This is an optimization exercise on Yosys and OpenROAD, whose aim is small area, a short achievable clock period and few clock cycles per item, not a production implementation. The RTL was checked by simulation tests, not by an equivalence proof against the original design. Not every run is shown, and edits may drop behaviour that the tests do not exercise.

run_1/placement_by_type.png
The bar under the picture is 50 um long.
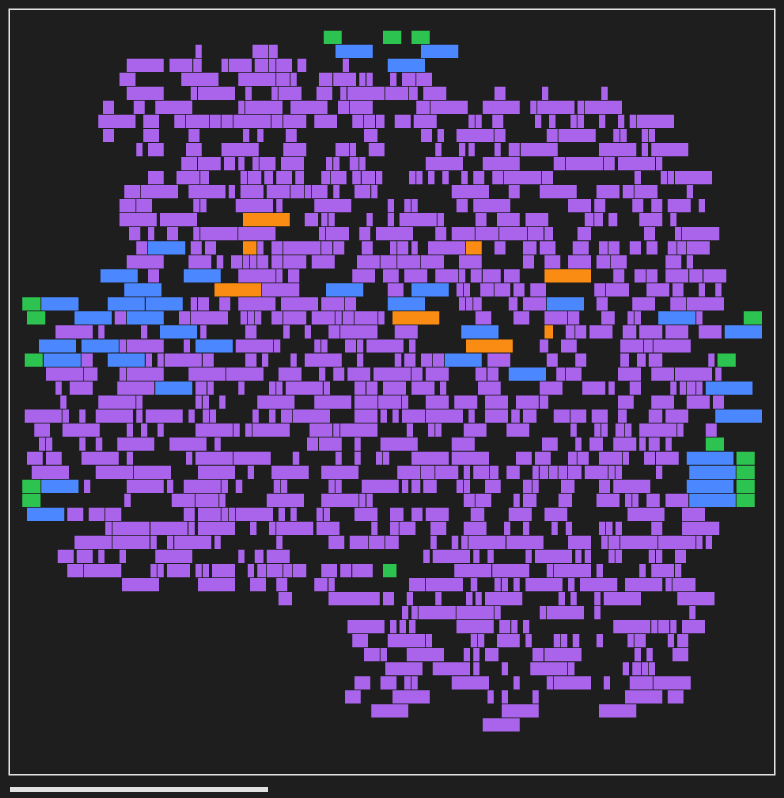
run_1/power_grid.png
The bar under the picture is 50 um long. Pins as bars on the die edge.
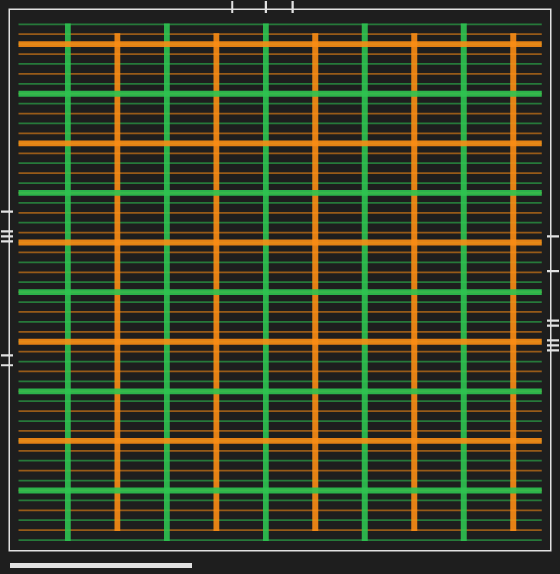
run_1/congestion.png
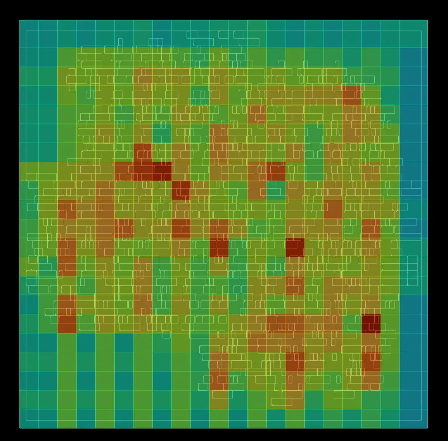
### design.v
module RCL(clk, rst_n, in_valid, coef_Q, coef_L, out_valid, out);
input clk,rst_n,in_valid;
input [4:0] coef_Q,coef_L;
output reg out_valid;
output reg [1:0] out;
reg [4:0] l1, l2, l3, q1, q2, q3;
always @(posedge clk) begin
	l1 <= coef_L; l2 <= l1; l3 <= l2;
	q1 <= coef_Q; q2 <= q1; q3 <= q2;
end
reg v1, v2, t3;
always @(posedge clk or negedge rst_n) begin
	if (!rst_n) begin v1 <= 1'b0; v2 <= 1'b0; t3 <= 1'b0; end
	else begin v1 <= in_valid; v2 <= in_valid & v1; t3 <= in_valid & v2; end
end
wire signed [4:0] a = l3, b = l2, c = l1, m = q3, n = q2;
wire [4:0] k = q1;
wire lt, eq;
always @(posedge clk or negedge rst_n) begin
	if (!rst_n) begin out_valid <= 1'b0; out <= 2'd0; end
	else begin out_valid <= t3; out <= t3 ? {lt, eq} : 2'd0; end
end
wire signed [9:0] am = a*m;
wire signed [9:0] bn = b*n;
wire signed [10:0] s = am + bn + c;
wire [8:0] aa = a*a;
wire [8:0] bb = b*b;
wire [9:0] d = aa + bb;
wire big = !(s[10:7] == 4'b0000 || s[10:7] == 4'b1111);
wire signed [7:0] s8 = s[7:0];
wire [14:0] sq = s8*s8;
wire [13:0] kd = k*d;
assign lt = !big && (sq < kd);
assign eq = !big && (sq == kd);
endmodule
### run.sh
#!/bin/bash
# synth_recipe.tcl (not shown) runs the flow's synth.tcl, then flattens the netlist and writes it again
# the make line also repeats each setting of config.mk as NAME=value (left out here)
make -C /OpenROAD-flow-scripts/flow DESIGN_CONFIG=/design/flow/config.mk WORK_HOME=/design/flow/orfs CLKGATE_MAP_FILE= SYNTH_SCRIPT=/design/flow/synth_recipe.tcl finish
### config.mk
export PLATFORM = sky130hd
export DESIGN_NAME = RCL
export DESIGN_NICKNAME = RCL
export VERILOG_FILES = /design/flow/design.v
export SDC_FILE = /design/flow/constraint.sdc
export NUM_CORES = 4
export LEC_CHECK = 0
export CAP_MARGIN = 20
export CORE_MARGIN = 2
export CORE_UTILIZATION = 40
export SLEW_MARGIN = 20
### constraint.sdc
create_clock -name core_clock -period 80.0 [get_ports {clk}]
set_input_delay 16.0000 -clock core_clock [delete_from_list [all_inputs] [get_ports {clk}]]
set_output_delay 16.0000 -clock core_clock [all_outputs]
set_load 0.01 [all_outputs]
==> run notes, run 1 <==
- Hold_buf cts: 0
- Critical path startpoint category: flip-flop
- Vias in the first global route: 6016
- RR Endpoint: out[0]
- Crit-path max cell delay: approximately 520 ps
- Fmax achieved: about 58 MHz
- Clock transition at path regs: 60 ps
- Flop2flop setup slack: between 70000 and 80000 ps
- Boundary Pins: 16
- Max-cap check violation count: 0
- Setup TNS: 0 ps
- N_diodes: 0
- Die Height: 148.1 um
- All-Layer GR Usage: 0.1546
- Worst-Skew Late Latency: 290 ps
- Synthesis-stage register bit count: 36
- Met2 Track Usage GR: 0.2699
- Worst Hold Class: reg2reg
- TritonCTS buffer count: 5
- DR iter-0 viols: 183
- # Post-CTS Setup Buffers: 0
- Reg2Reg Depth: 34
- Worst path top cell family by delay: buffers and inverters
- Non-filler cells, final: approximately 1200
- Worst Min Path Start: l1[0]
- Busiest grt layer: met2
- Share of post-route cells with drive strength above 1: 0.01544
- Row cnt: 52
- Post-CTS sizing: 0
- P&R area growth vs syn: 7.187%
- CP max FO: 1
- Ys flop type: dfxtp_1
- Fin crit share: 0.2140
- Worst Hold Depth: 0
- Synthesized instance count: around 900
- Status: no timing/DRC/antenna violations
- Synth warn: 1
- CP Cell Sequence: clkdlybuf4s50_1
- Final HPWL DP: 12990 um
- Pin count of the biggest net entering global routing: 16
- Die span in x: about 150 um
- First-pass GRT wire length: approximately 28000 um
- GPL Wtd Cong: between 0.7 and 0.8
- Post-synth ARST share: 0.1667
- Post-synth EDFFs: 0
- Fin. max-slew vios: 0
- Fin. Hold Viols: 0
- Total grt overflow: 0
- Initial antenna violation count: 0
- Slowest CP cell: clkdlybuf4s50_1
- CP endpoint kind: output port
Testbench counts for the RTL of run 1, summed over its fixed seeds: cycles 11,992, items 2,400.
-- placement_by_type.png (at the start) --
[clock drivers and dummy loads] orange | cells: 8
[other buffers and delay cells] green | cells: 16
[flops] blue | cells: 36
[combinational and other logic] purple | cells: 847

-- power_grid.png (at the start) --
[VDD] orange
[VSS] green
rows: 52
met1 rails: 53
met5 straps: 10
signal pins: 16

-- congestion.png (at the start) --
drt wl/cell: 12.78 um
GR met3 Demand/Resource: 0.02117
GR Util met1: 0.2146

run 1: cell usage in the layout (no fill, tap or decap), types with 17 or more instances in the layout:
cell type / count
inv_1: 219
a21o_1: 17
ha_1: 112
nand2_1: 61
and2_1: 76
dfxtp_1: 30
xor2_1: 18
xnor2_1: 47
a21oi_1: 29
fa_1: 151
nor2_1: 30
run 1: final cells by class:
type | count | area (um2) | share of cell area
clock inverter | 3 | 21.27 | 0.002390
inverter | 220 | 828.3 | 0.09306
clock buffer | 5 | 125.1 | 0.01406
multi-input combinational | 627 | 6680 | 0.7505
tap | 270 | 337.8 | 0.03795
timing repair buffer | 16 | 157.7 | 0.01771
sequential | 36 | 750.7 | 0.08434
run 1: flip-flops by register name, indices dropped and copies added, names as in the netlist:
register   count
l1             5
l2             5
l3             5
q1             5
q2             5
q3             5
out            2
out_valid      1
t3             1
v1             1
v2             1
run 1: layer usage:
layer	up-vias	wire length, um	part of all wire
li1	2717	-	-
met1	2671	7270	0.48
met2	40	7422	0.49
met3	4	309	0.021
met4	0	42	0.0028
met5	-	0	0
run 1: cells by family (layout without fill, tap and decap cells):
kind of cell,Yosys count,in the layout,share of synthesized area
AOI/OAI and AO/OA,82,82,0.06403
xor gates and xnor gates,66,66,0.07187
adders and majority gates,263,263,0.5328
buffers and inverters,234,244,0.1061
DFF,36,36,0.09040
other,2,4,0.0009044
and+or+nand+nor,212,212,0.1339
run 1: worst max path at each step:
stage | from | end | cells after the start
after floorplan | out[0] | out[0] | 0
after global placement | out_valid | out_valid | 1
after detailed placement | out_valid | out_valid | 1
after CTS | out_valid | out_valid | 1
after global routing | out[0] | out[0] | 1
final | out_valid | out_valid | 1
run 1: metrics by stage:
stage | worst slack (ps) | cell area [um2] | hold slack [ps]
finish | 62880 | 8901 | 395.8
global route | 62830 | 8901 | 407.6
CTS | 62860 | 8901 | 396.5
detailed placement | 63180 | 8755 | 381.3
global placement | 63180 | 8755 | 389.5
floorplan | 63620 | 8312 | 329.0
--- run 2 (changed files replaced; the others as in run 1) ---
==> design.v <==
module RCL(
    clk,
    rst_n,
    in_valid,
    coef_Q,
    coef_L,
    out_valid,
    out
);
input clk, rst_n, in_valid;
input [4:0] coef_Q, coef_L;
output reg out_valid;
output reg [1:0] out;
reg [4:0] l1, q1;
reg [9:0] x, d;
reg [1:0] cnt;
wire first = cnt[0] & ~cnt[1];    
wire third = cnt[0] & cnt[1];     
wire [9:0] x_next, d_next;
wire [2:0] s_hi;
wire [14:0] f;
wire n1 = ~(q1[0] | third);
wire n2 = ~(q1[1] & ~third);
wire n3 = ~(q1[2] & ~third);
wire n4 = ~(q1[3] & ~third);
wire n5 = ~(q1[4] & ~third);
wire n6 = (l1[0] & ~n1);
wire n7 = (l1[0] & ~n2);
wire n8 = (l1[0] & ~n3);
wire n9 = (l1[0] & ~n4);
wire n10 = (l1[0] & ~n5);
wire n11 = (l1[1] & ~n1);
wire n12 = (l1[1] & ~n2);
wire n13 = (l1[1] & ~n3);
wire n14 = (l1[1] & ~n4);
wire n15 = (l1[1] & ~n5);
wire n16 = (l1[2] & ~n1);
wire n17 = (l1[2] & ~n2);
wire n18 = (l1[2] & ~n3);
wire n19 = (l1[2] & ~n4);
wire n20 = (l1[2] & ~n5);
wire n21 = (l1[3] & ~n1);
wire n22 = (l1[3] & ~n2);
wire n23 = (l1[3] & ~n3);
wire n24 = (l1[3] & ~n4);
wire n25 = (l1[3] & ~n5);
wire n26 = (l1[4] & ~n1);
wire n27 = (l1[4] & ~n2);
wire n28 = (l1[4] & ~n3);
wire n29 = (l1[4] & ~n4);
wire n30 = (l1[4] & ~n5);
wire n31 = (x[0] & ~first);
wire n32 = (x[1] & ~first);
wire n33 = (x[2] & ~first);
wire n34 = (x[3] & ~first);
wire n35 = ~(x[4] | first);
wire n36 = (x[5] & ~first);
wire n37 = (x[6] & ~first);
wire n38 = (x[7] & ~first);
wire n39 = (x[8] & ~first);
wire n40 = ~(x[9] | first);
wire n41 = n31 ^ n6;
wire n42 = n31 & n6;
wire n43 = n32 ^ n11 ^ n7;
wire n44 = (n32 & n11) | (n32 & n7) | (n11 & n7);
wire n45 = n42 ^ n43;
wire n46 = n42 & n43;
wire n47 = n33 ^ n12 ^ n16;
wire n48 = (n33 & n12) | (n33 & n16) | (n12 & n16);
wire n49 = n8 ^ n44 ^ n47;
wire n50 = (n8 & n44) | (n8 & n47) | (n44 & n47);
wire n51 = n46 ^ n49;
wire n52 = n46 & n49;
wire n53 = n34 ^ n13 ^ n17;
wire n54 = (n34 & n13) | (n34 & n17) | (n13 & n17);
wire n55 = n21 ^ n9 ^ n48;
wire n56 = (n21 & n9) | (n21 & n48) | (n9 & n48);
wire n57 = n53 ^ n50 ^ n55;
wire n58 = (n53 & n50) | (n53 & n55) | (n50 & n55);
wire n59 = n52 ^ n57;
wire n60 = n52 & n57;
wire n61 = n35 ^ n14 ^ n18;
wire n62 = (n35 & n14) | (n35 & n18) | (n14 & n18);
wire n63 = ~n22;
wire n64 = n10 ^ n63 ^ n26;
wire n65 = (n10 & n63) | (n10 & n26) | (n63 & n26);
wire n66 = n54 ^ n61 ^ n56;
wire n67 = (n54 & n61) | (n54 & n56) | (n61 & n56);
wire n68 = n58 ^ n66 ^ n60;
wire n69 = (n58 & n66) | (n58 & n60) | (n66 & n60);
wire n70 = n68 ^ n64;
wire n71 = n68 & ~n64;
wire n72 = n36 ^ n19;
wire n73 = ~(n36 | n19);
wire n74 = n15 ^ n27 ^ n72;
wire n75 = (n15 & n27) | (n15 & n72) | (n27 & n72);
wire n76 = ~n65;
wire n77 = n23 ^ n62 ^ n76;
wire n78 = (n23 & n62) | (n23 & n76) | (n62 & n76);
wire n79 = ~n74;
wire n80 = n79 ^ n77 ^ n67;
wire n81 = (n79 & n77) | (n79 & n67) | (n77 & n67);
wire n82 = n80 ^ n69 ^ n71;
wire n83 = (n80 & n69) | (n80 & n71) | (n69 & n71);
wire n84 = n20 ^ n28 ^ n73;
wire n85 = (n20 & n28) | (n20 & n73) | (n28 & n73);
wire n86 = ~n75;
wire n87 = n37 ^ n24 ^ n86;
wire n88 = (n37 & n24) | (n37 & n86) | (n24 & n86);
wire n89 = ~n84;
wire n90 = n89 ^ n78 ^ n87;
wire n91 = (n89 & n78) | (n89 & n87) | (n78 & n87);
wire n92 = n81 ^ n90 ^ n83;
wire n93 = (n81 & n90) | (n81 & n83) | (n90 & n83);
wire n94 = ~n38;
wire n95 = n94 ^ n25 ^ n29;
wire n96 = (n94 & n25) | (n94 & n29) | (n25 & n29);
wire n97 = ~n88;
wire n98 = n95 ^ n85 ^ n97;
wire n99 = (n95 & n85) | (n95 & n97) | (n85 & n97);
wire n100 = ~n98;
wire n101 = n91 ^ n100 ^ n93;
wire n102 = (n91 & n100) | (n91 & n93) | (n100 & n93);
wire n103 = ~n96;
wire n104 = n39 ^ n30 ^ n103;
wire n105 = (n39 & n30) | (n39 & n103) | (n30 & n103);
wire n106 = ~n99;
wire n107 = n104 ^ n106 ^ n102;
wire n108 = (n104 & n106) | (n104 & n102) | (n106 & n102);
wire n109 = n40 ^ n105;
wire n110 = n108 ^ n109;
wire n111 = ~(l1[0] & l1[1]);
wire n112 = ~(l1[0] & l1[2]);
wire n113 = ~(l1[0] & l1[3]);
wire n114 = ~(l1[0] & l1[4]);
wire n115 = ~(l1[1] & l1[2]);
wire n116 = ~(l1[1] & l1[3]);
wire n117 = ~(l1[1] & l1[4]);
wire n118 = ~(l1[2] & l1[3]);
wire n119 = ~(l1[2] & l1[4]);
wire n120 = ~(l1[3] & l1[4]);
wire n121 = (d[0] & ~first);
wire n122 = (d[1] & ~first);
wire n123 = (d[2] & ~first);
wire n124 = ~(d[3] | first);
wire n125 = ~(d[4] | first);
wire n126 = (d[5] & ~first);
wire n127 = ~(d[6] | first);
wire n128 = ~(d[7] | first);
wire n129 = (d[8] & ~first);
wire n130 = ~(d[9] | first);
wire n131 = l1[0] ^ n121;
wire n132 = l1[0] & n121;
wire n133 = n122 ^ n132;
wire n134 = n122 & n132;
wire n135 = ~n111;
wire n136 = l1[1] ^ n135 ^ n123;
wire n137 = (l1[1] & n135) | (l1[1] & n123) | (n135 & n123);
wire n138 = n136 ^ n134;
wire n139 = n136 & n134;
wire n140 = n124 ^ n137 ^ n139;
wire n141 = (n124 & n137) | (n124 & n139) | (n137 & n139);
wire n142 = n140 ^ n112;
wire n143 = n140 & ~n112;
wire n144 = ~l1[2];
wire n145 = n144 ^ n113 ^ n115;
wire n146 = (n144 & n113) | (n144 & n115) | (n113 & n115);
wire n147 = n125 ^ n141 ^ n143;
wire n148 = (n125 & n141) | (n125 & n143) | (n141 & n143);
wire n149 = n147 ^ n145;
wire n150 = n147 & ~n145;
wire n151 = n114 ^ n126;
wire n152 = ~(n114 | n126);
wire n153 = n116 ^ n151 ^ n146;
wire n154 = (n116 & n151) | (n116 & n146) | (n151 & n146);
wire n155 = ~n153;
wire n156 = n155 ^ n148 ^ n150;
wire n157 = (n155 & n148) | (n155 & n150) | (n148 & n150);
wire n158 = l1[3] ^ n117 ^ n127;
wire n159 = (l1[3] & n117) | (l1[3] & n127) | (n117 & n127);
wire n160 = ~n158;
wire n161 = n118 ^ n152 ^ n160;
wire n162 = (n118 & n152) | (n118 & n160) | (n152 & n160);
wire n163 = ~n157;
wire n164 = n154 ^ n161 ^ n163;
wire n165 = (n154 & n161) | (n154 & n163) | (n161 & n163);
wire n166 = n119 ^ n128 ^ n159;
wire n167 = (n119 & n128) | (n119 & n159) | (n128 & n159);
wire n168 = ~n166;
wire n169 = n168 ^ n162 ^ n165;
wire n170 = (n168 & n162) | (n168 & n165) | (n162 & n165);
wire n171 = l1[4] ^ n120 ^ n129;
wire n172 = (l1[4] & n120) | (l1[4] & n129) | (n120 & n129);
wire n173 = ~n170;
wire n174 = n171 ^ n167 ^ n173;
wire n175 = (n171 & n167) | (n171 & n173) | (n167 & n173);
wire n176 = n130 ^ n172;
wire n177 = n175 ^ n176;
wire n178 = ~(n41 & n45);
wire n179 = ~(n41 & n51);
wire n180 = ~(n41 & n59);
wire n181 = (n41 & ~n70);
wire n182 = ~(n41 & n82);
wire n183 = ~(n41 & n92);
wire n184 = ~(n41 & n101);
wire n185 = ~(n45 & n51);
wire n186 = ~(n45 & n59);
wire n187 = (n45 & ~n70);
wire n188 = ~(n45 & n82);
wire n189 = ~(n45 & n92);
wire n190 = ~(n45 & n101);
wire n191 = ~(n51 & n59);
wire n192 = (n51 & ~n70);
wire n193 = ~(n51 & n82);
wire n194 = ~(n51 & n92);
wire n195 = ~(n51 & n101);
wire n196 = (n59 & ~n70);
wire n197 = ~(n59 & n82);
wire n198 = ~(n59 & n92);
wire n199 = ~(n59 & n101);
wire n200 = (~n70 & n82);
wire n201 = (~n70 & n92);
wire n202 = (~n70 & n101);
wire n203 = ~(n82 & n92);
wire n204 = ~(n82 & n101);
wire n205 = ~(n92 & n101);
wire n206 = ~(q1[0] & d[0]);
wire n207 = ~(q1[0] & d[1]);
wire n208 = ~(q1[0] & d[2]);
wire n209 = (q1[0] & ~d[3]);
wire n210 = (q1[0] & ~d[4]);
wire n211 = ~(q1[0] & d[5]);
wire n212 = (q1[0] & ~d[6]);
wire n213 = (q1[0] & ~d[7]);
wire n214 = ~(q1[0] & d[8]);
wire n215 = (q1[0] & ~d[9]);
wire n216 = ~(q1[1] & d[0]);
wire n217 = ~(q1[1] & d[1]);
wire n218 = ~(q1[1] & d[2]);
wire n219 = (q1[1] & ~d[3]);
wire n220 = (q1[1] & ~d[4]);
wire n221 = ~(q1[1] & d[5]);
wire n222 = (q1[1] & ~d[6]);
wire n223 = (q1[1] & ~d[7]);
wire n224 = ~(q1[1] & d[8]);
wire n225 = (q1[1] & ~d[9]);
wire n226 = ~(q1[2] & d[0]);
wire n227 = ~(q1[2] & d[1]);
wire n228 = ~(q1[2] & d[2]);
wire n229 = (q1[2] & ~d[3]);
wire n230 = (q1[2] & ~d[4]);
wire n231 = ~(q1[2] & d[5]);
wire n232 = (q1[2] & ~d[6]);
wire n233 = (q1[2] & ~d[7]);
wire n234 = ~(q1[2] & d[8]);
wire n235 = (q1[2] & ~d[9]);
wire n236 = ~(q1[3] & d[0]);
wire n237 = ~(q1[3] & d[1]);
wire n238 = ~(q1[3] & d[2]);
wire n239 = (q1[3] & ~d[3]);
wire n240 = (q1[3] & ~d[4]);
wire n241 = ~(q1[3] & d[5]);
wire n242 = (q1[3] & ~d[6]);
wire n243 = (q1[3] & ~d[7]);
wire n244 = ~(q1[3] & d[8]);
wire n245 = (q1[3] & ~d[9]);
wire n246 = ~(q1[4] & d[0]);
wire n247 = ~(q1[4] & d[1]);
wire n248 = ~(q1[4] & d[2]);
wire n249 = (q1[4] & ~d[3]);
wire n250 = (q1[4] & ~d[4]);
wire n251 = ~(q1[4] & d[5]);
wire n252 = (q1[4] & ~d[6]);
wire n253 = (q1[4] & ~d[7]);
wire n254 = ~(q1[4] & d[8]);
wire n255 = (q1[4] & ~d[9]);
wire n256 = n206 ^ n41;
wire n257 = ~(n206 | n41);
wire n258 = n207 ^ n216;
wire n259 = ~(n207 | n216);
wire n260 = n258 ^ n257;
wire n261 = ~(n258 | n257);
wire n262 = n208 ^ n217;
wire n263 = ~(n208 | n217);
wire n264 = ~n226;
wire n265 = n264 ^ n259 ^ n262;
wire n266 = (n264 & n259) | (n264 & n262) | (n259 & n262);
wire n267 = ~n45;
wire n268 = n265 ^ n267 ^ n178;
wire n269 = (n265 & n267) | (n265 & n178) | (n267 & n178);
wire n270 = n261 ^ n268;
wire n271 = n261 & ~n268;
wire n272 = n218 ^ n227;
wire n273 = ~(n218 | n227);
wire n274 = n209 ^ n263 ^ n272;
wire n275 = (n209 & n263) | (n209 & n272) | (n263 & n272);
wire n276 = ~n236;
wire n277 = n276 ^ n266 ^ n274;
wire n278 = (n276 & n266) | (n276 & n274) | (n266 & n274);
wire n279 = n277 ^ n179 ^ n269;
wire n280 = (n277 & n179) | (n277 & n269) | (n179 & n269);
wire n281 = n271 ^ n279;
wire n282 = n271 & ~n279;
wire n283 = n210 ^ n219;
wire n284 = n210 & n219;
wire n285 = n228 ^ n237 ^ n246;
wire n286 = (n228 & n237) | (n228 & n246) | (n237 & n246);
wire n287 = n273 ^ n283 ^ n275;
wire n288 = (n273 & n283) | (n273 & n275) | (n283 & n275);
wire n289 = n278 ^ n287 ^ n185;
wire n290 = (n278 & n287) | (n278 & n185) | (n287 & n185);
wire n291 = n180 ^ n280 ^ n289;
wire n292 = (n180 & n280) | (n180 & n289) | (n280 & n289);
wire n293 = n285 ^ n51 ^ n282;
wire n294 = (n285 & n51) | (n285 & n282) | (n51 & n282);
wire n295 = n293 ^ n291;
wire n296 = n293 & ~n291;
wire n297 = n211 ^ n238 ^ n247;
wire n298 = (n211 & n238) | (n211 & n247) | (n238 & n247);
wire n299 = n220 ^ n229 ^ n284;
wire n300 = (n220 & n229) | (n220 & n284) | (n229 & n284);
wire n301 = ~n299;
wire n302 = n286 ^ n297 ^ n301;
wire n303 = (n286 & n297) | (n286 & n301) | (n297 & n301);
wire n304 = n288 ^ n186 ^ n290;
wire n305 = (n288 & n186) | (n288 & n290) | (n186 & n290);
wire n306 = n302 ^ n181 ^ n294;
wire n307 = (n302 & n181) | (n302 & n294) | (n181 & n294);
wire n308 = ~n296;
wire n309 = n292 ^ n304 ^ n308;
wire n310 = (n292 & n304) | (n292 & n308) | (n304 & n308);
wire n311 = n306 ^ n309;
wire n312 = n306 & ~n309;
wire n313 = n212 ^ n230 ^ n239;
wire n314 = (n212 & n230) | (n212 & n239) | (n230 & n239);
wire n315 = n221 ^ n248 ^ n298;
wire n316 = (n221 & n248) | (n221 & n298) | (n248 & n298);
wire n317 = ~n315;
wire n318 = n313 ^ n300 ^ n317;
wire n319 = (n313 & n300) | (n313 & n317) | (n300 & n317);
wire n320 = ~n318;
wire n321 = n303 ^ n320 ^ n59;
wire n322 = (n303 & n320) | (n303 & n59) | (n320 & n59);
wire n323 = ~n321;
wire n324 = n191 ^ n323 ^ n305;
wire n325 = (n191 & n323) | (n191 & n305) | (n323 & n305);
wire n326 = ~n187;
wire n327 = n326 ^ n324 ^ n182;
wire n328 = (n326 & n324) | (n326 & n182) | (n324 & n182);
wire n329 = ~n307;
wire n330 = n329 ^ n310 ^ n327;
wire n331 = (n329 & n310) | (n329 & n327) | (n310 & n327);
wire n332 = n312 ^ n330;
wire n333 = n312 & ~n330;
wire n334 = n213 ^ n222 ^ n240;
wire n335 = (n213 & n222) | (n213 & n240) | (n222 & n240);
wire n336 = n249 ^ n314 ^ n334;
wire n337 = (n249 & n314) | (n249 & n334) | (n314 & n334);
wire n338 = ~n336;
wire n339 = n231 ^ n316 ^ n338;
wire n340 = (n231 & n316) | (n231 & n338) | (n316 & n338);
wire n341 = ~n319;
wire n342 = n341 ^ n339 ^ n322;
wire n343 = (n341 & n339) | (n341 & n322) | (n339 & n322);
wire n344 = ~n325;
wire n345 = n192 ^ n342 ^ n344;
wire n346 = (n192 & n342) | (n192 & n344) | (n342 & n344);
wire n347 = n188 ^ n183 ^ n328;
wire n348 = (n188 & n183) | (n188 & n328) | (n183 & n328);
wire n349 = ~n345;
wire n350 = n349 ^ n331 ^ n347;
wire n351 = (n349 & n331) | (n349 & n347) | (n331 & n347);
wire n352 = n333 ^ n350;
wire n353 = n333 & ~n350;
wire n354 = n214 ^ n241;
wire n355 = ~(n214 | n241);
wire n356 = n223 ^ n232 ^ n250;
wire n357 = (n223 & n232) | (n223 & n250) | (n232 & n250);
wire n358 = n354 ^ n335 ^ n356;
wire n359 = (n354 & n335) | (n354 & n356) | (n335 & n356);
wire n360 = ~n340;
wire n361 = n337 ^ n358 ^ n360;
wire n362 = (n337 & n358) | (n337 & n360) | (n358 & n360);
wire n363 = ~n196;
wire n364 = n361 ^ n70 ^ n363;
wire n365 = (n361 & n70) | (n361 & n363) | (n70 & n363);
wire n366 = n193 ^ n364 ^ n189;
wire n367 = (n193 & n364) | (n193 & n189) | (n364 & n189);
wire n368 = n343 ^ n346 ^ n184;
wire n369 = (n343 & n346) | (n343 & n184) | (n346 & n184);
wire n370 = n348 ^ n366 ^ n351;
wire n371 = (n348 & n366) | (n348 & n351) | (n366 & n351);
wire n372 = ~n370;
wire n373 = n368 ^ n353 ^ n372;
wire n374 = (n368 & n353) | (n368 & n372) | (n353 & n372);
wire n375 = n215 ^ n233 ^ n242;
wire n376 = (n215 & n233) | (n215 & n242) | (n233 & n242);
wire n377 = n355 ^ n357 ^ n375;
wire n378 = (n355 & n357) | (n355 & n375) | (n357 & n375);
wire n379 = ~n359;
wire n380 = n224 ^ n251 ^ n379;
wire n381 = (n224 & n251) | (n224 & n379) | (n251 & n379);
wire n382 = ~n380;
wire n383 = n377 ^ n382 ^ n362;
wire n384 = (n377 & n382) | (n377 & n362) | (n382 & n362);
wire n385 = n383 ^ n197 ^ n365;
wire n386 = (n383 & n197) | (n383 & n365) | (n197 & n365);
wire n387 = n194 ^ n385 ^ n367;
wire n388 = (n194 & n385) | (n194 & n367) | (n385 & n367);
wire n389 = ~n387;
wire n390 = n190 ^ n369 ^ n389;
wire n391 = (n190 & n369) | (n190 & n389) | (n369 & n389);
wire n392 = ~n371;
wire n393 = n392 ^ n390 ^ n374;
wire n394 = (n392 & n390) | (n392 & n374) | (n390 & n374);
wire n395 = n225 ^ n243;
wire n396 = n225 & n243;
wire n397 = n252 ^ n395 ^ n376;
wire n398 = (n252 & n395) | (n252 & n376) | (n395 & n376);
wire n399 = ~n234;
wire n400 = n399 ^ n378 ^ n397;
wire n401 = (n399 & n378) | (n399 & n397) | (n378 & n397);
wire n402 = ~n381;
wire n403 = n400 ^ n402 ^ n384;
wire n404 = (n400 & n402) | (n400 & n384) | (n402 & n384);
wire n405 = ~n403;
wire n406 = n405 ^ n82 ^ n200;
wire n407 = (n405 & n82) | (n405 & n200) | (n82 & n200);
wire n408 = ~n406;
wire n409 = n198 ^ n408 ^ n386;
wire n410 = (n198 & n408) | (n198 & n386) | (n408 & n386);
wire n411 = ~n195;
wire n412 = n411 ^ n409 ^ n388;
wire n413 = (n411 & n409) | (n411 & n388) | (n409 & n388);
wire n414 = ~n412;
wire n415 = n414 ^ n391 ^ n394;
wire n416 = (n414 & n391) | (n414 & n394) | (n391 & n394);
wire n417 = n235 ^ n253 ^ n396;
wire n418 = (n235 & n253) | (n235 & n396) | (n253 & n396);
wire n419 = ~n244;
wire n420 = n419 ^ n417 ^ n398;
wire n421 = (n419 & n417) | (n419 & n398) | (n417 & n398);
wire n422 = n401 ^ n420 ^ n404;
wire n423 = (n401 & n420) | (n401 & n404) | (n420 & n404);
wire n424 = ~n422;
wire n425 = n424 ^ n201 ^ n407;
wire n426 = (n424 & n201) | (n424 & n407) | (n201 & n407);
wire n427 = ~n410;
wire n428 = n199 ^ n425 ^ n427;
wire n429 = (n199 & n425) | (n199 & n427) | (n425 & n427);
wire n430 = ~n413;
wire n431 = n428 ^ n430 ^ n416;
wire n432 = (n428 & n430) | (n428 & n416) | (n430 & n416);
wire n433 = ~n254;
wire n434 = n245 ^ n433 ^ n418;
wire n435 = (n245 & n433) | (n245 & n418) | (n433 & n418);
wire n436 = n434 ^ n421 ^ n423;
wire n437 = (n434 & n421) | (n434 & n423) | (n421 & n423);
wire n438 = n203 ^ n436 ^ n202;
wire n439 = (n203 & n436) | (n203 & n202) | (n436 & n202);
wire n440 = n92 ^ n426 ^ n429;
wire n441 = (n92 & n426) | (n92 & n429) | (n426 & n429);
wire n442 = ~n438;
wire n443 = n442 ^ n440 ^ n432;
wire n444 = (n442 & n440) | (n442 & n432) | (n440 & n432);
wire n445 = n255 ^ n435 ^ n437;
wire n446 = (n255 & n435) | (n255 & n437) | (n435 & n437);
wire n447 = ~n204;
wire n448 = n447 ^ n445 ^ n439;
wire n449 = (n447 & n445) | (n447 & n439) | (n445 & n439);
wire n450 = ~n448;
wire n451 = n450 ^ n441 ^ n444;
wire n452 = (n450 & n441) | (n450 & n444) | (n441 & n444);
wire n453 = ~n446;
wire n454 = n101 ^ n205 ^ n453;
wire n455 = ~n449;
wire n456 = n454 ^ n455 ^ n452;
assign x_next = {n110, n107, n101, n92, n82, n70, n59, n51, n45, n41};
assign d_next = {n177, n174, n169, n164, n156, n149, n142, n138, n133, n131};
assign s_hi = {~n110, n107, n101};
assign f = {n456, n451, n443, n431, n415, n393, n373, ~n352, ~n332, ~n311, ~n295, ~n281, ~n270, n260, ~n256};
wire big = ~((s_hi == 3'b000) | (s_hi == 3'b111));
wire lt = ~big & f[14];
wire eq = ~big & (f == 15'd0);
always @(posedge clk) begin
	l1 <= coef_L;
	q1 <= coef_Q;
	x <= x_next;
	d <= d_next;
end
always @(posedge clk or negedge rst_n) begin
	if (!rst_n) begin
		cnt <= 2'd0;
		out_valid <= 1'b0;
		out <= 2'd0;
	end else begin
		cnt <= in_valid ? cnt + 2'd1 : 2'd0;
		out_valid <= third;
		out <= third ? {lt, eq} : 2'd0;
	end
end
endmodule
run_2/placement.png
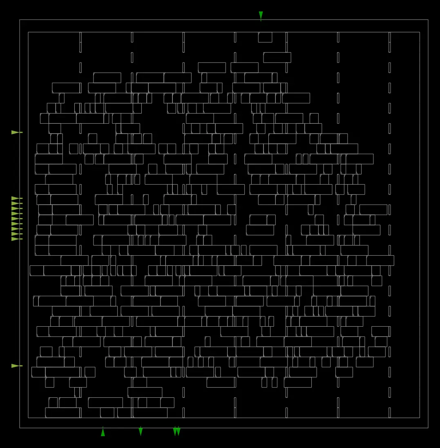
# Taps: 140
row cnt: 38
non-filler cells, final: 588
Core Area: 10840 um2
Seq Cell Count: 35

==> run 2 against run 1 <==
Setup slack lost 56 ps. Routed wire length shrank 46%. Critical endpoint is now out[1]. First-iteration DRC count shrank 63%. Clock skew grew 6.9 ps. Flip-flop and latch count shrank 1. Sequential share of layout area grew 6.5 points.
==> run notes, run 2 <==
- Die span in x: 109.4 um (-26%)
- Biggest regs: d x10, x x10
- Worst-Skew Late Latency: 300 ps (about the same)
- Vias in the first global route: 3065 (-49%)
- DR iter-0 viols: 68 (-63%)
- Post-synth ARST share: 0.1429 (-0.02381)
- Final HPWL DP: 6661 um (-49%)
- Fin crit share: 0.2148 (+0.0007038)
- Fin. Hold Viols: 0 (unchanged)
- # Post-CTS Setup Buffers: 0 (unchanged)
- Ys flop type: dfxtp_1
- Most frequent cells in the layout: fa_1, inv_1, and2_1, nor2b_1, dfxtp_1
- Status: no timing/DRC/antenna violations
- Die Height: 109.4 um (-26%)
- Fmax achieved: 58.21 MHz (-0.33%)
- P&R area growth vs syn: 9.426%
- Initial antenna violation count: 0 (unchanged)
- Clock transition at path regs: 90 ps (+30 ps)
- Synthesis-stage register bit count: 35 (-2.8%)
- Worst path top cell family by delay: buffers and inverters
- Share of post-route cells with drive strength above 1: 0.03125 (+0.01581)
- CP max FO: 1 (unchanged)
- Post-synth EDFFs: 0 (unchanged)
- Max-cap check violation count: 0 (unchanged)
- Slowest CP cell: clkdlybuf4s50_1
- CP endpoint kind: output port
- CP Cell Sequence: clkdlybuf4s50_1
- Critical path startpoint category: flip-flop
- IO buf count: 15
- Hold_buf cts: 0 (unchanged)
- Synth warn: 1 (unchanged)
- Boundary Pins: 16 (unchanged)
- All-Layer GR Usage: 0.1578 (+0.003273)
- Hold WS: 468.6 ps (+72.81 ps)
- Post-CTS sizing: 0 (unchanged)
- DR DRC count: 0
- Clock Path Buffers: 2
- Area of the multi-input gates: 3346 um2 (-50%)
- Commonest non-fill, non-tap cell in the layout: fa_1
- Library cells used by synthesis: 25
- Worst Tran Pin Value: ~450 ps
- Flip-flop and latch area: 725.7 um2 (-3.3%)
- Fin. max-slew vios: 0 (unchanged)
- Pin count of the biggest net entering global routing: 22 (+6)
- TritonCTS buffer count: 5 (unchanged)
- Crit-path max cell delay: 540 ps (+20 ps)
- Synthesized instance count: 431 (-52%)
- Total grt overflow: 0 (unchanged)
- Worst Hold Class: reg2reg
- Drt wl/cell: 13.75 um (+7.6%)
- Setup TNS: 0 ps (unchanged)
- First-pass GRT wire length: 14400 um (-48%)
- GPL Wtd Cong: 0.7316 (-6.9%)
- N_diodes: 0 (unchanged)
Testbench counts for the RTL of run 2, summed over its fixed seeds: cycles 11,992, items 2,400.
run_2/congestion.png
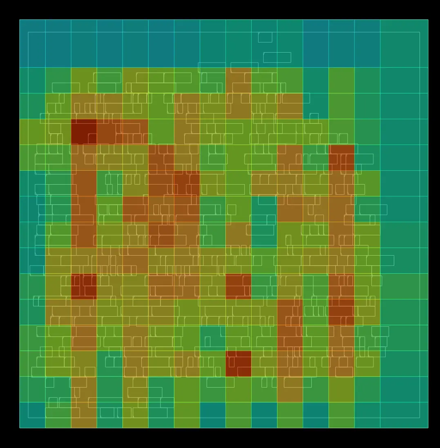
GR Util met1: 0.2061
busiest grt layer: met2

==> run 2: cell count changes after synthesis, moves of 20 or more <==
cell | before | now
ha_1 | 112 | 29
fa_1 | 151 | 99
a21oi_1 | 29 | 2
nand2_1 | 61 | 26
nor2_1 | 30 | 8
inv_1 | 219 | 93
nor2b_1 | 14 | 38
xnor2_1 | 47 | 9
and2_1 | 76 | 56
==> run 2: through the flow <==
| step | setup WS, ps | instance area, um2 | utilization |
|---|---|---|---|
| detailed placement | 63140 | 4753 | 0.4385 |
| global route | 62790 | 4866 | 0.4489 |
| floorplan | 63620 | 4447 | - |
| CTS | 62800 | 4866 | 0.4489 |
| global placement | 63180 | 4753 | 0.4385 |
| finish | 62820 | 4866 | 0.4489 |
==> run 2: area by class of cell <==
| type | count | share of cell area |
|---|---|---|
| inverter | 93 | 0.07174 |
| clock inverter | 3 | 0.009000 |
| sequential | 35 | 0.1491 |
| clock buffer | 5 | 0.01414 |
| multi-input combinational | 296 | 0.6876 |
| timing repair buffer | 16 | 0.03240 |
| tap | 140 | 0.03600 |
==> run 2: cell families (layout without fill, tap and decap cells) <==
logic type / count (synthesis) / after routing / share of synthesized area
muxes: 1 / 1 / 0.002251
AOI/OAI and AO/OA: 5 / 5 / 0.006472
and+or+nand+nor: 152 / 152 / 0.1967
xor gates and xnor gates: 10 / 10 / 0.01970
adders and majority gates: 128 / 128 / 0.5273
buffers and inverters: 100 / 117 / 0.08441
DFF: 35 / 35 / 0.1632
==> run 2: worst paths after layout <==
| kind | cells after the start | startpoint | slack, ps | to |
|---|---|---|---|---|
| max reg2reg | 29 | cnt[0] | 70150 | out[0] |
| max | 1 | out[1] | 62820 | out[1] |
| min | 1 | cnt[0] | 470 | cnt[0] |
| min reg2reg | 1 | cnt[0] | 470 | cnt[0] |
| max in group asynchronous | 1 | rst_n | 63900 | cnt[1] |
| min in group asynchronous | 1 | rst_n | 15910 | out[0] |
==> run 2: per-layer routing <==
layer  share of wire  vias up  track usage
li1                -     1275            -
met1            0.44     1421       0.2061
met2            0.52       24       0.2800
met3           0.022        7      0.02312
met4          0.0099        0      0.03165
met5               0        -            0
==> run 3: changes to the inputs <==
--- a/design.v
+++ b/design.v
@@ -18,6 +18,7 @@
 wire third = cnt[0] & cnt[1];     
 wire [9:0] x_next, d_next;
 wire [2:0] s_hi;
+wire [6:0] s_lo;
 wire [14:0] f;
 wire n1 = ~(q1[0] | third);
 wire n2 = ~(q1[1] & ~third);
@@ -478,8 +479,9 @@
 assign x_next = {n110, n107, n101, n92, n82, n70, n59, n51, n45, n41};
 assign d_next = {n177, n174, n169, n164, n156, n149, n142, n138, n133, n131};
 assign s_hi = {~n110, n107, n101};
+assign s_lo = {n92, n82, ~n70, n59, n51, n45, n41};
 assign f = {n456, n451, n443, n431, n415, n393, n373, ~n352, ~n332, ~n311, ~n295, ~n281, ~n270, n260, ~n256};
-wire big = ~((s_hi == 3'b000) | (s_hi == 3'b111));
+wire big = ~((s_hi == 3'b000) | ((s_hi == 3'b111) & (s_lo != 7'd0)));
 wire lt = ~big & f[14];
 wire eq = ~big & (f == 15'd0);
 always @(posedge clk) begin
run_3/power_grid.png
The bar under the picture is 20 um long. Pins as bars on the die edge.
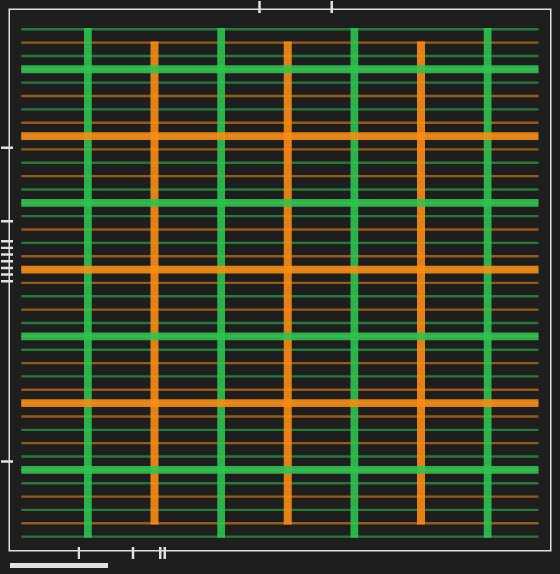
[VSS] green
[VDD] orange
signal pins: 16
met5 straps: 7

==> run 3 against run 2 <==
Count of clock-buffer cells in the layout is 2 higher. Setup slack improved by 34 ps. Cell count is 1.0% higher. Clock skew down 4.8 ps.
==> run notes, run 3 <==
- Ys flop type: dfxtp_1
- Place WS: 63160 ps (+23.90 ps)
- Hold WS: 466.8 ps (-1.746 ps)
- Library cells used by synthesis: 28 (+12%)
- Setup TNS: 0 ps (unchanged)
- Worst Min Path Start: cnt[0]
- Post-CTS sizing: 0 (unchanged)
- Fin util: 0.4476 (-0.001271)
- Most frequent cells in the layout: fa_1, inv_1, and2_1, nor2b_1, dfxtp_1
- Worst path top cell family by delay: buffers and inverters
- Most numerous cell in the Yosys netlist: fa_1
- Post-Syn Area per Cell: 10.24 um2
- All-Layer GR Usage: 0.1551 (-0.002789)
- CTS Root Cell: clkbuf_8
- DR DRC count: 0 (unchanged)
- Commonest non-fill, non-tap cell in the layout: fa_1
- DR iter-0 viols: 79 (+16%)
- Worst-Skew Late Latency: 290 ps (about the same)
- Slowest CP cell: clkdlybuf4s50_1
- Area of the multi-input gates: 3363 um2 (+0.52%)
- Fin crit share: 0.2143 (-0.0004250)
- Die Height: 110 um (+0.52%)
- Hold_buf cts: 0 (unchanged)
- Reg2Reg Depth: 29 (unchanged)
- Die span in x: 110 um (+0.52%)
- Worst Hold Depth: 1 (unchanged)
- Critical path startpoint category: flip-flop
- Max-cap check violation count: 0 (unchanged)
- Biggest regs: d x10, x x10
- Cell Area, Placed: 4782 um2 (+0.61%)
- Synth warn: 1 (unchanged)
- Status: no timing/DRC/antenna violations
- GPL Wtd Cong: 0.7606 (+4.0%)
- Share of post-route cells with drive strength above 1: 0.03084 (-0.0004130)
- Post-synth ARST share: 0.1429 (unchanged)
- IO buf count: 15 (unchanged)
- RR Endpoint: out[0]
- Met2 Track Usage GR: 0.2686 (-0.01136)
- Fin. max-slew vios: 0 (unchanged)
- GR met3 Demand/Resource: 0.01822 (-0.004893)
- Worst Tran Pin Value: 836.7 ps (+383.9 ps)
- Fin. Hold Viols: 0 (unchanged)
- First-pass GRT wire length: 14480 um (+0.53%)
- Fmax achieved: 58.32 MHz (+0.20%)
- Vias in the first global route: 3095 (+0.98%)
- Synthesized instance count: 439 (+1.9%)
- Clock transition at path regs: 80 ps (about the same)
- Row cnt: 38 (unchanged)
- Final HPWL DP: 6702 um (+0.62%)
- Busiest grt layer: met2
- # Post-CTS Setup Buffers: 0 (unchanged)
- GR Util met1: 0.2120 (+0.005931)
- Flip-flop and latch area: 725.7 um2 (unchanged)
- Pin count of the biggest net entering global routing: 22 (unchanged)
- CP endpoint kind: output port
- Boundary Pins: 16 (unchanged)
- TritonCTS buffer count: 5 (unchanged)
- Crit-path max cell delay: 530 ps (about the same)
- Drt wl/cell: 13.56 um (-1.4%)
- CP Cell Sequence: clkdlybuf4s50_1
- Hold endpoint: cnt[0]
- Core Area: 10890 um2 (+0.44%)
- CTS tree: yes
- Post-synth EDFFs: 0 (unchanged)
- P&R area growth vs syn: 8.435%
- N_diodes: 0 (unchanged)
- Initial antenna violation count: 0 (unchanged)
- Flop2flop setup slack: 69890 ps (-260 ps)
- Post-route cell area: 4873 um2 (+0.15%)
Testbench counts for the RTL of run 3, summed over its fixed seeds: cycles 11,992, items 2,400.
run_3/clk_routes.png
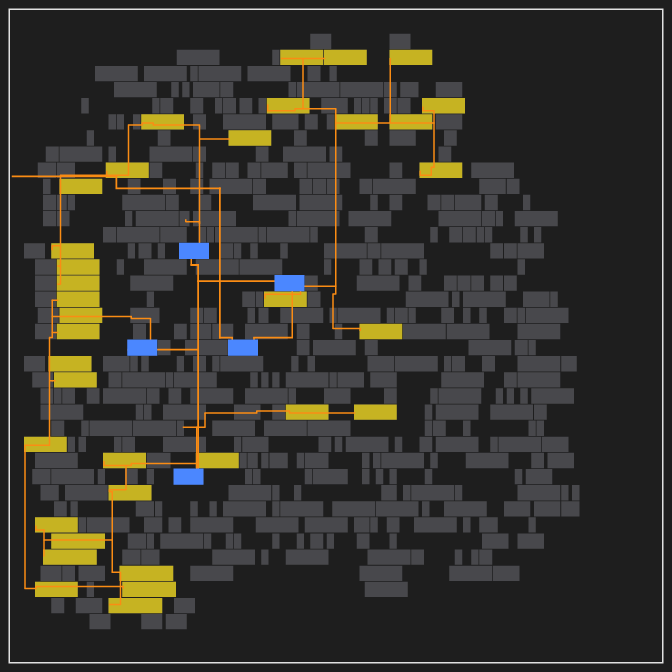
[flip-flops] yellow | count: 35
[clock drivers] blue | count: 5
[clock wires] orange | length: 571 um
routed clock nets: 6

## run 3: kinds of logic (layout without fill, tap and decap cells)
kind of cell | Yosys count | count (layout) | synth area share
muxes | 1 | 1 | 0.002505
buffers and inverters | 106 | 121 | 0.09020
and+or+nand+nor | 153 | 153 | 0.1946
xor gates and xnor gates | 10 | 10 | 0.01949
AOI/OAI and AO/OA | 6 | 6 | 0.01002
adders and majority gates | 128 | 128 | 0.5217
DFF | 35 | 35 | 0.1615
## run 3: how the worst max path moves through the flow
| stage | start | end | cells after the start |
|---|---|---|---|
| final | out[0] | out[0] | 1 |
| after global routing | out[0] | out[0] | 1 |
| after CTS | out[0] | out[0] | 1 |
| after detailed placement | out[0] | out[0] | 1 |
| after global placement | out[0] | out[0] | 1 |
| after floorplan | out[0] | out[0] | 0 |
## run 3: cell type report
| type | instances | share of cell area |
|---|---|---|
| multi-input cells | 298 | 0.6901 |
| flip-flops and latches | 35 | 0.1489 |
| inverters | 98 | 0.07548 |
| well taps | 140 | 0.03594 |
| repair buffers | 15 | 0.03081 |
| clock buffers | 7 | 0.01772 |
| clock inverters | 1 | 0.001027 |
## run 3: per-layer routing
| layer | part of all wire | vias up |
|---|---|---|
| met4 | 0.011 | 0 |
| met5 | 0 | - |
| li1 | - | 1293 |
| met2 | 0.52 | 22 |
| met3 | 0.015 | 8 |
| met1 | 0.45 | 1439 |
==> run 4: a larger rewrite; changed files in full <==
==> design.v <==
module RCL(
    clk,
    rst_n,
    in_valid,
    coef_Q,
    coef_L,
    out_valid,
    out
);
input clk, rst_n, in_valid;
input [4:0] coef_Q, coef_L;
output reg out_valid;
output reg [1:0] out;
reg [4:0] l1, q1;
reg [9:0] x, d;
reg [1:0] cnt;
wire first = cnt[0] & ~cnt[1];    
wire third = cnt[0] & cnt[1];     
wire nfirst = ~first;
wire [4:0] qm = third ? 5'd1 : q1;
wire [9:0] x_next, d_next;
wire [2:0] s_hi;
wire [6:0] s_lo;
wire [14:0] f;
wire n1 = ~(x[0] & nfirst);
wire n2 = ~(l1[0] & qm[0]);
wire n3 = n1 ^ n2;
wire n4 = ~(n1 | n2);
wire n5 = ~(x[1] & nfirst);
wire n6 = ~(l1[0] & qm[1]);
wire n7 = ~(l1[1] & qm[0]);
wire n8, n9;
RCL_fa un8 (.a(n5), .b(n6), .c(n7), .s(n8), .co(n9));
wire n10 = ~n4;
wire n11 = n10 ^ n8;
wire n12 = ~(n10 | n8);
wire n13 = ~(x[2] & nfirst);
wire n14 = ~(l1[0] & qm[2]);
wire n15, n16;
RCL_fa un15 (.a(n13), .b(n14), .c(n9), .s(n15), .co(n16));
wire n17 = ~(l1[1] & qm[1]);
wire n18 = ~(l1[2] & qm[0]);
wire n19, n20;
RCL_fa un19 (.a(n17), .b(n18), .c(n15), .s(n19), .co(n20));
wire n21 = ~n12;
wire n22 = n21 ^ n19;
wire n23 = ~(n21 | n19);
wire n24 = ~(x[3] & nfirst);
wire n25, n26;
RCL_fa un25 (.a(n24), .b(n16), .c(n20), .s(n25), .co(n26));
wire n27 = ~(l1[0] & qm[3]);
wire n28 = ~(l1[1] & qm[2]);
wire n29, n30;
RCL_fa un29 (.a(n27), .b(n28), .c(n25), .s(n29), .co(n30));
wire n31 = ~(l1[2] & qm[1]);
wire n32 = ~(l1[3] & qm[0]);
wire n33, n34;
RCL_fa un33 (.a(n31), .b(n32), .c(n29), .s(n33), .co(n34));
wire n35 = ~n23;
wire n36 = n35 ^ n33;
wire n37 = ~(n35 | n33);
wire n38 = ~(x[4] & nfirst);
wire n39 = ~(l1[1] & qm[3]);
wire n40, n41;
RCL_fa un40 (.a(n38), .b(n39), .c(n26), .s(n40), .co(n41));
wire n42, n43;
RCL_fa un42 (.a(n30), .b(n40), .c(n34), .s(n42), .co(n43));
wire n44 = ~(l1[0] & qm[4]);
wire n45 = ~(l1[4] & qm[0]);
wire n46, n47;
RCL_fa un46 (.a(n44), .b(n45), .c(n37), .s(n46), .co(n47));
wire n48 = ~(l1[2] & qm[2]);
wire n49 = ~(l1[3] & qm[1]);
wire n50, n51;
RCL_fa un50 (.a(n48), .b(n49), .c(n42), .s(n50), .co(n51));
wire n52 = ~n46;
wire n53 = n52 ^ n50;
wire n54 = ~(n52 | n50);
wire n55, n56;
RCL_ha un55 (.a(n41), .b(n43), .s(n55), .co(n56));
wire n57 = ~(x[5] & nfirst);
wire n58 = ~(l1[2] & qm[3]);
wire n59 = ~(l1[3] & qm[2]);
wire n60, n61;
RCL_fa un60 (.a(n57), .b(n58), .c(n59), .s(n60), .co(n61));
wire n62, n63;
RCL_fa un62 (.a(n60), .b(n55), .c(n51), .s(n62), .co(n63));
wire n64 = ~(l1[1] & qm[4]);
wire n65, n66;
RCL_fa un65 (.a(n64), .b(n47), .c(n54), .s(n65), .co(n66));
wire n67 = ~(l1[4] & qm[1]);
wire n68 = ~n62;
wire n69, n70;
RCL_fa un69 (.a(n67), .b(n68), .c(n65), .s(n69), .co(n70));
wire n71, n72;
RCL_fa un71 (.a(n61), .b(n56), .c(n63), .s(n71), .co(n72));
wire n73 = ~(l1[2] & qm[4]);
wire n74, n75;
RCL_fa un74 (.a(n73), .b(n66), .c(n70), .s(n74), .co(n75));
wire n76 = ~(x[6] & nfirst);
wire n77 = ~(l1[3] & qm[3]);
wire n78, n79;
RCL_fa un78 (.a(n76), .b(n77), .c(n71), .s(n78), .co(n79));
wire n80 = ~(l1[4] & qm[2]);
wire n81 = ~n78;
wire n82, n83;
RCL_fa un82 (.a(n80), .b(n81), .c(n74), .s(n82), .co(n83));
wire n84 = ~(x[7] & nfirst);
wire n85, n86;
RCL_fa un85 (.a(n84), .b(n72), .c(n79), .s(n85), .co(n86));
wire n87 = ~(l1[3] & qm[4]);
wire n88, n89;
RCL_fa un88 (.a(n87), .b(n75), .c(n83), .s(n88), .co(n89));
wire n90 = ~(l1[4] & qm[3]);
wire n91 = ~n85;
wire n92, n93;
RCL_fa un92 (.a(n90), .b(n91), .c(n88), .s(n92), .co(n93));
wire n94 = ~n86;
wire n95, n96;
RCL_fa un95 (.a(n94), .b(n89), .c(n93), .s(n95), .co(n96));
wire n97 = ~(x[8] & nfirst);
wire n98 = ~(l1[4] & qm[4]);
wire n99 = ~n95;
wire n100, n101;
RCL_fa un100 (.a(n97), .b(n98), .c(n99), .s(n100), .co(n101));
wire n102 = ~(x[9] & nfirst);
wire n103 = n102 ^ n101;
wire n104 = ~n96;
wire n105 = n104 ^ n103;
wire n106 = (d[0] & nfirst);
wire n107, n108;
RCL_ha un107 (.a(l1[0]), .b(n106), .s(n107), .co(n108));
wire n109 = (d[1] & nfirst);
wire n110, n111;
RCL_ha un110 (.a(n109), .b(n108), .s(n110), .co(n111));
wire n112 = (l1[0] & l1[1]);
wire n113, n114;
RCL_fa un113 (.a(l1[1]), .b(n112), .c(n111), .s(n113), .co(n114));
wire n115 = (d[2] & nfirst);
wire n116, n117;
RCL_ha un116 (.a(n115), .b(n113), .s(n116), .co(n117));
wire n118 = (l1[0] & l1[2]);
wire n119, n120;
RCL_fa un119 (.a(n118), .b(n114), .c(n117), .s(n119), .co(n120));
wire n121 = (d[3] & nfirst);
wire n122, n123;
RCL_ha un122 (.a(n121), .b(n119), .s(n122), .co(n123));
wire n124, n125;
RCL_fa un124 (.a(l1[2]), .b(n120), .c(n123), .s(n124), .co(n125));
wire n126 = ~(l1[0] & l1[3]);
wire n127 = ~(l1[1] & l1[2]);
wire n128 = ~(d[4] & nfirst);
wire n129, n130;
RCL_fa un129 (.a(n126), .b(n127), .c(n128), .s(n129), .co(n130));
wire n131 = ~n129;
wire n132, n133;
RCL_ha un132 (.a(n131), .b(n124), .s(n132), .co(n133));
wire n134 = n125 ^ n133;
wire n135 = ~(n125 | n133);
wire n136 = ~(l1[1] & l1[3]);
wire n137, n138;
RCL_fa un137 (.a(n136), .b(n130), .c(n134), .s(n137), .co(n138));
wire n139 = (l1[0] & l1[4]);
wire n140 = ~(~d[5] & nfirst);
wire n141, n142;
RCL_fa un141 (.a(n139), .b(n140), .c(n137), .s(n141), .co(n142));
wire n143, n144;
RCL_fa un143 (.a(n135), .b(n138), .c(n142), .s(n143), .co(n144));
wire n145 = ~(l1[1] & l1[4]);
wire n146 = (l1[2] & l1[3]);
wire n147, n148;
RCL_fa un147 (.a(l1[3]), .b(n145), .c(n146), .s(n147), .co(n148));
wire n149 = ~(~d[6] & nfirst);
wire n150 = ~n147;
wire n151, n152;
RCL_fa un151 (.a(n149), .b(n150), .c(n143), .s(n151), .co(n152));
wire n153 = ~(d[7] & nfirst);
wire n154, n155;
RCL_fa un154 (.a(n153), .b(n144), .c(n152), .s(n154), .co(n155));
wire n156 = ~(l1[2] & l1[4]);
wire n157 = ~n154;
wire n158, n159;
RCL_fa un158 (.a(n156), .b(n148), .c(n157), .s(n158), .co(n159));
wire n160 = ~(l1[3] & l1[4]);
wire n161 = (d[8] & nfirst);
wire n162, n163;
RCL_fa un162 (.a(l1[4]), .b(n160), .c(n161), .s(n162), .co(n163));
wire n164 = ~n155;
wire n165, n166;
RCL_fa un165 (.a(n162), .b(n164), .c(n159), .s(n165), .co(n166));
wire n167 = (d[9] & nfirst);
wire n168 = n167 ^ n163;
wire n169 = ~n168;
wire n170 = n169 ^ n166;
wire n171 = ~(q1[0] & d[0]);
wire n172 = n171 ^ n3;
wire n173 = ~(n171 | n3);
wire n174 = (q1[0] & d[1]);
wire n175, n176;
RCL_ha un175 (.a(n174), .b(n173), .s(n175), .co(n176));
wire n177 = (q1[1] & d[0]);
wire n178 = n177 ^ n175;
wire n179 = ~(n177 | n175);
wire n180 = n11 ^ n179;
wire n181 = ~(n11 | n179);
wire n182 = ~(n3 & n11);
wire n183, n184;
RCL_fa un183 (.a(n182), .b(n176), .c(n180), .s(n183), .co(n184));
wire n185 = ~(q1[0] & d[2]);
wire n186 = ~(q1[1] & d[1]);
wire n187 = ~(q1[2] & d[0]);
wire n188, n189;
RCL_fa un188 (.a(n185), .b(n186), .c(n187), .s(n188), .co(n189));
wire n190 = ~n188;
wire n191 = n190 ^ n183;
wire n192 = ~(n190 | n183);
wire n193 = ~(q1[0] & d[3]);
wire n194 = n193 ^ n189;
wire n195 = ~(n193 | n189);
wire n196, n197;
RCL_fa un196 (.a(n194), .b(n181), .c(n184), .s(n196), .co(n197));
wire n198 = ~(q1[1] & d[2]);
wire n199 = ~(q1[2] & d[1]);
wire n200, n201;
RCL_fa un200 (.a(n198), .b(n199), .c(n192), .s(n200), .co(n201));
wire n202 = ~(q1[3] & d[0]);
wire n203 = ~n196;
wire n204, n205;
RCL_fa un204 (.a(n202), .b(n203), .c(n200), .s(n204), .co(n205));
wire n206 = (n3 & n22);
wire n207, n208;
RCL_ha un207 (.a(n206), .b(n204), .s(n207), .co(n208));
wire n209 = ~(q1[0] & d[4]);
wire n210 = n209 ^ n22;
wire n211 = ~(n209 | n22);
wire n212 = ~(n11 & n22);
wire n213, n214;
RCL_fa un213 (.a(n195), .b(n212), .c(n210), .s(n213), .co(n214));
wire n215 = ~n201;
wire n216, n217;
RCL_fa un216 (.a(n213), .b(n197), .c(n215), .s(n216), .co(n217));
wire n218 = ~(q1[1] & d[3]);
wire n219 = ~(q1[2] & d[2]);
wire n220 = ~(q1[3] & d[1]);
wire n221, n222;
RCL_fa un221 (.a(n218), .b(n219), .c(n220), .s(n221), .co(n222));
wire n223, n224;
RCL_fa un223 (.a(n221), .b(n205), .c(n208), .s(n223), .co(n224));
wire n225 = ~(q1[4] & d[0]);
wire n226 = ~n216;
wire n227, n228;
RCL_fa un227 (.a(n225), .b(n226), .c(n223), .s(n227), .co(n228));
wire n229 = (n3 & n36);
wire n230, n231;
RCL_ha un230 (.a(n229), .b(n227), .s(n230), .co(n231));
wire n232 = ~(q1[1] & d[4]);
wire n233 = ~(q1[2] & d[3]);
wire n234, n235;
RCL_fa un234 (.a(n232), .b(n233), .c(n222), .s(n234), .co(n235));
wire n236 = ~n234;
wire n237, n238;
RCL_fa un237 (.a(n236), .b(n211), .c(n214), .s(n237), .co(n238));
wire n239 = ~(n11 & n36);
wire n240, n241;
RCL_fa un240 (.a(n237), .b(n239), .c(n217), .s(n240), .co(n241));
wire n242 = ~(q1[3] & d[2]);
wire n243, n244;
RCL_fa un243 (.a(n242), .b(n224), .c(n228), .s(n243), .co(n244));
wire n245 = ~(q1[4] & d[1]);
wire n246, n247;
RCL_fa un246 (.a(n245), .b(n231), .c(n243), .s(n246), .co(n247));
wire n248 = ~(n3 & n53);
wire n249 = ~n246;
wire n250, n251;
RCL_fa un250 (.a(n240), .b(n248), .c(n249), .s(n250), .co(n251));
wire n252 = (q1[0] & ~d[5]);
wire n253 = n252 ^ n250;
wire n254 = ~(n252 | n250);
wire n255 = ~(q1[2] & d[4]);
wire n256 = ~(q1[3] & d[3]);
wire n257, n258;
RCL_fa un257 (.a(n255), .b(n256), .c(n235), .s(n257), .co(n258));
wire n259 = ~(q1[4] & d[2]);
wire n260, n261;
RCL_fa un260 (.a(n259), .b(n257), .c(n36), .s(n260), .co(n261));
wire n262 = ~(n22 & n36);
wire n263, n264;
RCL_fa un263 (.a(n238), .b(n262), .c(n241), .s(n263), .co(n264));
wire n265 = ~n263;
wire n266, n267;
RCL_fa un266 (.a(n260), .b(n265), .c(n244), .s(n266), .co(n267));
wire n268 = ~n251;
wire n269, n270;
RCL_fa un269 (.a(n247), .b(n266), .c(n268), .s(n269), .co(n270));
wire n271 = ~(q1[0] & ~d[6]);
wire n272, n273;
RCL_fa un272 (.a(n271), .b(n254), .c(n269), .s(n272), .co(n273));
wire n274 = ~(n11 & n53);
wire n275 = ~(n3 & n69);
wire n276 = ~n272;
wire n277, n278;
RCL_fa un277 (.a(n274), .b(n275), .c(n276), .s(n277), .co(n278));
wire n279 = (q1[1] & ~d[5]);
wire n280 = n279 ^ n277;
wire n281 = ~(n279 | n277);
wire n282 = ~(q1[0] & d[7]);
wire n283, n284;
RCL_fa un283 (.a(n282), .b(n258), .c(n261), .s(n283), .co(n284));
wire n285 = ~(q1[3] & d[4]);
wire n286 = ~(q1[4] & d[3]);
wire n287, n288;
RCL_fa un287 (.a(n285), .b(n286), .c(n283), .s(n287), .co(n288));
wire n289 = ~n264;
wire n290, n291;
RCL_fa un290 (.a(n289), .b(n287), .c(n267), .s(n290), .co(n291));
wire n292 = ~(q1[1] & ~d[6]);
wire n293, n294;
RCL_fa un293 (.a(n292), .b(n290), .c(n270), .s(n293), .co(n294));
wire n295 = ~n278;
wire n296, n297;
RCL_fa un296 (.a(n273), .b(n293), .c(n295), .s(n296), .co(n297));
wire n298 = ~(q1[2] & ~d[5]);
wire n299, n300;
RCL_fa un299 (.a(n298), .b(n281), .c(n296), .s(n299), .co(n300));
wire n301 = ~(n22 & n53);
wire n302 = ~(n11 & n69);
wire n303 = ~(n3 & n82);
wire n304, n305;
RCL_fa un304 (.a(n301), .b(n302), .c(n303), .s(n304), .co(n305));
wire n306 = ~n304;
wire n307, n308;
RCL_ha un307 (.a(n306), .b(n299), .s(n307), .co(n308));
wire n309 = n53 ^ n284;
wire n310 = ~(n53 | n284);
wire n311 = ~(q1[0] & d[8]);
wire n312 = ~(q1[1] & d[7]);
wire n313 = ~(q1[4] & d[4]);
wire n314, n315;
RCL_fa un314 (.a(n311), .b(n312), .c(n313), .s(n314), .co(n315));
wire n316 = ~n309;
wire n317, n318;
RCL_fa un317 (.a(n314), .b(n316), .c(n288), .s(n317), .co(n318));
wire n319 = ~(q1[2] & ~d[6]);
wire n320, n321;
RCL_fa un320 (.a(n319), .b(n317), .c(n291), .s(n320), .co(n321));
wire n322 = ~(n36 & n53);
wire n323 = ~(n22 & n69);
wire n324, n325;
RCL_fa un324 (.a(n322), .b(n323), .c(n305), .s(n324), .co(n325));
wire n326, n327;
RCL_fa un326 (.a(n320), .b(n294), .c(n297), .s(n326), .co(n327));
wire n328, n329;
RCL_fa un328 (.a(n300), .b(n326), .c(n308), .s(n328), .co(n329));
wire n330 = (q1[3] & ~d[5]);
wire n331 = ~(n11 & n82);
wire n332, n333;
RCL_fa un332 (.a(n330), .b(n331), .c(n324), .s(n332), .co(n333));
wire n334 = ~(n3 & n92);
wire n335 = ~n332;
wire n336, n337;
RCL_fa un336 (.a(n334), .b(n335), .c(n328), .s(n336), .co(n337));
wire n338 = ~(q1[0] & d[9]);
wire n339 = ~(q1[1] & d[8]);
wire n340, n341;
RCL_fa un340 (.a(n338), .b(n339), .c(n315), .s(n340), .co(n341));
wire n342 = ~(q1[2] & d[7]);
wire n343, n344;
RCL_fa un343 (.a(n342), .b(n340), .c(n318), .s(n343), .co(n344));
wire n345 = ~n310;
wire n346, n347;
RCL_fa un346 (.a(n345), .b(n343), .c(n321), .s(n346), .co(n347));
wire n348 = ~(n36 & n69);
wire n349 = ~(n22 & n82);
wire n350, n351;
RCL_fa un350 (.a(n348), .b(n349), .c(n325), .s(n350), .co(n351));
wire n352 = ~n346;
wire n353, n354;
RCL_fa un353 (.a(n352), .b(n333), .c(n350), .s(n353), .co(n354));
wire n355, n356;
RCL_fa un355 (.a(n327), .b(n329), .c(n337), .s(n355), .co(n356));
wire n357 = ~(n11 & n92);
wire n358 = ~n353;
wire n359, n360;
RCL_fa un359 (.a(n357), .b(n358), .c(n355), .s(n359), .co(n360));
wire n361 = ~(q1[3] & ~d[6]);
wire n362 = ~(q1[4] & ~d[5]);
wire n363, n364;
RCL_fa un363 (.a(n361), .b(n362), .c(n359), .s(n363), .co(n364));
wire n365 = ~(q1[1] & d[9]);
wire n366 = n365 ^ n341;
wire n367 = ~(n365 | n341);
wire n368 = ~(q1[2] & d[8]);
wire n369, n370;
RCL_fa un369 (.a(n368), .b(n69), .c(n344), .s(n369), .co(n370));
wire n371 = ~(q1[3] & d[7]);
wire n372, n373;
RCL_fa un372 (.a(n371), .b(n369), .c(n347), .s(n372), .co(n373));
wire n374 = ~(n53 & n69);
wire n375, n376;
RCL_fa un375 (.a(n366), .b(n374), .c(n351), .s(n375), .co(n376));
wire n377 = ~(n36 & n82);
wire n378, n379;
RCL_fa un378 (.a(n377), .b(n354), .c(n375), .s(n378), .co(n379));
wire n380, n381;
RCL_fa un380 (.a(n372), .b(n356), .c(n360), .s(n380), .co(n381));
wire n382 = ~(n22 & n92);
wire n383, n384;
RCL_fa un383 (.a(n382), .b(n364), .c(n380), .s(n383), .co(n384));
wire n385 = ~(q1[4] & ~d[6]);
wire n386 = ~n378;
wire n387, n388;
RCL_fa un387 (.a(n385), .b(n386), .c(n383), .s(n387), .co(n388));
wire n389 = ~(q1[2] & d[9]);
wire n390 = ~(q1[3] & d[8]);
wire n391 = ~(q1[4] & d[7]);
wire n392, n393;
RCL_fa un392 (.a(n389), .b(n390), .c(n391), .s(n392), .co(n393));
wire n394, n395;
RCL_fa un394 (.a(n392), .b(n370), .c(n373), .s(n394), .co(n395));
wire n396, n397;
RCL_fa un396 (.a(n367), .b(n376), .c(n379), .s(n396), .co(n397));
wire n398, n399;
RCL_fa un398 (.a(n394), .b(n381), .c(n384), .s(n398), .co(n399));
wire n400 = ~(n36 & n92);
wire n401, n402;
RCL_fa un401 (.a(n400), .b(n388), .c(n398), .s(n401), .co(n402));
wire n403 = ~(n53 & n82);
wire n404 = ~n401;
wire n405, n406;
RCL_fa un405 (.a(n403), .b(n396), .c(n404), .s(n405), .co(n406));
wire n407 = ~(q1[3] & d[9]);
wire n408 = ~(q1[4] & d[8]);
wire n409, n410;
RCL_fa un409 (.a(n407), .b(n408), .c(n393), .s(n409), .co(n410));
wire n411, n412;
RCL_fa un411 (.a(n409), .b(n82), .c(n395), .s(n411), .co(n412));
wire n413, n414;
RCL_fa un413 (.a(n411), .b(n399), .c(n402), .s(n413), .co(n414));
wire n415 = ~(n69 & n82);
wire n416, n417;
RCL_fa un416 (.a(n415), .b(n397), .c(n406), .s(n416), .co(n417));
wire n418 = ~(n53 & n92);
wire n419 = ~n416;
wire n420, n421;
RCL_fa un420 (.a(n418), .b(n413), .c(n419), .s(n420), .co(n421));
wire n422 = ~(q1[4] & d[9]);
wire n423, n424;
RCL_fa un423 (.a(n422), .b(n410), .c(n412), .s(n423), .co(n424));
wire n425, n426;
RCL_fa un425 (.a(n423), .b(n414), .c(n421), .s(n425), .co(n426));
wire n427 = ~(n69 & n92);
wire n428 = ~n417;
wire n429, n430;
RCL_fa un429 (.a(n427), .b(n428), .c(n425), .s(n429), .co(n430));
wire n431 = ~(n82 & n92);
wire n432 = n92 ^ n431 ^ n424;
wire n433 = n432 ^ n426 ^ n430;
wire n434 = ~n100;
assign x_next = {n105, n434, n92, n82, n69, n53, n36, n22, n11, n3};
assign d_next = {n170, n165, n158, n151, n141, n132, n122, n116, n110, n107};
assign s_hi = {n105, ~n100, n92};
assign s_lo = {n82, n69, n53, n36, n22, n11, n3};
assign f = {n433, n429, n420, ~n405, n387, n363, n336, n307, n280, n253, n230, n207, n191, n178, ~n172};
wire big = ~((s_hi == 3'b000) | ((s_hi == 3'b111) & (s_lo != 7'd0)));
wire lt = ~big & f[14];
wire eq = ~big & (f == 15'd0);
always @(posedge clk) begin
	l1 <= coef_L;
	q1 <= coef_Q;
	x <= x_next;
	d <= d_next;
end
always @(posedge clk or negedge rst_n) begin
	if (!rst_n) begin
		cnt <= 2'd0;
		out_valid <= 1'b0;
		out <= 2'd0;
	end else begin
		cnt <= in_valid ? cnt + 2'd1 : 2'd0;
		out_valid <= third;
		out <= third ? {lt, eq} : 2'd0;
	end
end
endmodule
module RCL_fa(a, b, c, s, co);
input a, b, c;
output s, co;
assign s = a ^ b ^ c;
assign co = (a & b) | (a & c) | (b & c);
endmodule
module RCL_ha(a, b, s, co);
input a, b;
output s, co;
assign s = a ^ b;
assign co = a & b;
endmodule
==> config.mk <==
export PLATFORM = sky130hd
export DESIGN_NAME = RCL
export DESIGN_NICKNAME = RCL
export VERILOG_FILES = /design/flow/design.v
export SDC_FILE = /design/flow/constraint.sdc
export NUM_CORES = 4
export LEC_CHECK = 0
export CAP_MARGIN = 20
export CORE_MARGIN = 2
export CORE_UTILIZATION = 40
export CTS_CLUSTER_DIAMETER = 500
export CTS_CLUSTER_SIZE = 50
export SLEW_MARGIN = 20
export SYNTH_HIERARCHICAL = 1
run_4/congestion.png
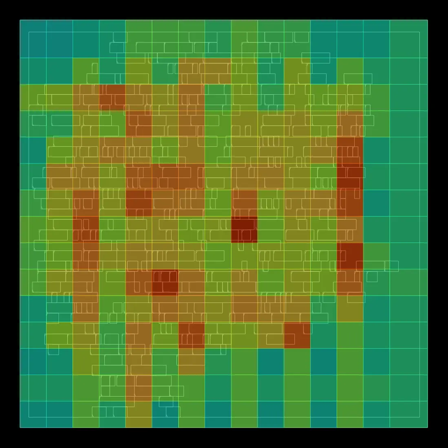
drt wl/cell: 14.33 um
fin util: 0.4445
GR Util met1: 0.2162

==> run 4 against run 3 <==
Synthesized cell count down 11%. Still clean on timing, DRC and antenna. Hold slack gained 2.9 ps. Core utilization down 0.31 points. Count of clock-buffer cells in the layout shrank 1. Maximum frequency barely moved. Largest cell class unchanged. Cell count is 9.4% lower. Setup slack got worse by 1.9 ps.
==> run notes, run 4 <==
- Ys flop type: dfxtp_1
- Library cells used by synthesis: 28 (unchanged)
- Post-CTS sizing: 0 (unchanged)
- CP endpoint kind: output port
- Die span in x: 106.5 um (-3.2%)
- Worst Hold Depth: 1 (unchanged)
- CP Cell Sequence: clkdlybuf4s50_1
- Max H-tree Level: 2
- Worst path top cell family by delay: buffers and inverters
- Fin crit share: 0.2144 (about the same)
- Pin count of the biggest net entering global routing: 21 (-4.5%)
- Slowest CP cell: clkdlybuf4s50_1
- Most frequent cells in the layout: fa_1, nand2_1, inv_1, dfxtp_1, ha_1
- Initial antenna violation count: 0 (unchanged)
- Fmax achieved: 58.32 MHz (about the same)
- Post-route ant nets: 0
- N_diodes: 0 (unchanged)
- Synthesized instance count: 390 (-11%)
- GPL Wtd Cong: 0.7677 (+0.93%)
- IO buf count: 15 (unchanged)
- Worst Tran Pin Value: 660.8 ps (-175.9 ps)
- Synth top cells by count: fa_1, nand2_1, inv_1
- Post-Syn Area per Cell: 10.78 um2 (+5.3%)
- Worst-Skew Late Latency: 290 ps (about the same)
- Boundary Pins: 16 (unchanged)
- Biggest regs: d x10, x x10
- # Post-CTS Setup Buffers: 0 (unchanged)
- Post-synth EDFFs: 0 (unchanged)
- Vias in the first global route: 2774 (-10%)
- Core Area: 10280 um2 (-5.6%)
- Most numerous cell in the Yosys netlist: fa_1
- Fin. Hold Viols: 0 (unchanged)
- All-Layer GR Usage: 0.1565 (+0.001442)
- Levels on crit path: 1 (unchanged)
- Post-synth ARST share: 0.1429 (unchanged)
- Worst Min Path Start: cnt[0]
- Commonest non-fill, non-tap cell in the layout: fa_1
- TritonCTS buffer count: 5 (unchanged)
- Reg2Reg Depth: 47 (+62%)
- DR iter-0 viols: 52 (-34%)
- RR Endpoint: out[0]
- Fin. max-slew vios: 0 (unchanged)
- First-pass GRT wire length: 13780 um (-4.8%)
- Status: no timing/DRC/antenna violations
- Critical path startpoint category: flip-flop
- Clock transition at path regs: 80 ps (about the same)
- Hold endpoint: cnt[0]
- Flop2flop setup slack: 63630 ps (-6260 ps)
- CTS Root Cell: clkbuf_8
- Share of post-route cells with drive strength above 1: 0.03234 (+0.001501)
- Hold WS: 469.7 ps (+2.916 ps)
- CP max FO: 1
- Synth warn: 7 (+6)
- Die Height: 106.5 um (-3.2%)
- Final HPWL DP: 6249 um (-6.8%)
- CTS tree: yes
- Crit-path max cell delay: 530 ps (about the same)
Testbench counts for the RTL of run 4, summed over its fixed seeds: cycles 11,992, items 2,400.
run_4/power_grid.png
The bar under the picture is 20 um long. Pins as bars on the die edge.
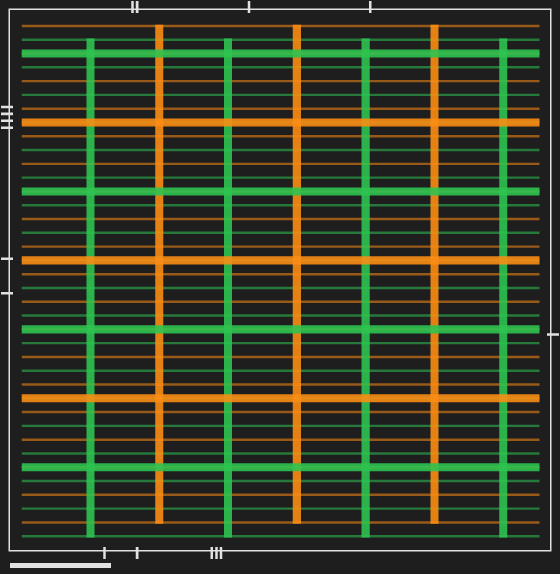
[VDD] orange
[VSS] green
rows: 37
signal pins: 16

[run 4: routing by layer]
metal  up-vias  global-route usage  share of wire
li1       1179                   -              -
met2        38              0.2701           0.52
met4         0             0.02876         0.0091
met1      1315              0.2162           0.43
met3         7             0.01778          0.034
met5         -                   0              0
[run 4: metrics by stage]
step                  util  worst slack (ps)  area, um2  instances
finish              0.4445             62850       4568        538
global route        0.4445             62810       4568        538
CTS                 0.4445             62840       4568        538
detailed placement  0.4362             63160       4483        530
global placement    0.4362             63170       4483        530
floorplan                -             63620       4203        390
[run 4: logic make-up (layout without fill, tap and decap cells)]
group / Yosys count / count (layout) / synth area share
flops: 35 / 35 / 0.1727
buf+inv: 63 / 75 / 0.05865
fa+ha+maj: 131 / 131 / 0.5740
mux: 1 / 1 / 0.002382
compound gates: 6 / 6 / 0.007740
xor+xnor: 7 / 7 / 0.01637
simple gates: 147 / 147 / 0.1682
[run 4: cell type report]
type	instances	area, um2	area share
tap	136	170.2	0.03725
timing repair buffer	18	172.7	0.03780
multi-input combinational	292	3231	0.7072
clock buffer	6	72.57	0.01589
inverter	49	183.9	0.04026
clock inverter	2	12.51	0.002739
sequential	35	725.7	0.1589
[run 4: modules after synthesis, one instance, submodules excluded]
module | area (um2) | copies in the design | cells
RCL_fa | 20.02 | 103 | 1
RCL_ha | 12.51 | 10 | 1
RCL | 2016 | 1 | 277
[run 4: worst max-delay path by stage]
stage | from | to | slack (ps)
after floorplan | out[0] | out[0] | 63620
after global placement | out[0] | out[0] | 63170
after detailed placement | out[1] | out[1] | 63160
after CTS | out[1] | out[1] | 62840
after global routing | out[1] | out[1] | 62810
final | out[1] | out[1] | 62850
==> run 5: changes to the inputs <==
--- a/config.mk
+++ b/config.mk
@@ -8,7 +8,5 @@
 export CAP_MARGIN = 20
 export CORE_MARGIN = 2
 export CORE_UTILIZATION = 40
-export CTS_CLUSTER_DIAMETER = 500
-export CTS_CLUSTER_SIZE = 50
 export SLEW_MARGIN = 20
 export SYNTH_HIERARCHICAL = 1
run_5/placement_by_type.png
The bar under the picture is 20 um long.
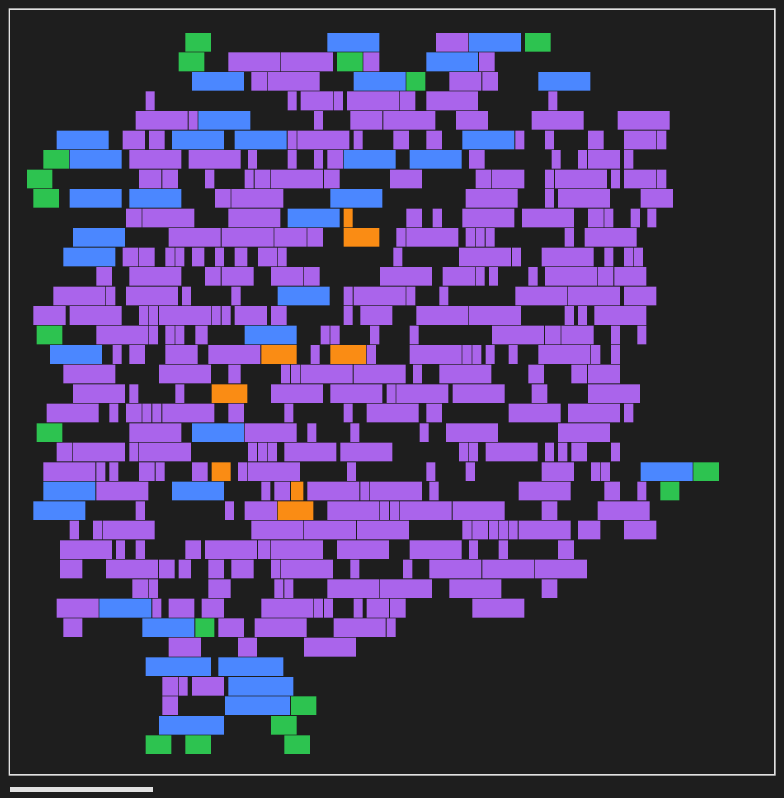
[combinational and other logic] purple | cells: 341
[flops] blue | cells: 35
[other buffers and delay cells] green | cells: 18
[clock drivers and dummy loads] orange | cells: 8

==> run 5 against run 4 <==
Still clean. Cell count unchanged. Flip-flop and latch count unchanged. Hold slack unchanged. Design area unchanged. Core utilization unchanged. Synthesized cell count unchanged. Setup slack unchanged. Area after synthesis unchanged. Non-clock buffer count unchanged. Critical path depth unchanged. Register-to-register slack about the same. Clock skew unchanged. Critical endpoint unchanged. Largest cell class unchanged. Highest routed layer unchanged.
==> run notes, run 5 <==
- Synth top cells by count: fa_1, nand2_1, inv_1
- Synthesized instance count: 390 (unchanged)
- Final HPWL DP: 6249 um (unchanged)
- TritonCTS buffer count: 5 (unchanged)
- Worst Min Path Start: cnt[0]
- Share of post-route cells with drive strength above 1: 0.03234 (unchanged)
- Fin crit share: 0.2144 (unchanged)
- Pin count of the biggest net entering global routing: 21 (unchanged)
- GPL Wtd Cong: 0.7677 (unchanged)
- CP endpoint kind: output port
- Max_slew headroom: 0.5589
- Worst Hold Class: reg2reg
- Unrepaired setup endpoints after global routing: no
- Crit path to: out[1]
- Synth warn: 7 (unchanged)
- # Post-CTS Setup Buffers: 0 (unchanged)
- Status: no timing/DRC/antenna violations
- Clock Path Buffers: 2
- Post-synth EDFFs: 0 (unchanged)
- Worst Tran Pin Value: 660.8 ps (unchanged)
- Most numerous cell in the Yosys netlist: fa_1
- CP max FO: 1 (unchanged)
- Worst path top cell family by delay: buffers and inverters
- Biggest regs: d x10, x x10
- Worst Hold Depth: 1 (unchanged)
- Core Area: 10280 um2 (unchanged)
- Boundary Pins: 16 (unchanged)
- Fin. max-slew vios: 0 (unchanged)
- Library cells used by synthesis: 28 (unchanged)
- IO buf count: 15 (unchanged)
- Crit-path max cell delay: 530 ps (about the same)
- Post-route ant nets: 0 (unchanged)
- Cell Area, Synth: approximately 4200 um2
- Post-CTS sizing: 0 (unchanged)
- Vias in the first global route: 2774 (unchanged)
- Slowest CP cell: clkdlybuf4s50_1
- Levels on crit path: 1 (unchanged)
- Endpoints failing setup: 0
- Critical path startpoint category: flip-flop
- Drt wl/cell: 14.33 um (unchanged)
- Fin. Hold Viols: 0 (unchanged)
- DR iter-0 viols: 52 (unchanged)
- Commonest non-fill, non-tap cell in the layout: fa_1
- Hold endpoint: cnt[0]
- Clock transition at path regs: 80 ps (about the same)
- RR Endpoint: out[0]
- Die span in x: 106.5 um (unchanged)
- Fmax achieved: 58.32 MHz (unchanged)
- Critical Path Start: out[1]
- Hold_buf cts: 0
- N_diodes: 0 (unchanged)
- CTS tree: yes
- Die Height: 106.5 um (unchanged)
- Max H-tree Level: 2 (unchanged)
- Initial antenna violation count: 0 (unchanged)
- Ys flop type: dfxtp_1
- CTS Root Cell: clkbuf_8
- Most frequent cells in the layout: fa_1, nand2_1, inv_1, dfxtp_1, ha_1
- Flop2flop setup slack: 63630 ps (about the same)
- Post-synth ARST share: 0.1429 (unchanged)
- CP Cell Sequence: clkdlybuf4s50_1
- Worst-Skew Late Latency: 290 ps (about the same)
- All-Layer GR Usage: 0.1565 (unchanged)
- Post-Syn Area per Cell: 10.78 um2 (unchanged)
- Cell count after placement: 530 (unchanged)
- Reg2Reg Depth: 47 (unchanged)
run_5/placement.png
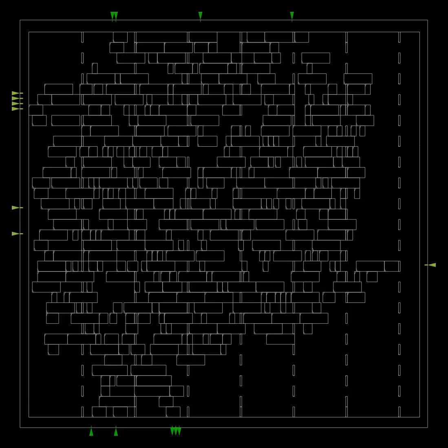
row cnt: 37
# Taps: 136
Filler Cell Count: 1009
non-filler cells, final: 538

==> run 5: cell counts in the layout (fill, tap and decap cells not counted) <==
Identical to the previous run, type by type.
==> run 5: area by class of cell <==
type                    count  area (um2)  area share
inverters                  49       183.9     0.04026
clock buffers               6       72.57     0.01589
multi-input cells         292        3231      0.7072
well taps                 136       170.2     0.03725
clock inverters             2       12.51    0.002739
repair buffers             18       172.7     0.03780
flip-flops and latches     35       725.7      0.1589
==> run 5: layer usage <==
| metal | vias up | part of all wire | GRT usage |
|---|---|---|---|
| li1 | 1179 | - | - |
| met1 | 1315 | 0.43 | 0.2162 |
| met2 | 38 | 0.52 | 0.2701 |
| met3 | 7 | 0.034 | 0.01778 |
| met4 | 0 | 0.0091 | 0.02876 |
| met5 | - | 0 | 0 |
==> run 5: Yosys stat by module (local to each module, per instance) <==
module | cells inside | cell area (um2) | times used | flip-flops and latches
RCL_fa | 1 | 20.02 | 103 | 0
RCL_ha | 1 | 12.51 | 10 | 0
RCL | 277 | 2016 | 1 | 35
==> run 5: cells by family after synthesis <==
| group | count (synthesis) | share of synthesized area |
|---|---|---|
| compound gates | 6 | 0.007740 |
| fa+ha+maj | 131 | 0.5740 |
| flops | 35 | 0.1727 |
| mux | 1 | 0.002382 |
| simple gates | 147 | 0.1682 |
| xor+xnor | 7 | 0.01637 |
| buf+inv | 63 | 0.05865 |
==> run 5: per-stage QoR <==
step	instance area [um2]	hold WS (ps)	util	worst slack [ps]
2_1_floorplan	4203	437.0	-	63620
3_3_place_gp	4483	456.5	0.4362	63170
3_5_place_dp	4483	467.6	0.4362	63160
4_1_cts	4568	482.1	0.4445	62840
5_1_grt	4568	507.0	0.4445	62810
6_report	4568	469.7	0.4445	62850
==> run 6: changes to the inputs <==
==> flow/run.sh (new file) <==
#!/bin/bash
# Standard layout, with the port buffers made of sky130_fd_sc_hd__buf_1 cells.
set -euo pipefail
echo 'export BUFFER_PORTS_ARGS = -buffer_cell sky130_fd_sc_hd__buf_1' >> config.mk
bash standard.sh > standard.log 2>&1
==> standard.sh (new file) <==
#!/bin/bash
# synth_recipe.tcl (not shown) runs the flow's synth.tcl, then flattens the netlist and writes it again
# the make line also repeats each setting of config.mk as NAME=value (left out here)
make -C /OpenROAD-flow-scripts/flow DESIGN_CONFIG=/design/flow/config.mk WORK_HOME=/design/flow/orfs CLKGATE_MAP_FILE= SYNTH_SCRIPT=/design/flow/synth_recipe.tcl "${@:-finish}"
--- a/config.mk
+++ b/config.mk
@@ -10,3 +10,4 @@
 export CORE_UTILIZATION = 40
 export SLEW_MARGIN = 20
 export SYNTH_HIERARCHICAL = 1
+export BUFFER_PORTS_ARGS = -buffer_cell sky130_fd_sc_hd__buf_1
removed: run.sh
run_6/congestion.png
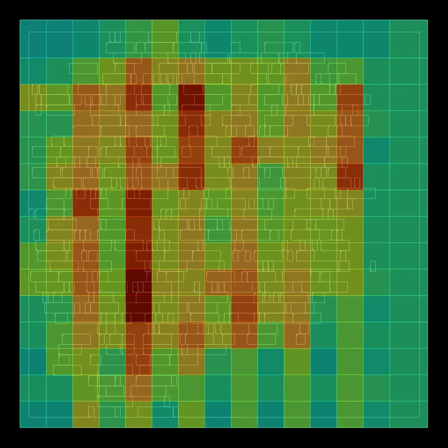
GR met3 Demand/Resource: 0.02269
drt wl/cell: 14.56 um

==> run 6 against run 5 <==
Cell count shrank 0.19%. Via count increased by 0.24%. Routed wire length grew 1.4%. Die area is the same. Global-route usage is 0.47 points higher. Synthesized cell count unchanged. Hold slack improved by 2.4 ps. Maximum frequency up 2.1%. Highest routed layer unchanged. Still clean on timing, DRC and antenna. Core utilization is 0.99 points lower. First-iteration DRC count increased by 35%. Flip-flop and latch count stayed put. Setup slack improved by 360 ps.
==> run notes, run 6 <==
- Area of the multi-input gates: 3231 um2 (unchanged)
- CP Data Arrival Time: 790 ps
- Reg2Reg Depth: 47 (unchanged)
- Max-cap check violation count: 0
- Via count: 2545
- Library cells used by synthesis: 28 (unchanged)
- Slowest CP cell: dfrtp_1
- Levels on crit path: 1 (unchanged)
- Critical Path Start: out[0]
- Final HPWL DP: 6323 um (+1.2%)
- Pin count of the biggest net entering global routing: 21 (unchanged)
- Synthesis-stage register bit count: 35
- Vias per cell: 4.739
- Die Height: 106.5 um (unchanged)
- # Post-CTS Setup Buffers: 0 (unchanged)
- Worst path top cell family by delay: flip-flops
- Post-synth ARST share: 0.1429 (unchanged)
- Reg2reg start: cnt[0]
- Post-Syn Area per Cell: 10.78 um2 (unchanged)
- Synthesized instance count: 390 (unchanged)
- Fin. max-slew vios: 0 (unchanged)
- DR DRC count: 0
- All-Layer GR Usage: 0.1612 (+0.004653)
- Unrepaired setup endpoints after global routing: no
- Place WS: 63540 ps (+380.4 ps)
- Setup TNS: 0 ps
- Clock Path Buffers: 2 (unchanged)
- Post-route ant nets: 0 (unchanged)
- N_diodes: 0 (unchanged)
- CP endpoint kind: output port
- Synth top cells by count: fa_1, nand2_1, inv_1
- RR Endpoint: out[0]
- Fin crit share: 0.2099 (-0.004454)
- Crit path time final: about 17000 ps
- Max H-tree Level: 2 (unchanged)
- Die span in x: 106.5 um (unchanged)
- Endpoints failing setup: 0 (unchanged)
- Worst-Skew Late Latency: 310 ps (+20 ps)
- Crit-path max cell delay: 360 ps (-170 ps)
- Synth warn: 7 (unchanged)
- CTS tree: yes
- Biggest regs: d x10, x x10
- Commonest non-fill, non-tap cell in the layout: fa_1
- Core Area: 10280 um2 (unchanged)
- Seq/Total Area, Yosys: 0.1727
- Post-route setup slack: 63210 ps (+356.3 ps)
- Fin. Hold Viols: 0 (unchanged)
- Boundary Pins: 16 (unchanged)
- Vias in the first global route: 2868 (+3.4%)
- Most numerous cell in the Yosys netlist: fa_1
- Top post-synthesis cells by area: fa_1, dfxtp_1, ha_1
- Filler Cell Count: 1037 (+2.8%)
- Die area: between 10000 and 15000 um2
- Yosys top cell by area: fa_1
- First-pass GRT wire length: approximately 14000 um
- Row cnt: 37 (unchanged)
- Most frequent cells in the layout: fa_1, nand2_1, inv_1, dfxtp_1, ha_1
- Max_slew headroom: 0.5373 (-0.02156)
- Critical path required time: ~64000 ps
- Post-CTS sizing: 0 (unchanged)
- Status: no timing/DRC/antenna violations
- TritonCTS buffer count: 5 (unchanged)
- Nets: about 540
- Worst Tran Pin Value: 693.1 ps (+32.30 ps)
- Post-synth EDFFs: 0 (unchanged)
- Total grt overflow: 0
- Worst Hold Class: reg2reg
- Ys flop type: dfxtp_1
- CP Cell Sequence: buf_1
- CTS Root Cell: clkbuf_8
- Share of post-route cells with drive strength above 1: 0.02993 (-0.002413)
- Final wirelength: just under 8000 um
- CP max FO: 1 (unchanged)
- Clock transition at path regs: 80 ps (about the same)
- Critical path startpoint category: flip-flop
- Initial antenna violation count: 0 (unchanged)
- Buf/Inv on CP: 1
- Fmax achieved: 59.55 MHz (+2.1%)
- Hold WS: 472.1 ps (+2.390 ps)
- IO buf count: 15 (unchanged)
- P&R area growth vs syn: 6.282%
- Hold_buf cts: 0 (unchanged)
- GPL Wtd Cong: 0.7787 (+1.4%)
- Cell Area, Synth: 4203 um2 (unchanged)
- Flop2flop setup slack: 63860 ps (+230 ps)
- Crit path to: out[0]
- Flip-flop and latch area: 725.7 um2 (unchanged)
- Synth top area share: 0.4906
- DR iter-0 viols: 70 (+35%)
- Final Skew: ~13 ps
run_6/clk_routes.png
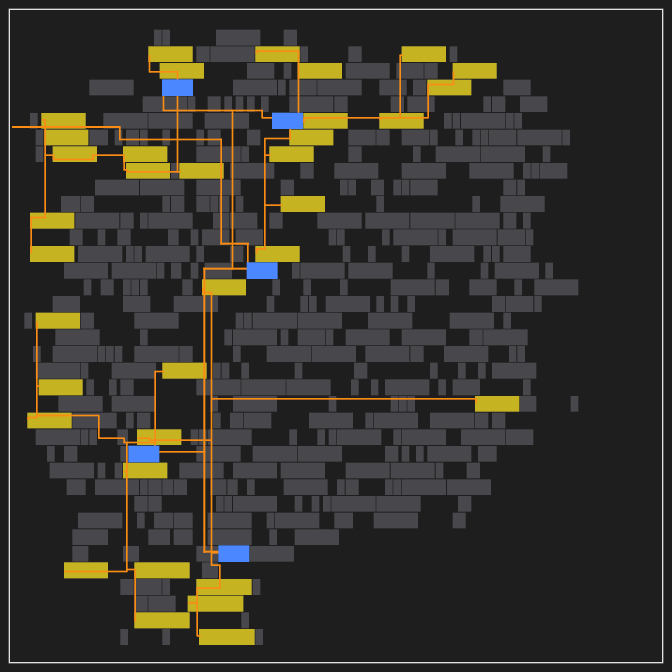
[clock wires] orange | length: 581 um
[clock drivers] blue | count: 5
[flip-flops] yellow | count: 35
routed clock nets: 6

==> run 6: cell counts after synthesis <==
Identical to the previous run, type by type.
==> run 6: final cells by class <==
type / instances / share of cell area
multi-input cells: 292 / 0.7233
flip-flops and latches: 35 / 0.1625
inverters: 49 / 0.04118
well taps: 136 / 0.03810
clock buffers: 6 / 0.01625
repair buffers: 17 / 0.01597
clock inverters: 2 / 0.002801
==> run 6: per-layer routing <==
layer	part of all wire	vias up	GRT usage
met3	0.022	7	0.02269
met2	0.52	22	0.2834
met4	0.011	0	0.03896
li1	-	1181	-
met5	0	-	0
met1	0.45	1335	0.2112
==> run 6: modules after synthesis (local to each module, per instance) <==
module	cell area, um2	flops+latches	times used	cells
RCL	2016	35	1	277
RCL_fa	20.02	0	103	1
RCL_ha	12.51	0	10	1
==> run 6: logic make-up after synthesis <==
logic type      count (synthesis)  synth area share
fa+ha+maj                     131            0.5740
buf+inv                        63           0.05865
xor+xnor                        7           0.01637
simple gates                  147            0.1682
flops                          35            0.1727
compound gates                  6          0.007740
mux                             1          0.002382
==> run 6: how the worst min path moves through the flow <==
stage | startpoint | end | slack [ps] | cells past startpoint
finish | cnt[0] | cnt[0] | 470 | 1
global route | cnt[0] | cnt[0] | 520 | 1
CTS | cnt[0] | cnt[0] | 480 | 1
detailed placement | cnt[0] | cnt[0] | 470 | 1
global placement | cnt[0] | cnt[0] | 450 | 1
floorplan | cnt[0] | cnt[0] | 440 | 1
==> run 6: stage by stage <==
stage	util	area [um2]	cells
finish	0.4346	4467	537
global placement	0.4263	4382	529
floorplan	-	4203	390
CTS	0.4346	4467	537
global route	0.4346	4467	537
detailed placement	0.4263	4382	529
==> run 7: changes to the inputs <==
==> flow/run.sh (replaced) <==
#!/bin/bash
# Standard layout, with the port buffers made of sky130_fd_sc_hd__buf_2 cells.
set -euo pipefail
echo 'export BUFFER_PORTS_ARGS = -buffer_cell sky130_fd_sc_hd__buf_2' >> config.mk
bash standard.sh > standard.log 2>&1
--- a/config.mk
+++ b/config.mk
@@ -10,4 +10,4 @@
 export CORE_UTILIZATION = 40
 export SLEW_MARGIN = 20
 export SYNTH_HIERARCHICAL = 1
-export BUFFER_PORTS_ARGS = -buffer_cell sky130_fd_sc_hd__buf_1
+export BUFFER_PORTS_ARGS = -buffer_cell sky130_fd_sc_hd__buf_2
run_7/placement.png
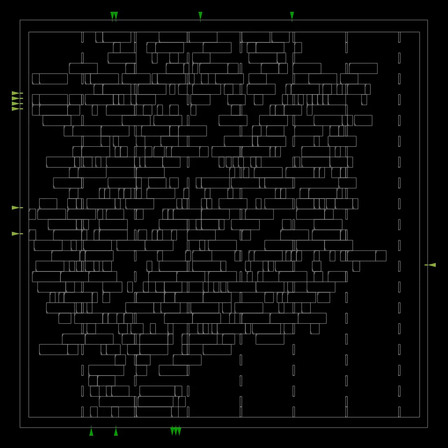
sequential cell area share: 0.1615
Filler Cell Count: 1011
fin util: 0.4372
Core Area: 10280 um2

==> run 7 against run 6 <==
Count of clock-buffer cells in the layout stayed put. Sequential share of layout area shrank 0.095 points. Flip-flop and latch count unchanged. Register-to-register slack worse by 110 ps. Critical endpoint is now out[1].
==> run notes, run 7 <==
- Status: no timing/DRC/antenna violations
- Clock Sinks: 35
- Pin count of the biggest net entering global routing: 21 (unchanged)
- N_diodes: 0 (unchanged)
- Synth warn: 7 (unchanged)
- Die area: 11340 um2 (unchanged)
- Post-route ant nets: 0 (unchanged)
- Final wirelength: 7859 um (+0.52%)
- Clock transition at path regs: 90 ps (about the same)
- TritonCTS buffer count: 5 (unchanged)
- Nets: 545 (+0.18%)
- Via count: 2553 (+0.31%)
- Worst Hold Depth: 1 (unchanged)
- Crit path kind: reg2out
- Final Skew: 14.22 ps (+0.7533 ps)
- Worst path top cell family by delay: flip-flops
- Biggest regs: d x10, x x10
- Synthesis-stage register bit count: 35 (unchanged)
- Initial core utilization: 0.4089
- Seq/Total Area, Yosys: 0.1727 (unchanged)
- All-Layer GR Usage: 0.1589 (-0.002297)
- GPL Wtd Cong: 0.7856 (+0.89%)
- CTS tree: yes
- Share of post-route cells with drive strength above 1: 0.06965 (+0.03973)
- CP endpoint kind: output port
- Fin. max-slew vios: 0 (unchanged)
- DR iter-0 viols: 100 (+43%)
- Max H-tree Level: 2 (unchanged)
- Post-CTS sizing: 0 (unchanged)
- CP Cell Sequence: buf_2
- Commonest non-fill, non-tap cell in the layout: fa_1
- Crit-path max cell delay: 360 ps (about the same)
- P&R area growth vs syn: 6.907%
- Die span in x: 106.5 um (unchanged)
- Drt wl/cell: 14.61 um (+0.34%)
- GR Util met1: 0.2024 (-0.008778)
- Levels on crit path: 1 (unchanged)
- Ys flop type: dfxtp_1
- Fin crit share: 0.2100 (about the same)
- Reg2Reg Depth: 47 (unchanged)
- Cell Area, Placed: 4408 um2 (+0.60%)
- Critical path required time: 64000 ps (about the same)
- Fin. Hold Viols: 0 (unchanged)
- Non-filler cells, final: 538 (+0.19%)
- Die Height: 106.5 um (unchanged)
- Max-cap check violation count: 0 (unchanged)
- Endpoints failing setup: 0 (unchanged)
- Boundary Pins: 16 (unchanged)
- Total grt overflow: 0 (unchanged)
- Setup TNS: 0 ps (unchanged)
- Initial antenna violation count: 0 (unchanged)
- Vias in the first global route: 2850 (-0.63%)
- Max_slew headroom: 0.5556 (+0.01834)
- Post-route cell area: 4493 um2 (+0.59%)
- GR met3 Demand/Resource: 0.02575 (+0.003066)
- Fmax achieved: 59.52 MHz (about the same)
- Unrepaired setup endpoints after global routing: no
- Worst Tran Pin Value: 665.6 ps (-27.47 ps)
- Synthesized instance count: 390 (unchanged)
- Synth top cells by count: fa_1, nand2_1, inv_1
- Met2 Track Usage GR: 0.2779 (-0.005495)
- Vias per cell: 4.745 (+0.13%)
- Clock Path Buffers: 2 (unchanged)
- Worst Hold Class: reg2reg
- Most frequent cells in the layout: fa_1, nand2_1, inv_1, dfxtp_1, ha_1
- Row cnt: 37 (unchanged)
- CTS Root Cell: clkbuf_8
- DR DRC count: 0 (unchanged)
- Post-synth ARST share: 0.1429 (unchanged)
- Most numerous cell in the Yosys netlist: fa_1
- Yosys top cell by area: fa_1
- First-pass GRT wire length: 13790 um (-1.5%)
- Post-Syn Area per Cell: 10.78 um2 (unchanged)
- Final HPWL DP: 6358 um (+0.54%)
- Top post-synthesis cells by area: fa_1, dfxtp_1, ha_1
- Buf/Inv on CP: 1 (unchanged)
- Hold_buf cts: 0 (unchanged)
- Critical path startpoint category: flip-flop
- Post-synth EDFFs: 0 (unchanged)
- Slowest CP cell: dfrtp_1
- Cell Area, Synth: 4203 um2 (unchanged)
- Crit path time final: 16800 ps (+8.700 ps)
- IO buf count: 15 (unchanged)
- Busiest grt layer: met2
- # Post-CTS Setup Buffers: 0 (unchanged)
- Synth top area share: 0.4906 (unchanged)
- Worst-Skew Late Latency: 300 ps (about the same)
- Library cells used by synthesis: 28 (unchanged)
- CP Data Arrival Time: 800 ps (about the same)
- CP max FO: 1 (unchanged)
- Cell count after placement: 530 (+0.19%)
run_7/clk_routes.png
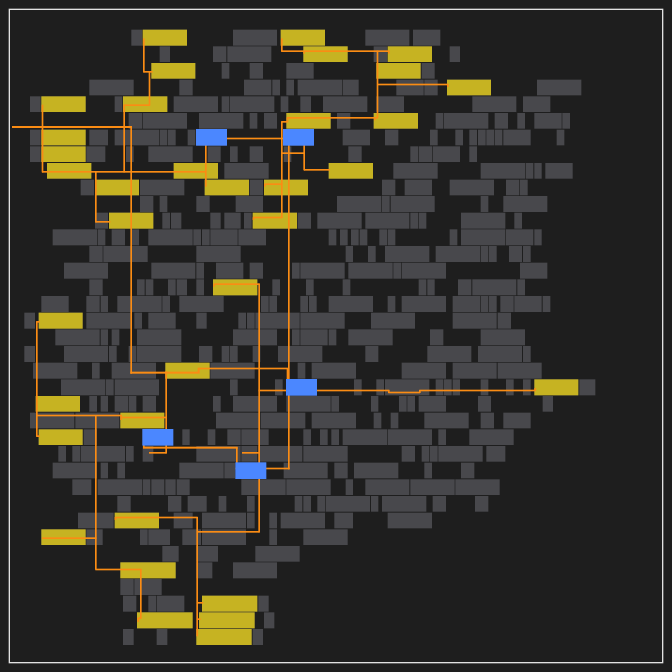
[clock drivers] blue | count: 5
[flip-flops] yellow | count: 35
[clock wires] orange | length: 622 um
routed clock nets: 6

## run 7: area by class of cell
| class | count | area (um2) | area share |
|---|---|---|---|
| clock inverters | 2 | 12.51 | 0.002785 |
| multi-input cells | 292 | 3231 | 0.7190 |
| clock buffers | 6 | 72.57 | 0.01615 |
| well taps | 136 | 170.2 | 0.03787 |
| repair buffers | 18 | 97.59 | 0.02172 |
| inverters | 49 | 183.9 | 0.04094 |
| flip-flops and latches | 35 | 725.7 | 0.1615 |
## run 7: per-layer routing
layer	vias up	part of all wire
li1	1178	-
met2	38	0.52
met3	7	0.024
met1	1330	0.44
met5	-	0
met4	0	0.015
## run 7: logic make-up after synthesis
| logic type | after synthesis | share of synthesized area |
|---|---|---|
| adder cells (fa/ha/maj) | 131 | 0.5740 |
| multiplexers | 1 | 0.002382 |
| flip-flops | 35 | 0.1727 |
| AO/OA/AOI/OAI | 6 | 0.007740 |
| XOR/XNOR | 7 | 0.01637 |
| buffers and inverters | 63 | 0.05865 |
| AND/OR/NAND/NOR | 147 | 0.1682 |
## run 7: path summary, 6_finish.rpt
path,startpoint,end,slack (ps)
min in group asynchronous,rst_n,out_valid,15490
max in group asynchronous,rst_n,cnt[0],64380
hold / removal,cnt[0],cnt[0],460
hold reg to reg,cnt[0],cnt[0],460
setup / recovery,out[1],out[1],63200
setup reg to reg,cnt[0],out[0],63750
## run 7: per-stage QoR
step / hold WS [ps] / worst slack [ps]
2_1_floorplan: 437.0 / 63620
3_3_place_gp: 456.1 / 63540
3_5_place_dp: 458.6 / 63530
4_1_cts: 469.8 / 63180
5_1_grt: 503.5 / 63140
6_report: 460.6 / 63200
## run 7: per-module statistics from Yosys (local to each module, per instance)
module / cell area (um2) / flops+latches / copies in the design
RCL_fa: 20.02 / 0 / 103
RCL_ha: 12.51 / 0 / 10
RCL: 2016 / 35 / 1
==> run 8: too many edits to list; what changed since run 7 <==
design.v: 496 -> 525 lines; modules unchanged: 2
  RCL: edited, 484 -> 503 lines
  RCL_x2: new, 5 lines
  RCL_xn: new, 5 lines
==> module RCL_x2 as of run 8 <==
module RCL_x2(a, b, y);
input a, b;
output y;
assign y = a ^ b;
endmodule
==> module RCL_xn as of run 8 <==
module RCL_xn(a, b, y);
input a, b;
output y;
assign y = ~(a ^ b);
endmodule
==> flow/run.sh (replaced) <==
#!/bin/bash
# Standard layout, with the port buffers made of sky130_fd_sc_hd__buf_1 cells.
set -euo pipefail
echo 'export BUFFER_PORTS_ARGS = -buffer_cell sky130_fd_sc_hd__buf_1' >> config.mk
bash standard.sh > standard.log 2>&1
--- a/config.mk
+++ b/config.mk
@@ -11,3 +11,3 @@
 export SLEW_MARGIN = 20
 export SYNTH_HIERARCHICAL = 1
-export BUFFER_PORTS_ARGS = -buffer_cell sky130_fd_sc_hd__buf_2
+export BUFFER_PORTS_ARGS = -buffer_cell sky130_fd_sc_hd__buf_1
run_8/clk_routes.png
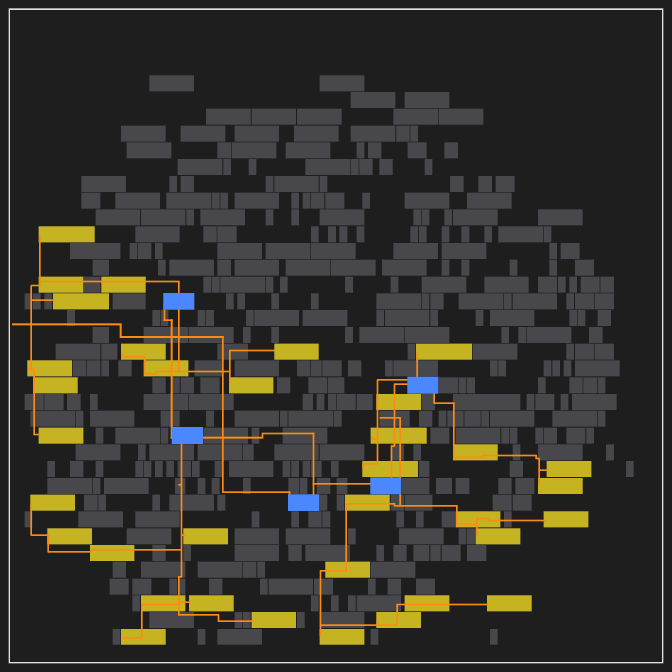
[clock drivers] blue | count: 5
[flip-flops] yellow | count: 35
[clock wires] orange | length: 551 um
routed clock nets: 6

==> run 8 against run 7 <==
Setup slack lost 540 ps. Design area is 0.39% lower. Sequential share of layout area up 0.063 points. Maximum frequency is 3.1% lower. Register-to-register slack lost 1100 ps.
==> run notes, run 8 <==
- Cell Area, Placed: 4358 um2 (-1.1%)
- Synthesis-stage register bit count: 35 (unchanged)
- Critical path startpoint category: flip-flop
- Fin crit share: 0.2168 (+0.006792)
- Fin. Hold Viols: 0 (unchanged)
- Non-filler cells, final: 548 (+1.9%)
- Die span in x: 105.7 um (-0.74%)
- Critical path required time: 80190 ps (+16190 ps)
- Synth top area share: 0.4982 (+0.007564)
- DR DRC count: 0 (unchanged)
- Commonest non-fill, non-tap cell in the layout: fa_1
- CTS tree: yes
- # Post-CTS Setup Buffers: 0 (unchanged)
- Status: no timing/DRC/antenna violations
- Post-synth EDFFs: 0 (unchanged)
- Post-route ant nets: 0 (unchanged)
- Endpoints failing setup: 0 (unchanged)
- Ys flop type: dfxtp_1
- Worst Hold Depth: 1 (unchanged)
- N_diodes: 0 (unchanged)
- Crit-path max cell delay: 690 ps (+330 ps)
- Area of the multi-input gates: 3248 um2 (+0.54%)
- Post-synth ARST share: 0.1429 (unchanged)
- Unrepaired setup endpoints after global routing: no
- Initial core utilization: 0.4064 (-0.002548)
- GPL Wtd Cong: 0.8308 (+5.8%)
- Worst-Skew Late Latency: 290 ps (about the same)
- Filler Cell Count: 1011 (unchanged)
- Total grt overflow: 0 (unchanged)
- CTS Root Cell: clkbuf_8
- Slowest CP cell: xnor2_1
- Top post-synthesis cells by area: fa_1, dfxtp_1, nand2_1
- Most numerous cell in the Yosys netlist: fa_1
- Setup TNS: 0 ps (unchanged)
- Hold_buf cts: 0 (unchanged)
- Nets: 529 (-2.9%)
- Post-CTS sizing: 0 (unchanged)
- Seq/Total Area, Yosys: 0.1753 (+0.002662)
- Biggest regs: d x10, x x10
- Post-Syn Area per Cell: 10.48 um2 (-2.8%)
- Library cells used by synthesis: 31 (+11%)
- TritonCTS buffer count: 5 (unchanged)
- Fin util: 0.4394 (+0.002255)
- CP endpoint kind: flip-flop
- Final HPWL DP: 6838 um (+7.6%)
- IO buf count: 15 (unchanged)
- Clock Path Buffers: 2 (unchanged)
- Crit path kind: reg2reg
- DR iter-0 viols: 77 (-23%)
- Crit path time final: 17340 ps (+543.4 ps)
- Clock transition at path regs: 80 ps (about the same)
- Core Area: 10180 um2 (-0.90%)
- Most frequent cells in the layout: fa_1, nand2_1, inv_1, dfxtp_1, xnor2_1
- Post-route cell area: 4476 um2 (-0.39%)
- Die area: 11180 um2 (-1.5%)
- Max_slew headroom: 0.4488 (-0.1068)
- Cell Area, Synth: 4139 um2 (-1.5%)
- Worst Hold Class: reg2reg
- Synthesized instance count: 395 (+1.3%)
- Hold WS: 471.2 ps (+10.55 ps)
- Clock Sinks: 35 (unchanged)
- Cell count after placement: 540 (+1.9%)
- CP Data Arrival Time: 17530 ps (+16730 ps)
- Final wirelength: 8366 um (+6.5%)
- P&R area growth vs syn: 8.132%
- All-Layer GR Usage: 0.1720 (+0.01310)
- Flip-flop and latch area: 725.7 um2 (unchanged)
- Synth warn: 7 (unchanged)
- Die Height: 105.7 um (-0.74%)
Testbench counts for the RTL of run 8, summed over its fixed seeds: cycles 11,992, items 2,400.
run_8/power_grid.png
The bar under the picture is 20 um long. Pins as bars on the die edge.
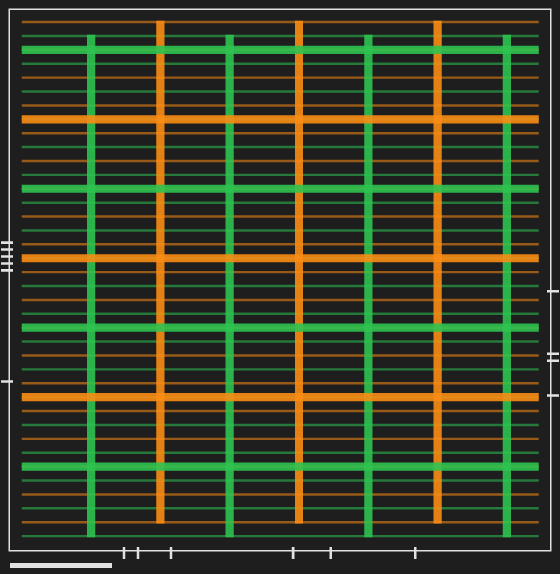
[VSS] green
[VDD] orange
met4 straps: 7
met5 straps: 7
signal pins: 16
met1 rails: 38

==> run 8: per-layer routing <==
metal / up-vias / wire [um] / GRT usage
met5: - / 0 / 0
met4: 0 / 55 / 0.03102
met3: 7 / 170 / 0.02597
met2: 28 / 4123 / 0.2899
met1: 1393 / 4016 / 0.2393
li1: 1219 / - / -
==> run 8: cell type report <==
type                    instances  share of cell area
multi-input cells             318              0.7257
flip-flops and latches         35              0.1621
well taps                     136             0.03802
inverters                      30             0.02516
repair buffers                 21             0.02264
clock buffers                   6             0.01845
clock inverters                 2            0.007828
==> run 8: critical path: cells and delay by family, from the launching register on <==
| kind | cells | cell delay [ps] |
|---|---|---|
| AND/OR/NAND/NOR | 4 | 850 |
| buffers and inverters | 2 | 100 |
| AO/OA/AOI/OAI | 1 | 370 |
| flip-flops | 1 | 400 |
| XOR/XNOR | 1 | 690 |
| adder cells (fa/ha/maj) | 33 | 14840 |
==> run 8: through the flow <==
stage	worst slack (ps)
after global placement	63070
after detailed placement	62640
final	62660
after CTS	62570
after global routing	62100
after floorplan	63480
==> run 8: worst paths after layout <==
kind,startpoint,to,slack [ps]
max,cnt[0],out[0],62660
min,cnt[0],cnt[0],470
max reg2reg,cnt[0],out[0],62660
min reg2reg,cnt[0],cnt[0],470
max in group asynchronous,rst_n,out_valid,64020
min in group asynchronous,rst_n,out[0],15640
==> run 8: cells by family after synthesis <==
family                   share of synthesized area
XOR/XNOR                                   0.07104
AO/OA/AOI/OAI                              0.01662
AND/OR/NAND/NOR                             0.1929
flip-flops                                  0.1753
adder cells (fa/ha/maj)                     0.5042
buffers and inverters                      0.03990
==> run 8: per-module statistics from Yosys (local to each module, per instance) <==
module / flip-flops and latches / cells inside / area, um2 / times used
RCL: 35 / 262 / 1814 / 1
RCL_fa: 0 / 1 / 20.02 / 103
RCL_x2: 0 / 1 / 8.758 / 9
RCL_xn: 0 / 1 / 8.758 / 21
==> run 9: too many edits to list; what changed since run 8 <==
design.v: 525 -> 526 lines; modules unchanged: 4
  RCL: edited, 503 -> 504 lines
--- a/config.mk
+++ b/config.mk
@@ -9,4 +9,5 @@
 export CORE_MARGIN = 2
 export CORE_UTILIZATION = 40
+export GPL_TIMING_DRIVEN = 0
 export SLEW_MARGIN = 20
 export SYNTH_HIERARCHICAL = 1
run_9/placement.png
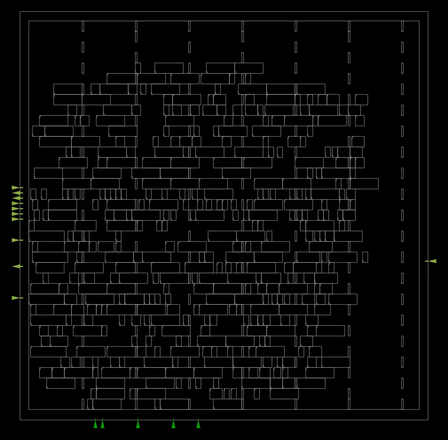
sequential cell area share: 0.1617
Core Area: 10180 um2
Filler Cell Count: 1028
fin util: 0.4407
non-filler cells, final: 551

==> run 9 against run 8 <==
Via count increased by 1.5%. Count of clock-buffer cells in the layout unchanged. Die area increased by 0.15%. Sequential share of layout area about the same. First-iteration DRC count increased by 26%. Highest routed layer unchanged.
==> run notes, run 9 <==
- Status: no timing/DRC/antenna violations
- Post-synthesis adder-cell area fraction: 0.5035 (-0.0007610)
- Post-route cell area: 4488 um2 (+0.28%)
- Endpoints failing setup: 0 (unchanged)
- # Post-CTS Setup Buffers: 0 (unchanged)
- Fmax achieved: 59.56 MHz
- Synthesized instance count: 392 (-0.76%)
- Die area: 11190 um2 (+0.15%)
- Critical path startpoint category: flip-flop
- Reg2reg start: cnt[0]
- Hold_buf cts: 0 (unchanged)
- Fin. max-slew vios: 0
- Fin crit share: 0.2099 (-0.006909)
- Final wirelength: 8490 um (+1.5%)
- Worst Hold Class: reg2reg
- Drt wl/cell: 15.41 um
- Crit path to: out[0]
- All-Layer GR Usage: 0.1768 (+0.004804)
- Initial antenna violation count: 0
- Commonest non-fill, non-tap cell in the layout: fa_1
- Flop2flop setup slack: 65450 ps (+2790 ps)
- DR iter-0 viols: 97 (+26%)
- Cell Area, Synth: 4145 um2 (+0.15%)
- Post-synth ARST share: 0.1429 (unchanged)
- CTS Root Cell: clkbuf_8
- Worst-Skew Late Latency: 290 ps (about the same)
- Biggest regs: d x10, x x10
- CTS tree: yes
- Post-CTS sizing: 0 (unchanged)
- CP endpoint kind: output port
- Most frequent cells in the layout: fa_1, nand2_1, dfxtp_1, inv_1, nor2b_1
- Clock transition at path regs: 80 ps (about the same)
- P&R area growth vs syn: 8.270%
- Die Height: 105.8 um (about the same)
- Pin count of the biggest net entering global routing: 13
- RR Endpoint: out[0]
- First-pass GRT wire length: ~15000 um
- Post-Syn Area per Cell: 10.57 um2 (+0.92%)
- N_diodes: 0 (unchanged)
- Reg2Reg Depth: 37
- Simple-Gate Fraction of Synth Area: 0.2001 (+0.007255)
- Setup TNS: 0 ps (unchanged)
- CP max FO: 1
- Library cells used by synthesis: 30 (-3.2%)
- Xor/xnor share of the synthesized area: 0.07093 (-0.0001072)
- Synth warn: 7 (unchanged)
- Synth Area in Compound Gates: 0.01600 (-0.0006288)
- Clock Path Buffers: 2 (unchanged)
- Buf/Inv on CP: 1 (-1)
- Post-route ant nets: 0 (unchanged)
- Slowest CP cell: dfrtp_1
- Main combinational cell family by area after synthesis: adder cells
- Critical Path Start: out[0]
- Seq/Total Area, Yosys: 0.1751 (-0.0002646)
- IO buf count: 15 (unchanged)
- Worst path top cell family by delay: flip-flops
- Total grt overflow: 0 (unchanged)
- Vias in the first global route: 3147
- Mux contribution to synthesized area: 0 (unchanged)
- Fin. Hold Viols: 0 (unchanged)
- Levels on crit path: 1 (-98%)
- Cell Area, Placed: 4372 um2 (+0.32%)
- Most numerous cell in the Yosys netlist: fa_1
- Clock Sinks: 35 (unchanged)
- Die span in x: 105.8 um (about the same)
- Top post-synthesis cells by area: fa_1, dfxtp_1, nand2_1
- Max_slew headroom: 0.3099 (-0.1390)
- Synthesis-stage register bit count: 35 (unchanged)
- Crit-path max cell delay: 380 ps (-310 ps)
- Crit path time final: 16790 ps (-552.7 ps)
- Crit path kind: reg2out
- GPL Wtd Cong: 0.8045 (-3.2%)
- DR DRC count: 0 (unchanged)
- Cell count after placement: 543 (+0.56%)
- Critical path required time: 64000 ps (-16190 ps)
- Boundary Pins: 16
- TritonCTS buffer count: 5 (unchanged)
- Unrepaired setup endpoints after global routing: no
- Final HPWL DP: 6881 um (+0.63%)
- Ys flop type: dfxtp_1
- Synth top area share: 0.4974 (-0.0007519)
- CP Data Arrival Time: 790 ps (-16740 ps)
- Nets: 532 (+0.57%)
- Initial core utilization: 0.4070 (+0.0006143)
- Post-synth EDFFs: 0 (unchanged)
Testbench counts for the RTL of run 9, summed over its fixed seeds: cycles 11,992, items 2,400.
run_9/placement_by_type.png
The bar under the picture is 20 um long.
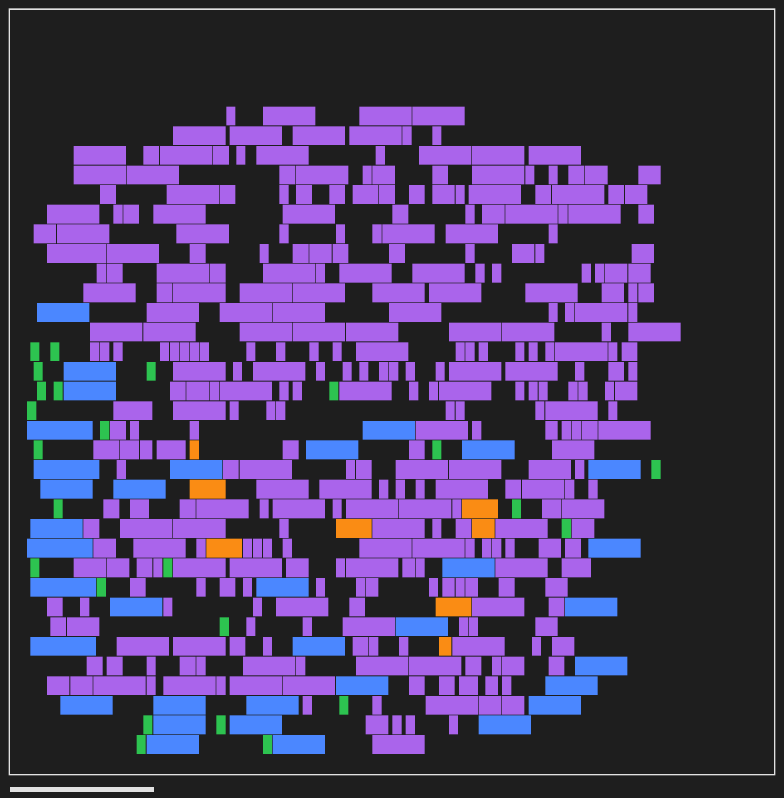
[combinational and other logic] purple | cells: 348
[other buffers and delay cells] green | cells: 24
[flops] blue | cells: 35
[clock drivers and dummy loads] orange | cells: 8

[run 9: stage by stage]
stage               setup slack [ps]  hold WS (ps)
floorplan                      63620         437.0
detailed placement             63520         466.1
finish                         63210         471.5
global placement               63530         448.7
CTS                            63200         476.9
global route                   63160         509.5
[run 9: kinds of logic (layout without fill, tap and decap cells)]
logic type / count (synthesis) / in the layout
flops: 35 / 35
simple gates: 173 / 173
fa+ha+maj: 105 / 105
compound gates: 9 / 9
xor+xnor: 32 / 32
buf+inv: 38 / 61
[run 9: routing by layer]
layer	GRT usage	share of wire	vias up
met4	0.03947	0.014	0
met5	0	0	-
li1	-	-	1220
met2	0.2949	0.49	65
met1	0.2426	0.45	1391
met3	0.03092	0.043	11
[run 9: Yosys stat by module (local to each module, per instance)]
module  area [um2]  copies in the design  cells inside
RCL           1820                     1           259
RCL_fa       20.02                   103             1
RCL_x2       8.758                     6             1
RCL_xn       8.758                    24             1
[run 9: final cells by class]
| type | count | area [um2] |
|---|---|---|
| buffer | 9 | 33.78 |
| clock buffer | 6 | 72.57 |
| clock inverter | 2 | 13.76 |
| fill | 1028 | 5697 |
| inverter | 29 | 108.9 |
| multi-input combinational | 319 | 3307 |
| sequential | 35 | 725.7 |
| tap | 136 | 170.2 |
| timing repair buffer | 15 | 56.30 |
[run 9: worst min-delay path by stage]
stage	startpoint	endpoint	slack, ps	cells past startpoint
after detailed placement	cnt[0]	cnt[0]	470	1
final	cnt[0]	cnt[0]	470	1
after CTS	cnt[0]	cnt[0]	480	1
after global placement	cnt[0]	cnt[0]	450	1
after floorplan	cnt[0]	cnt[0]	440	1
after global routing	cnt[0]	cnt[0]	510	1

==> layout pictures side by side <==
Clock distribution.
(a)
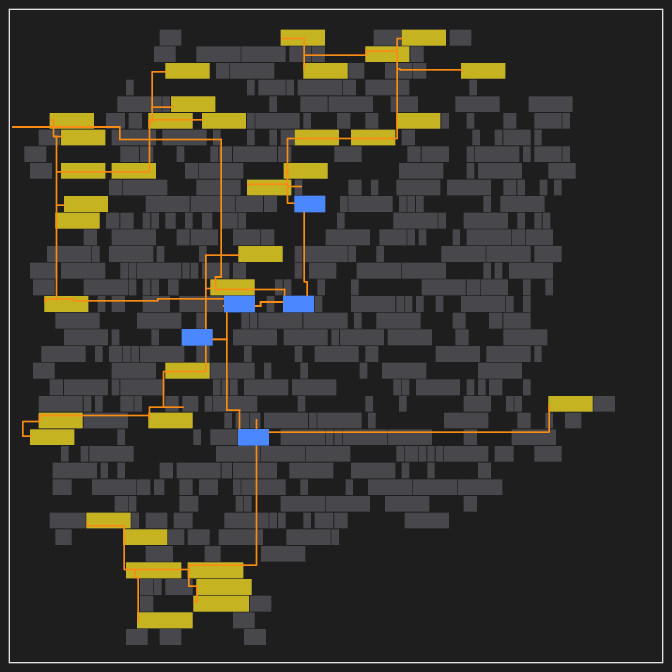
(b)
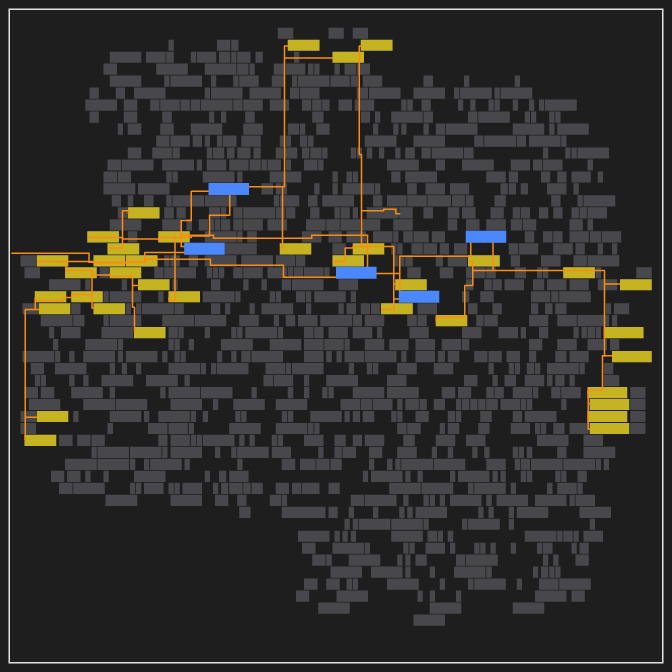
(c)
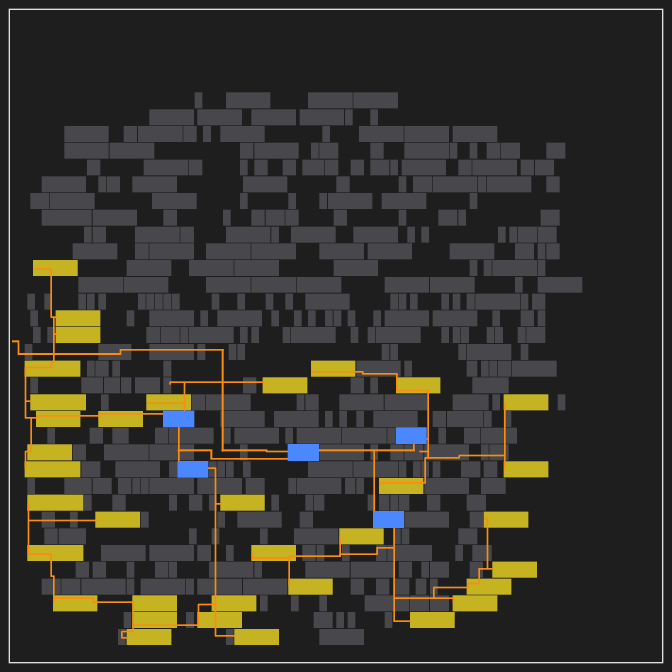
(d)
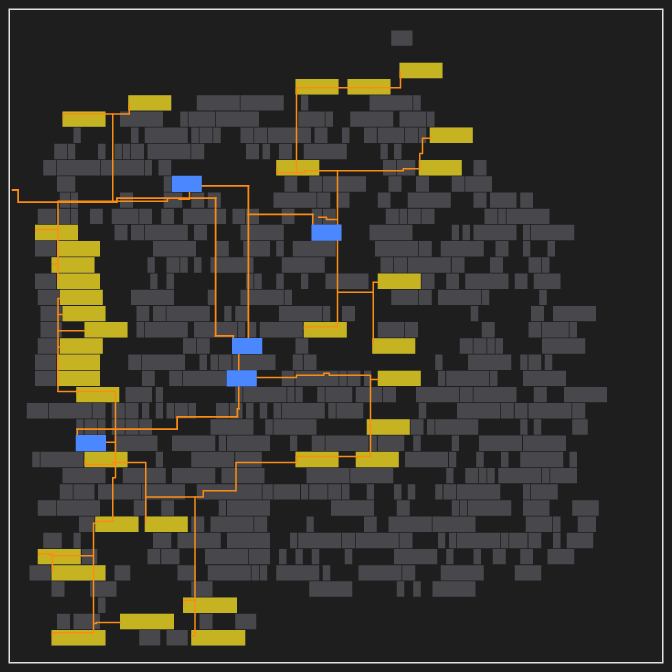
- (c) = run 9
- (b) = run 1
- (a) = run 5
- (d) = run 2


==> notes/layouts.md <==
Pictures saved along the way, in no particular order.

Signal wires by layer.
Two of the layers only.
Plate I
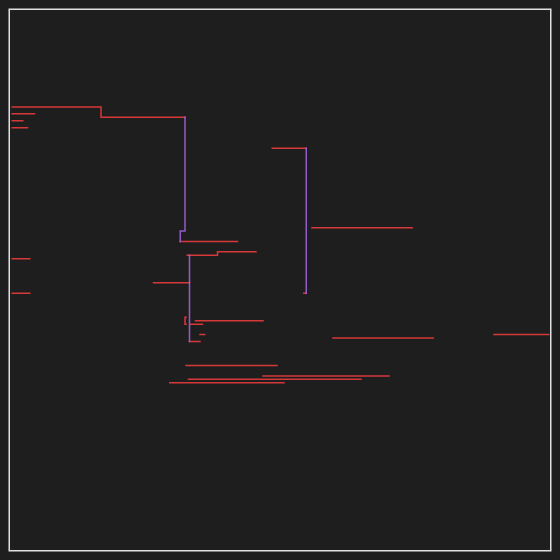
Plate II
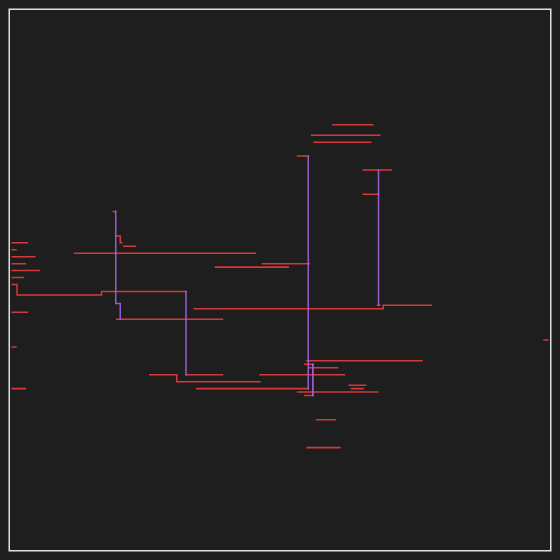
- Plate I = run 5
- Plate II = run 9

Key to Plate I:
[metal 3] red | wire length: 262 um
[metal 4] purple | wire length: 71.0 um

## separate check: timing with driven ports
In the flow no input, the clock included, has a driving cell. The finished layouts below were timed again as built, in two steps.
Step 1, drivers: a clkbuf_16 drives clk and a buf_2 each remaining input, both assumed.
Step 2, shift: input delay + t, output delay - t, t = (earliest + latest rising clock arrival at the registers) / 2. This alone moves slack from input paths to output paths.
a / b / c = ideal ports / drivers / drivers and shift; a / b = the first two.
run | t (ns) | slack for setup (ns) | pins driven straight from the clock port
run 1 | 0.320 | 62.876 / 62.840 / 63.160 | 1
run 2 | 0.325 | 62.820 / 62.791 / 63.116 | 1
run 3 | 0.318 | 62.854 / 62.825 / 63.142 | 1
run 4 | 0.313 | 62.852 / 62.822 / 63.135 | 1
run 5 | 0.313 | 62.852 / 62.822 / 63.135 | 1
run 6 | 0.330 | 63.208 / 63.181 / 63.511 | 1
run 7 | 0.329 | 63.200 / 63.166 / 63.495 | 1
run 8 | 0.321 | 62.656 / 62.656 / 62.656 | 1
run 9 | 0.309 | 63.209 / 63.181 / 63.490 | 1
After both steps setup and hold are still met in every run listed.
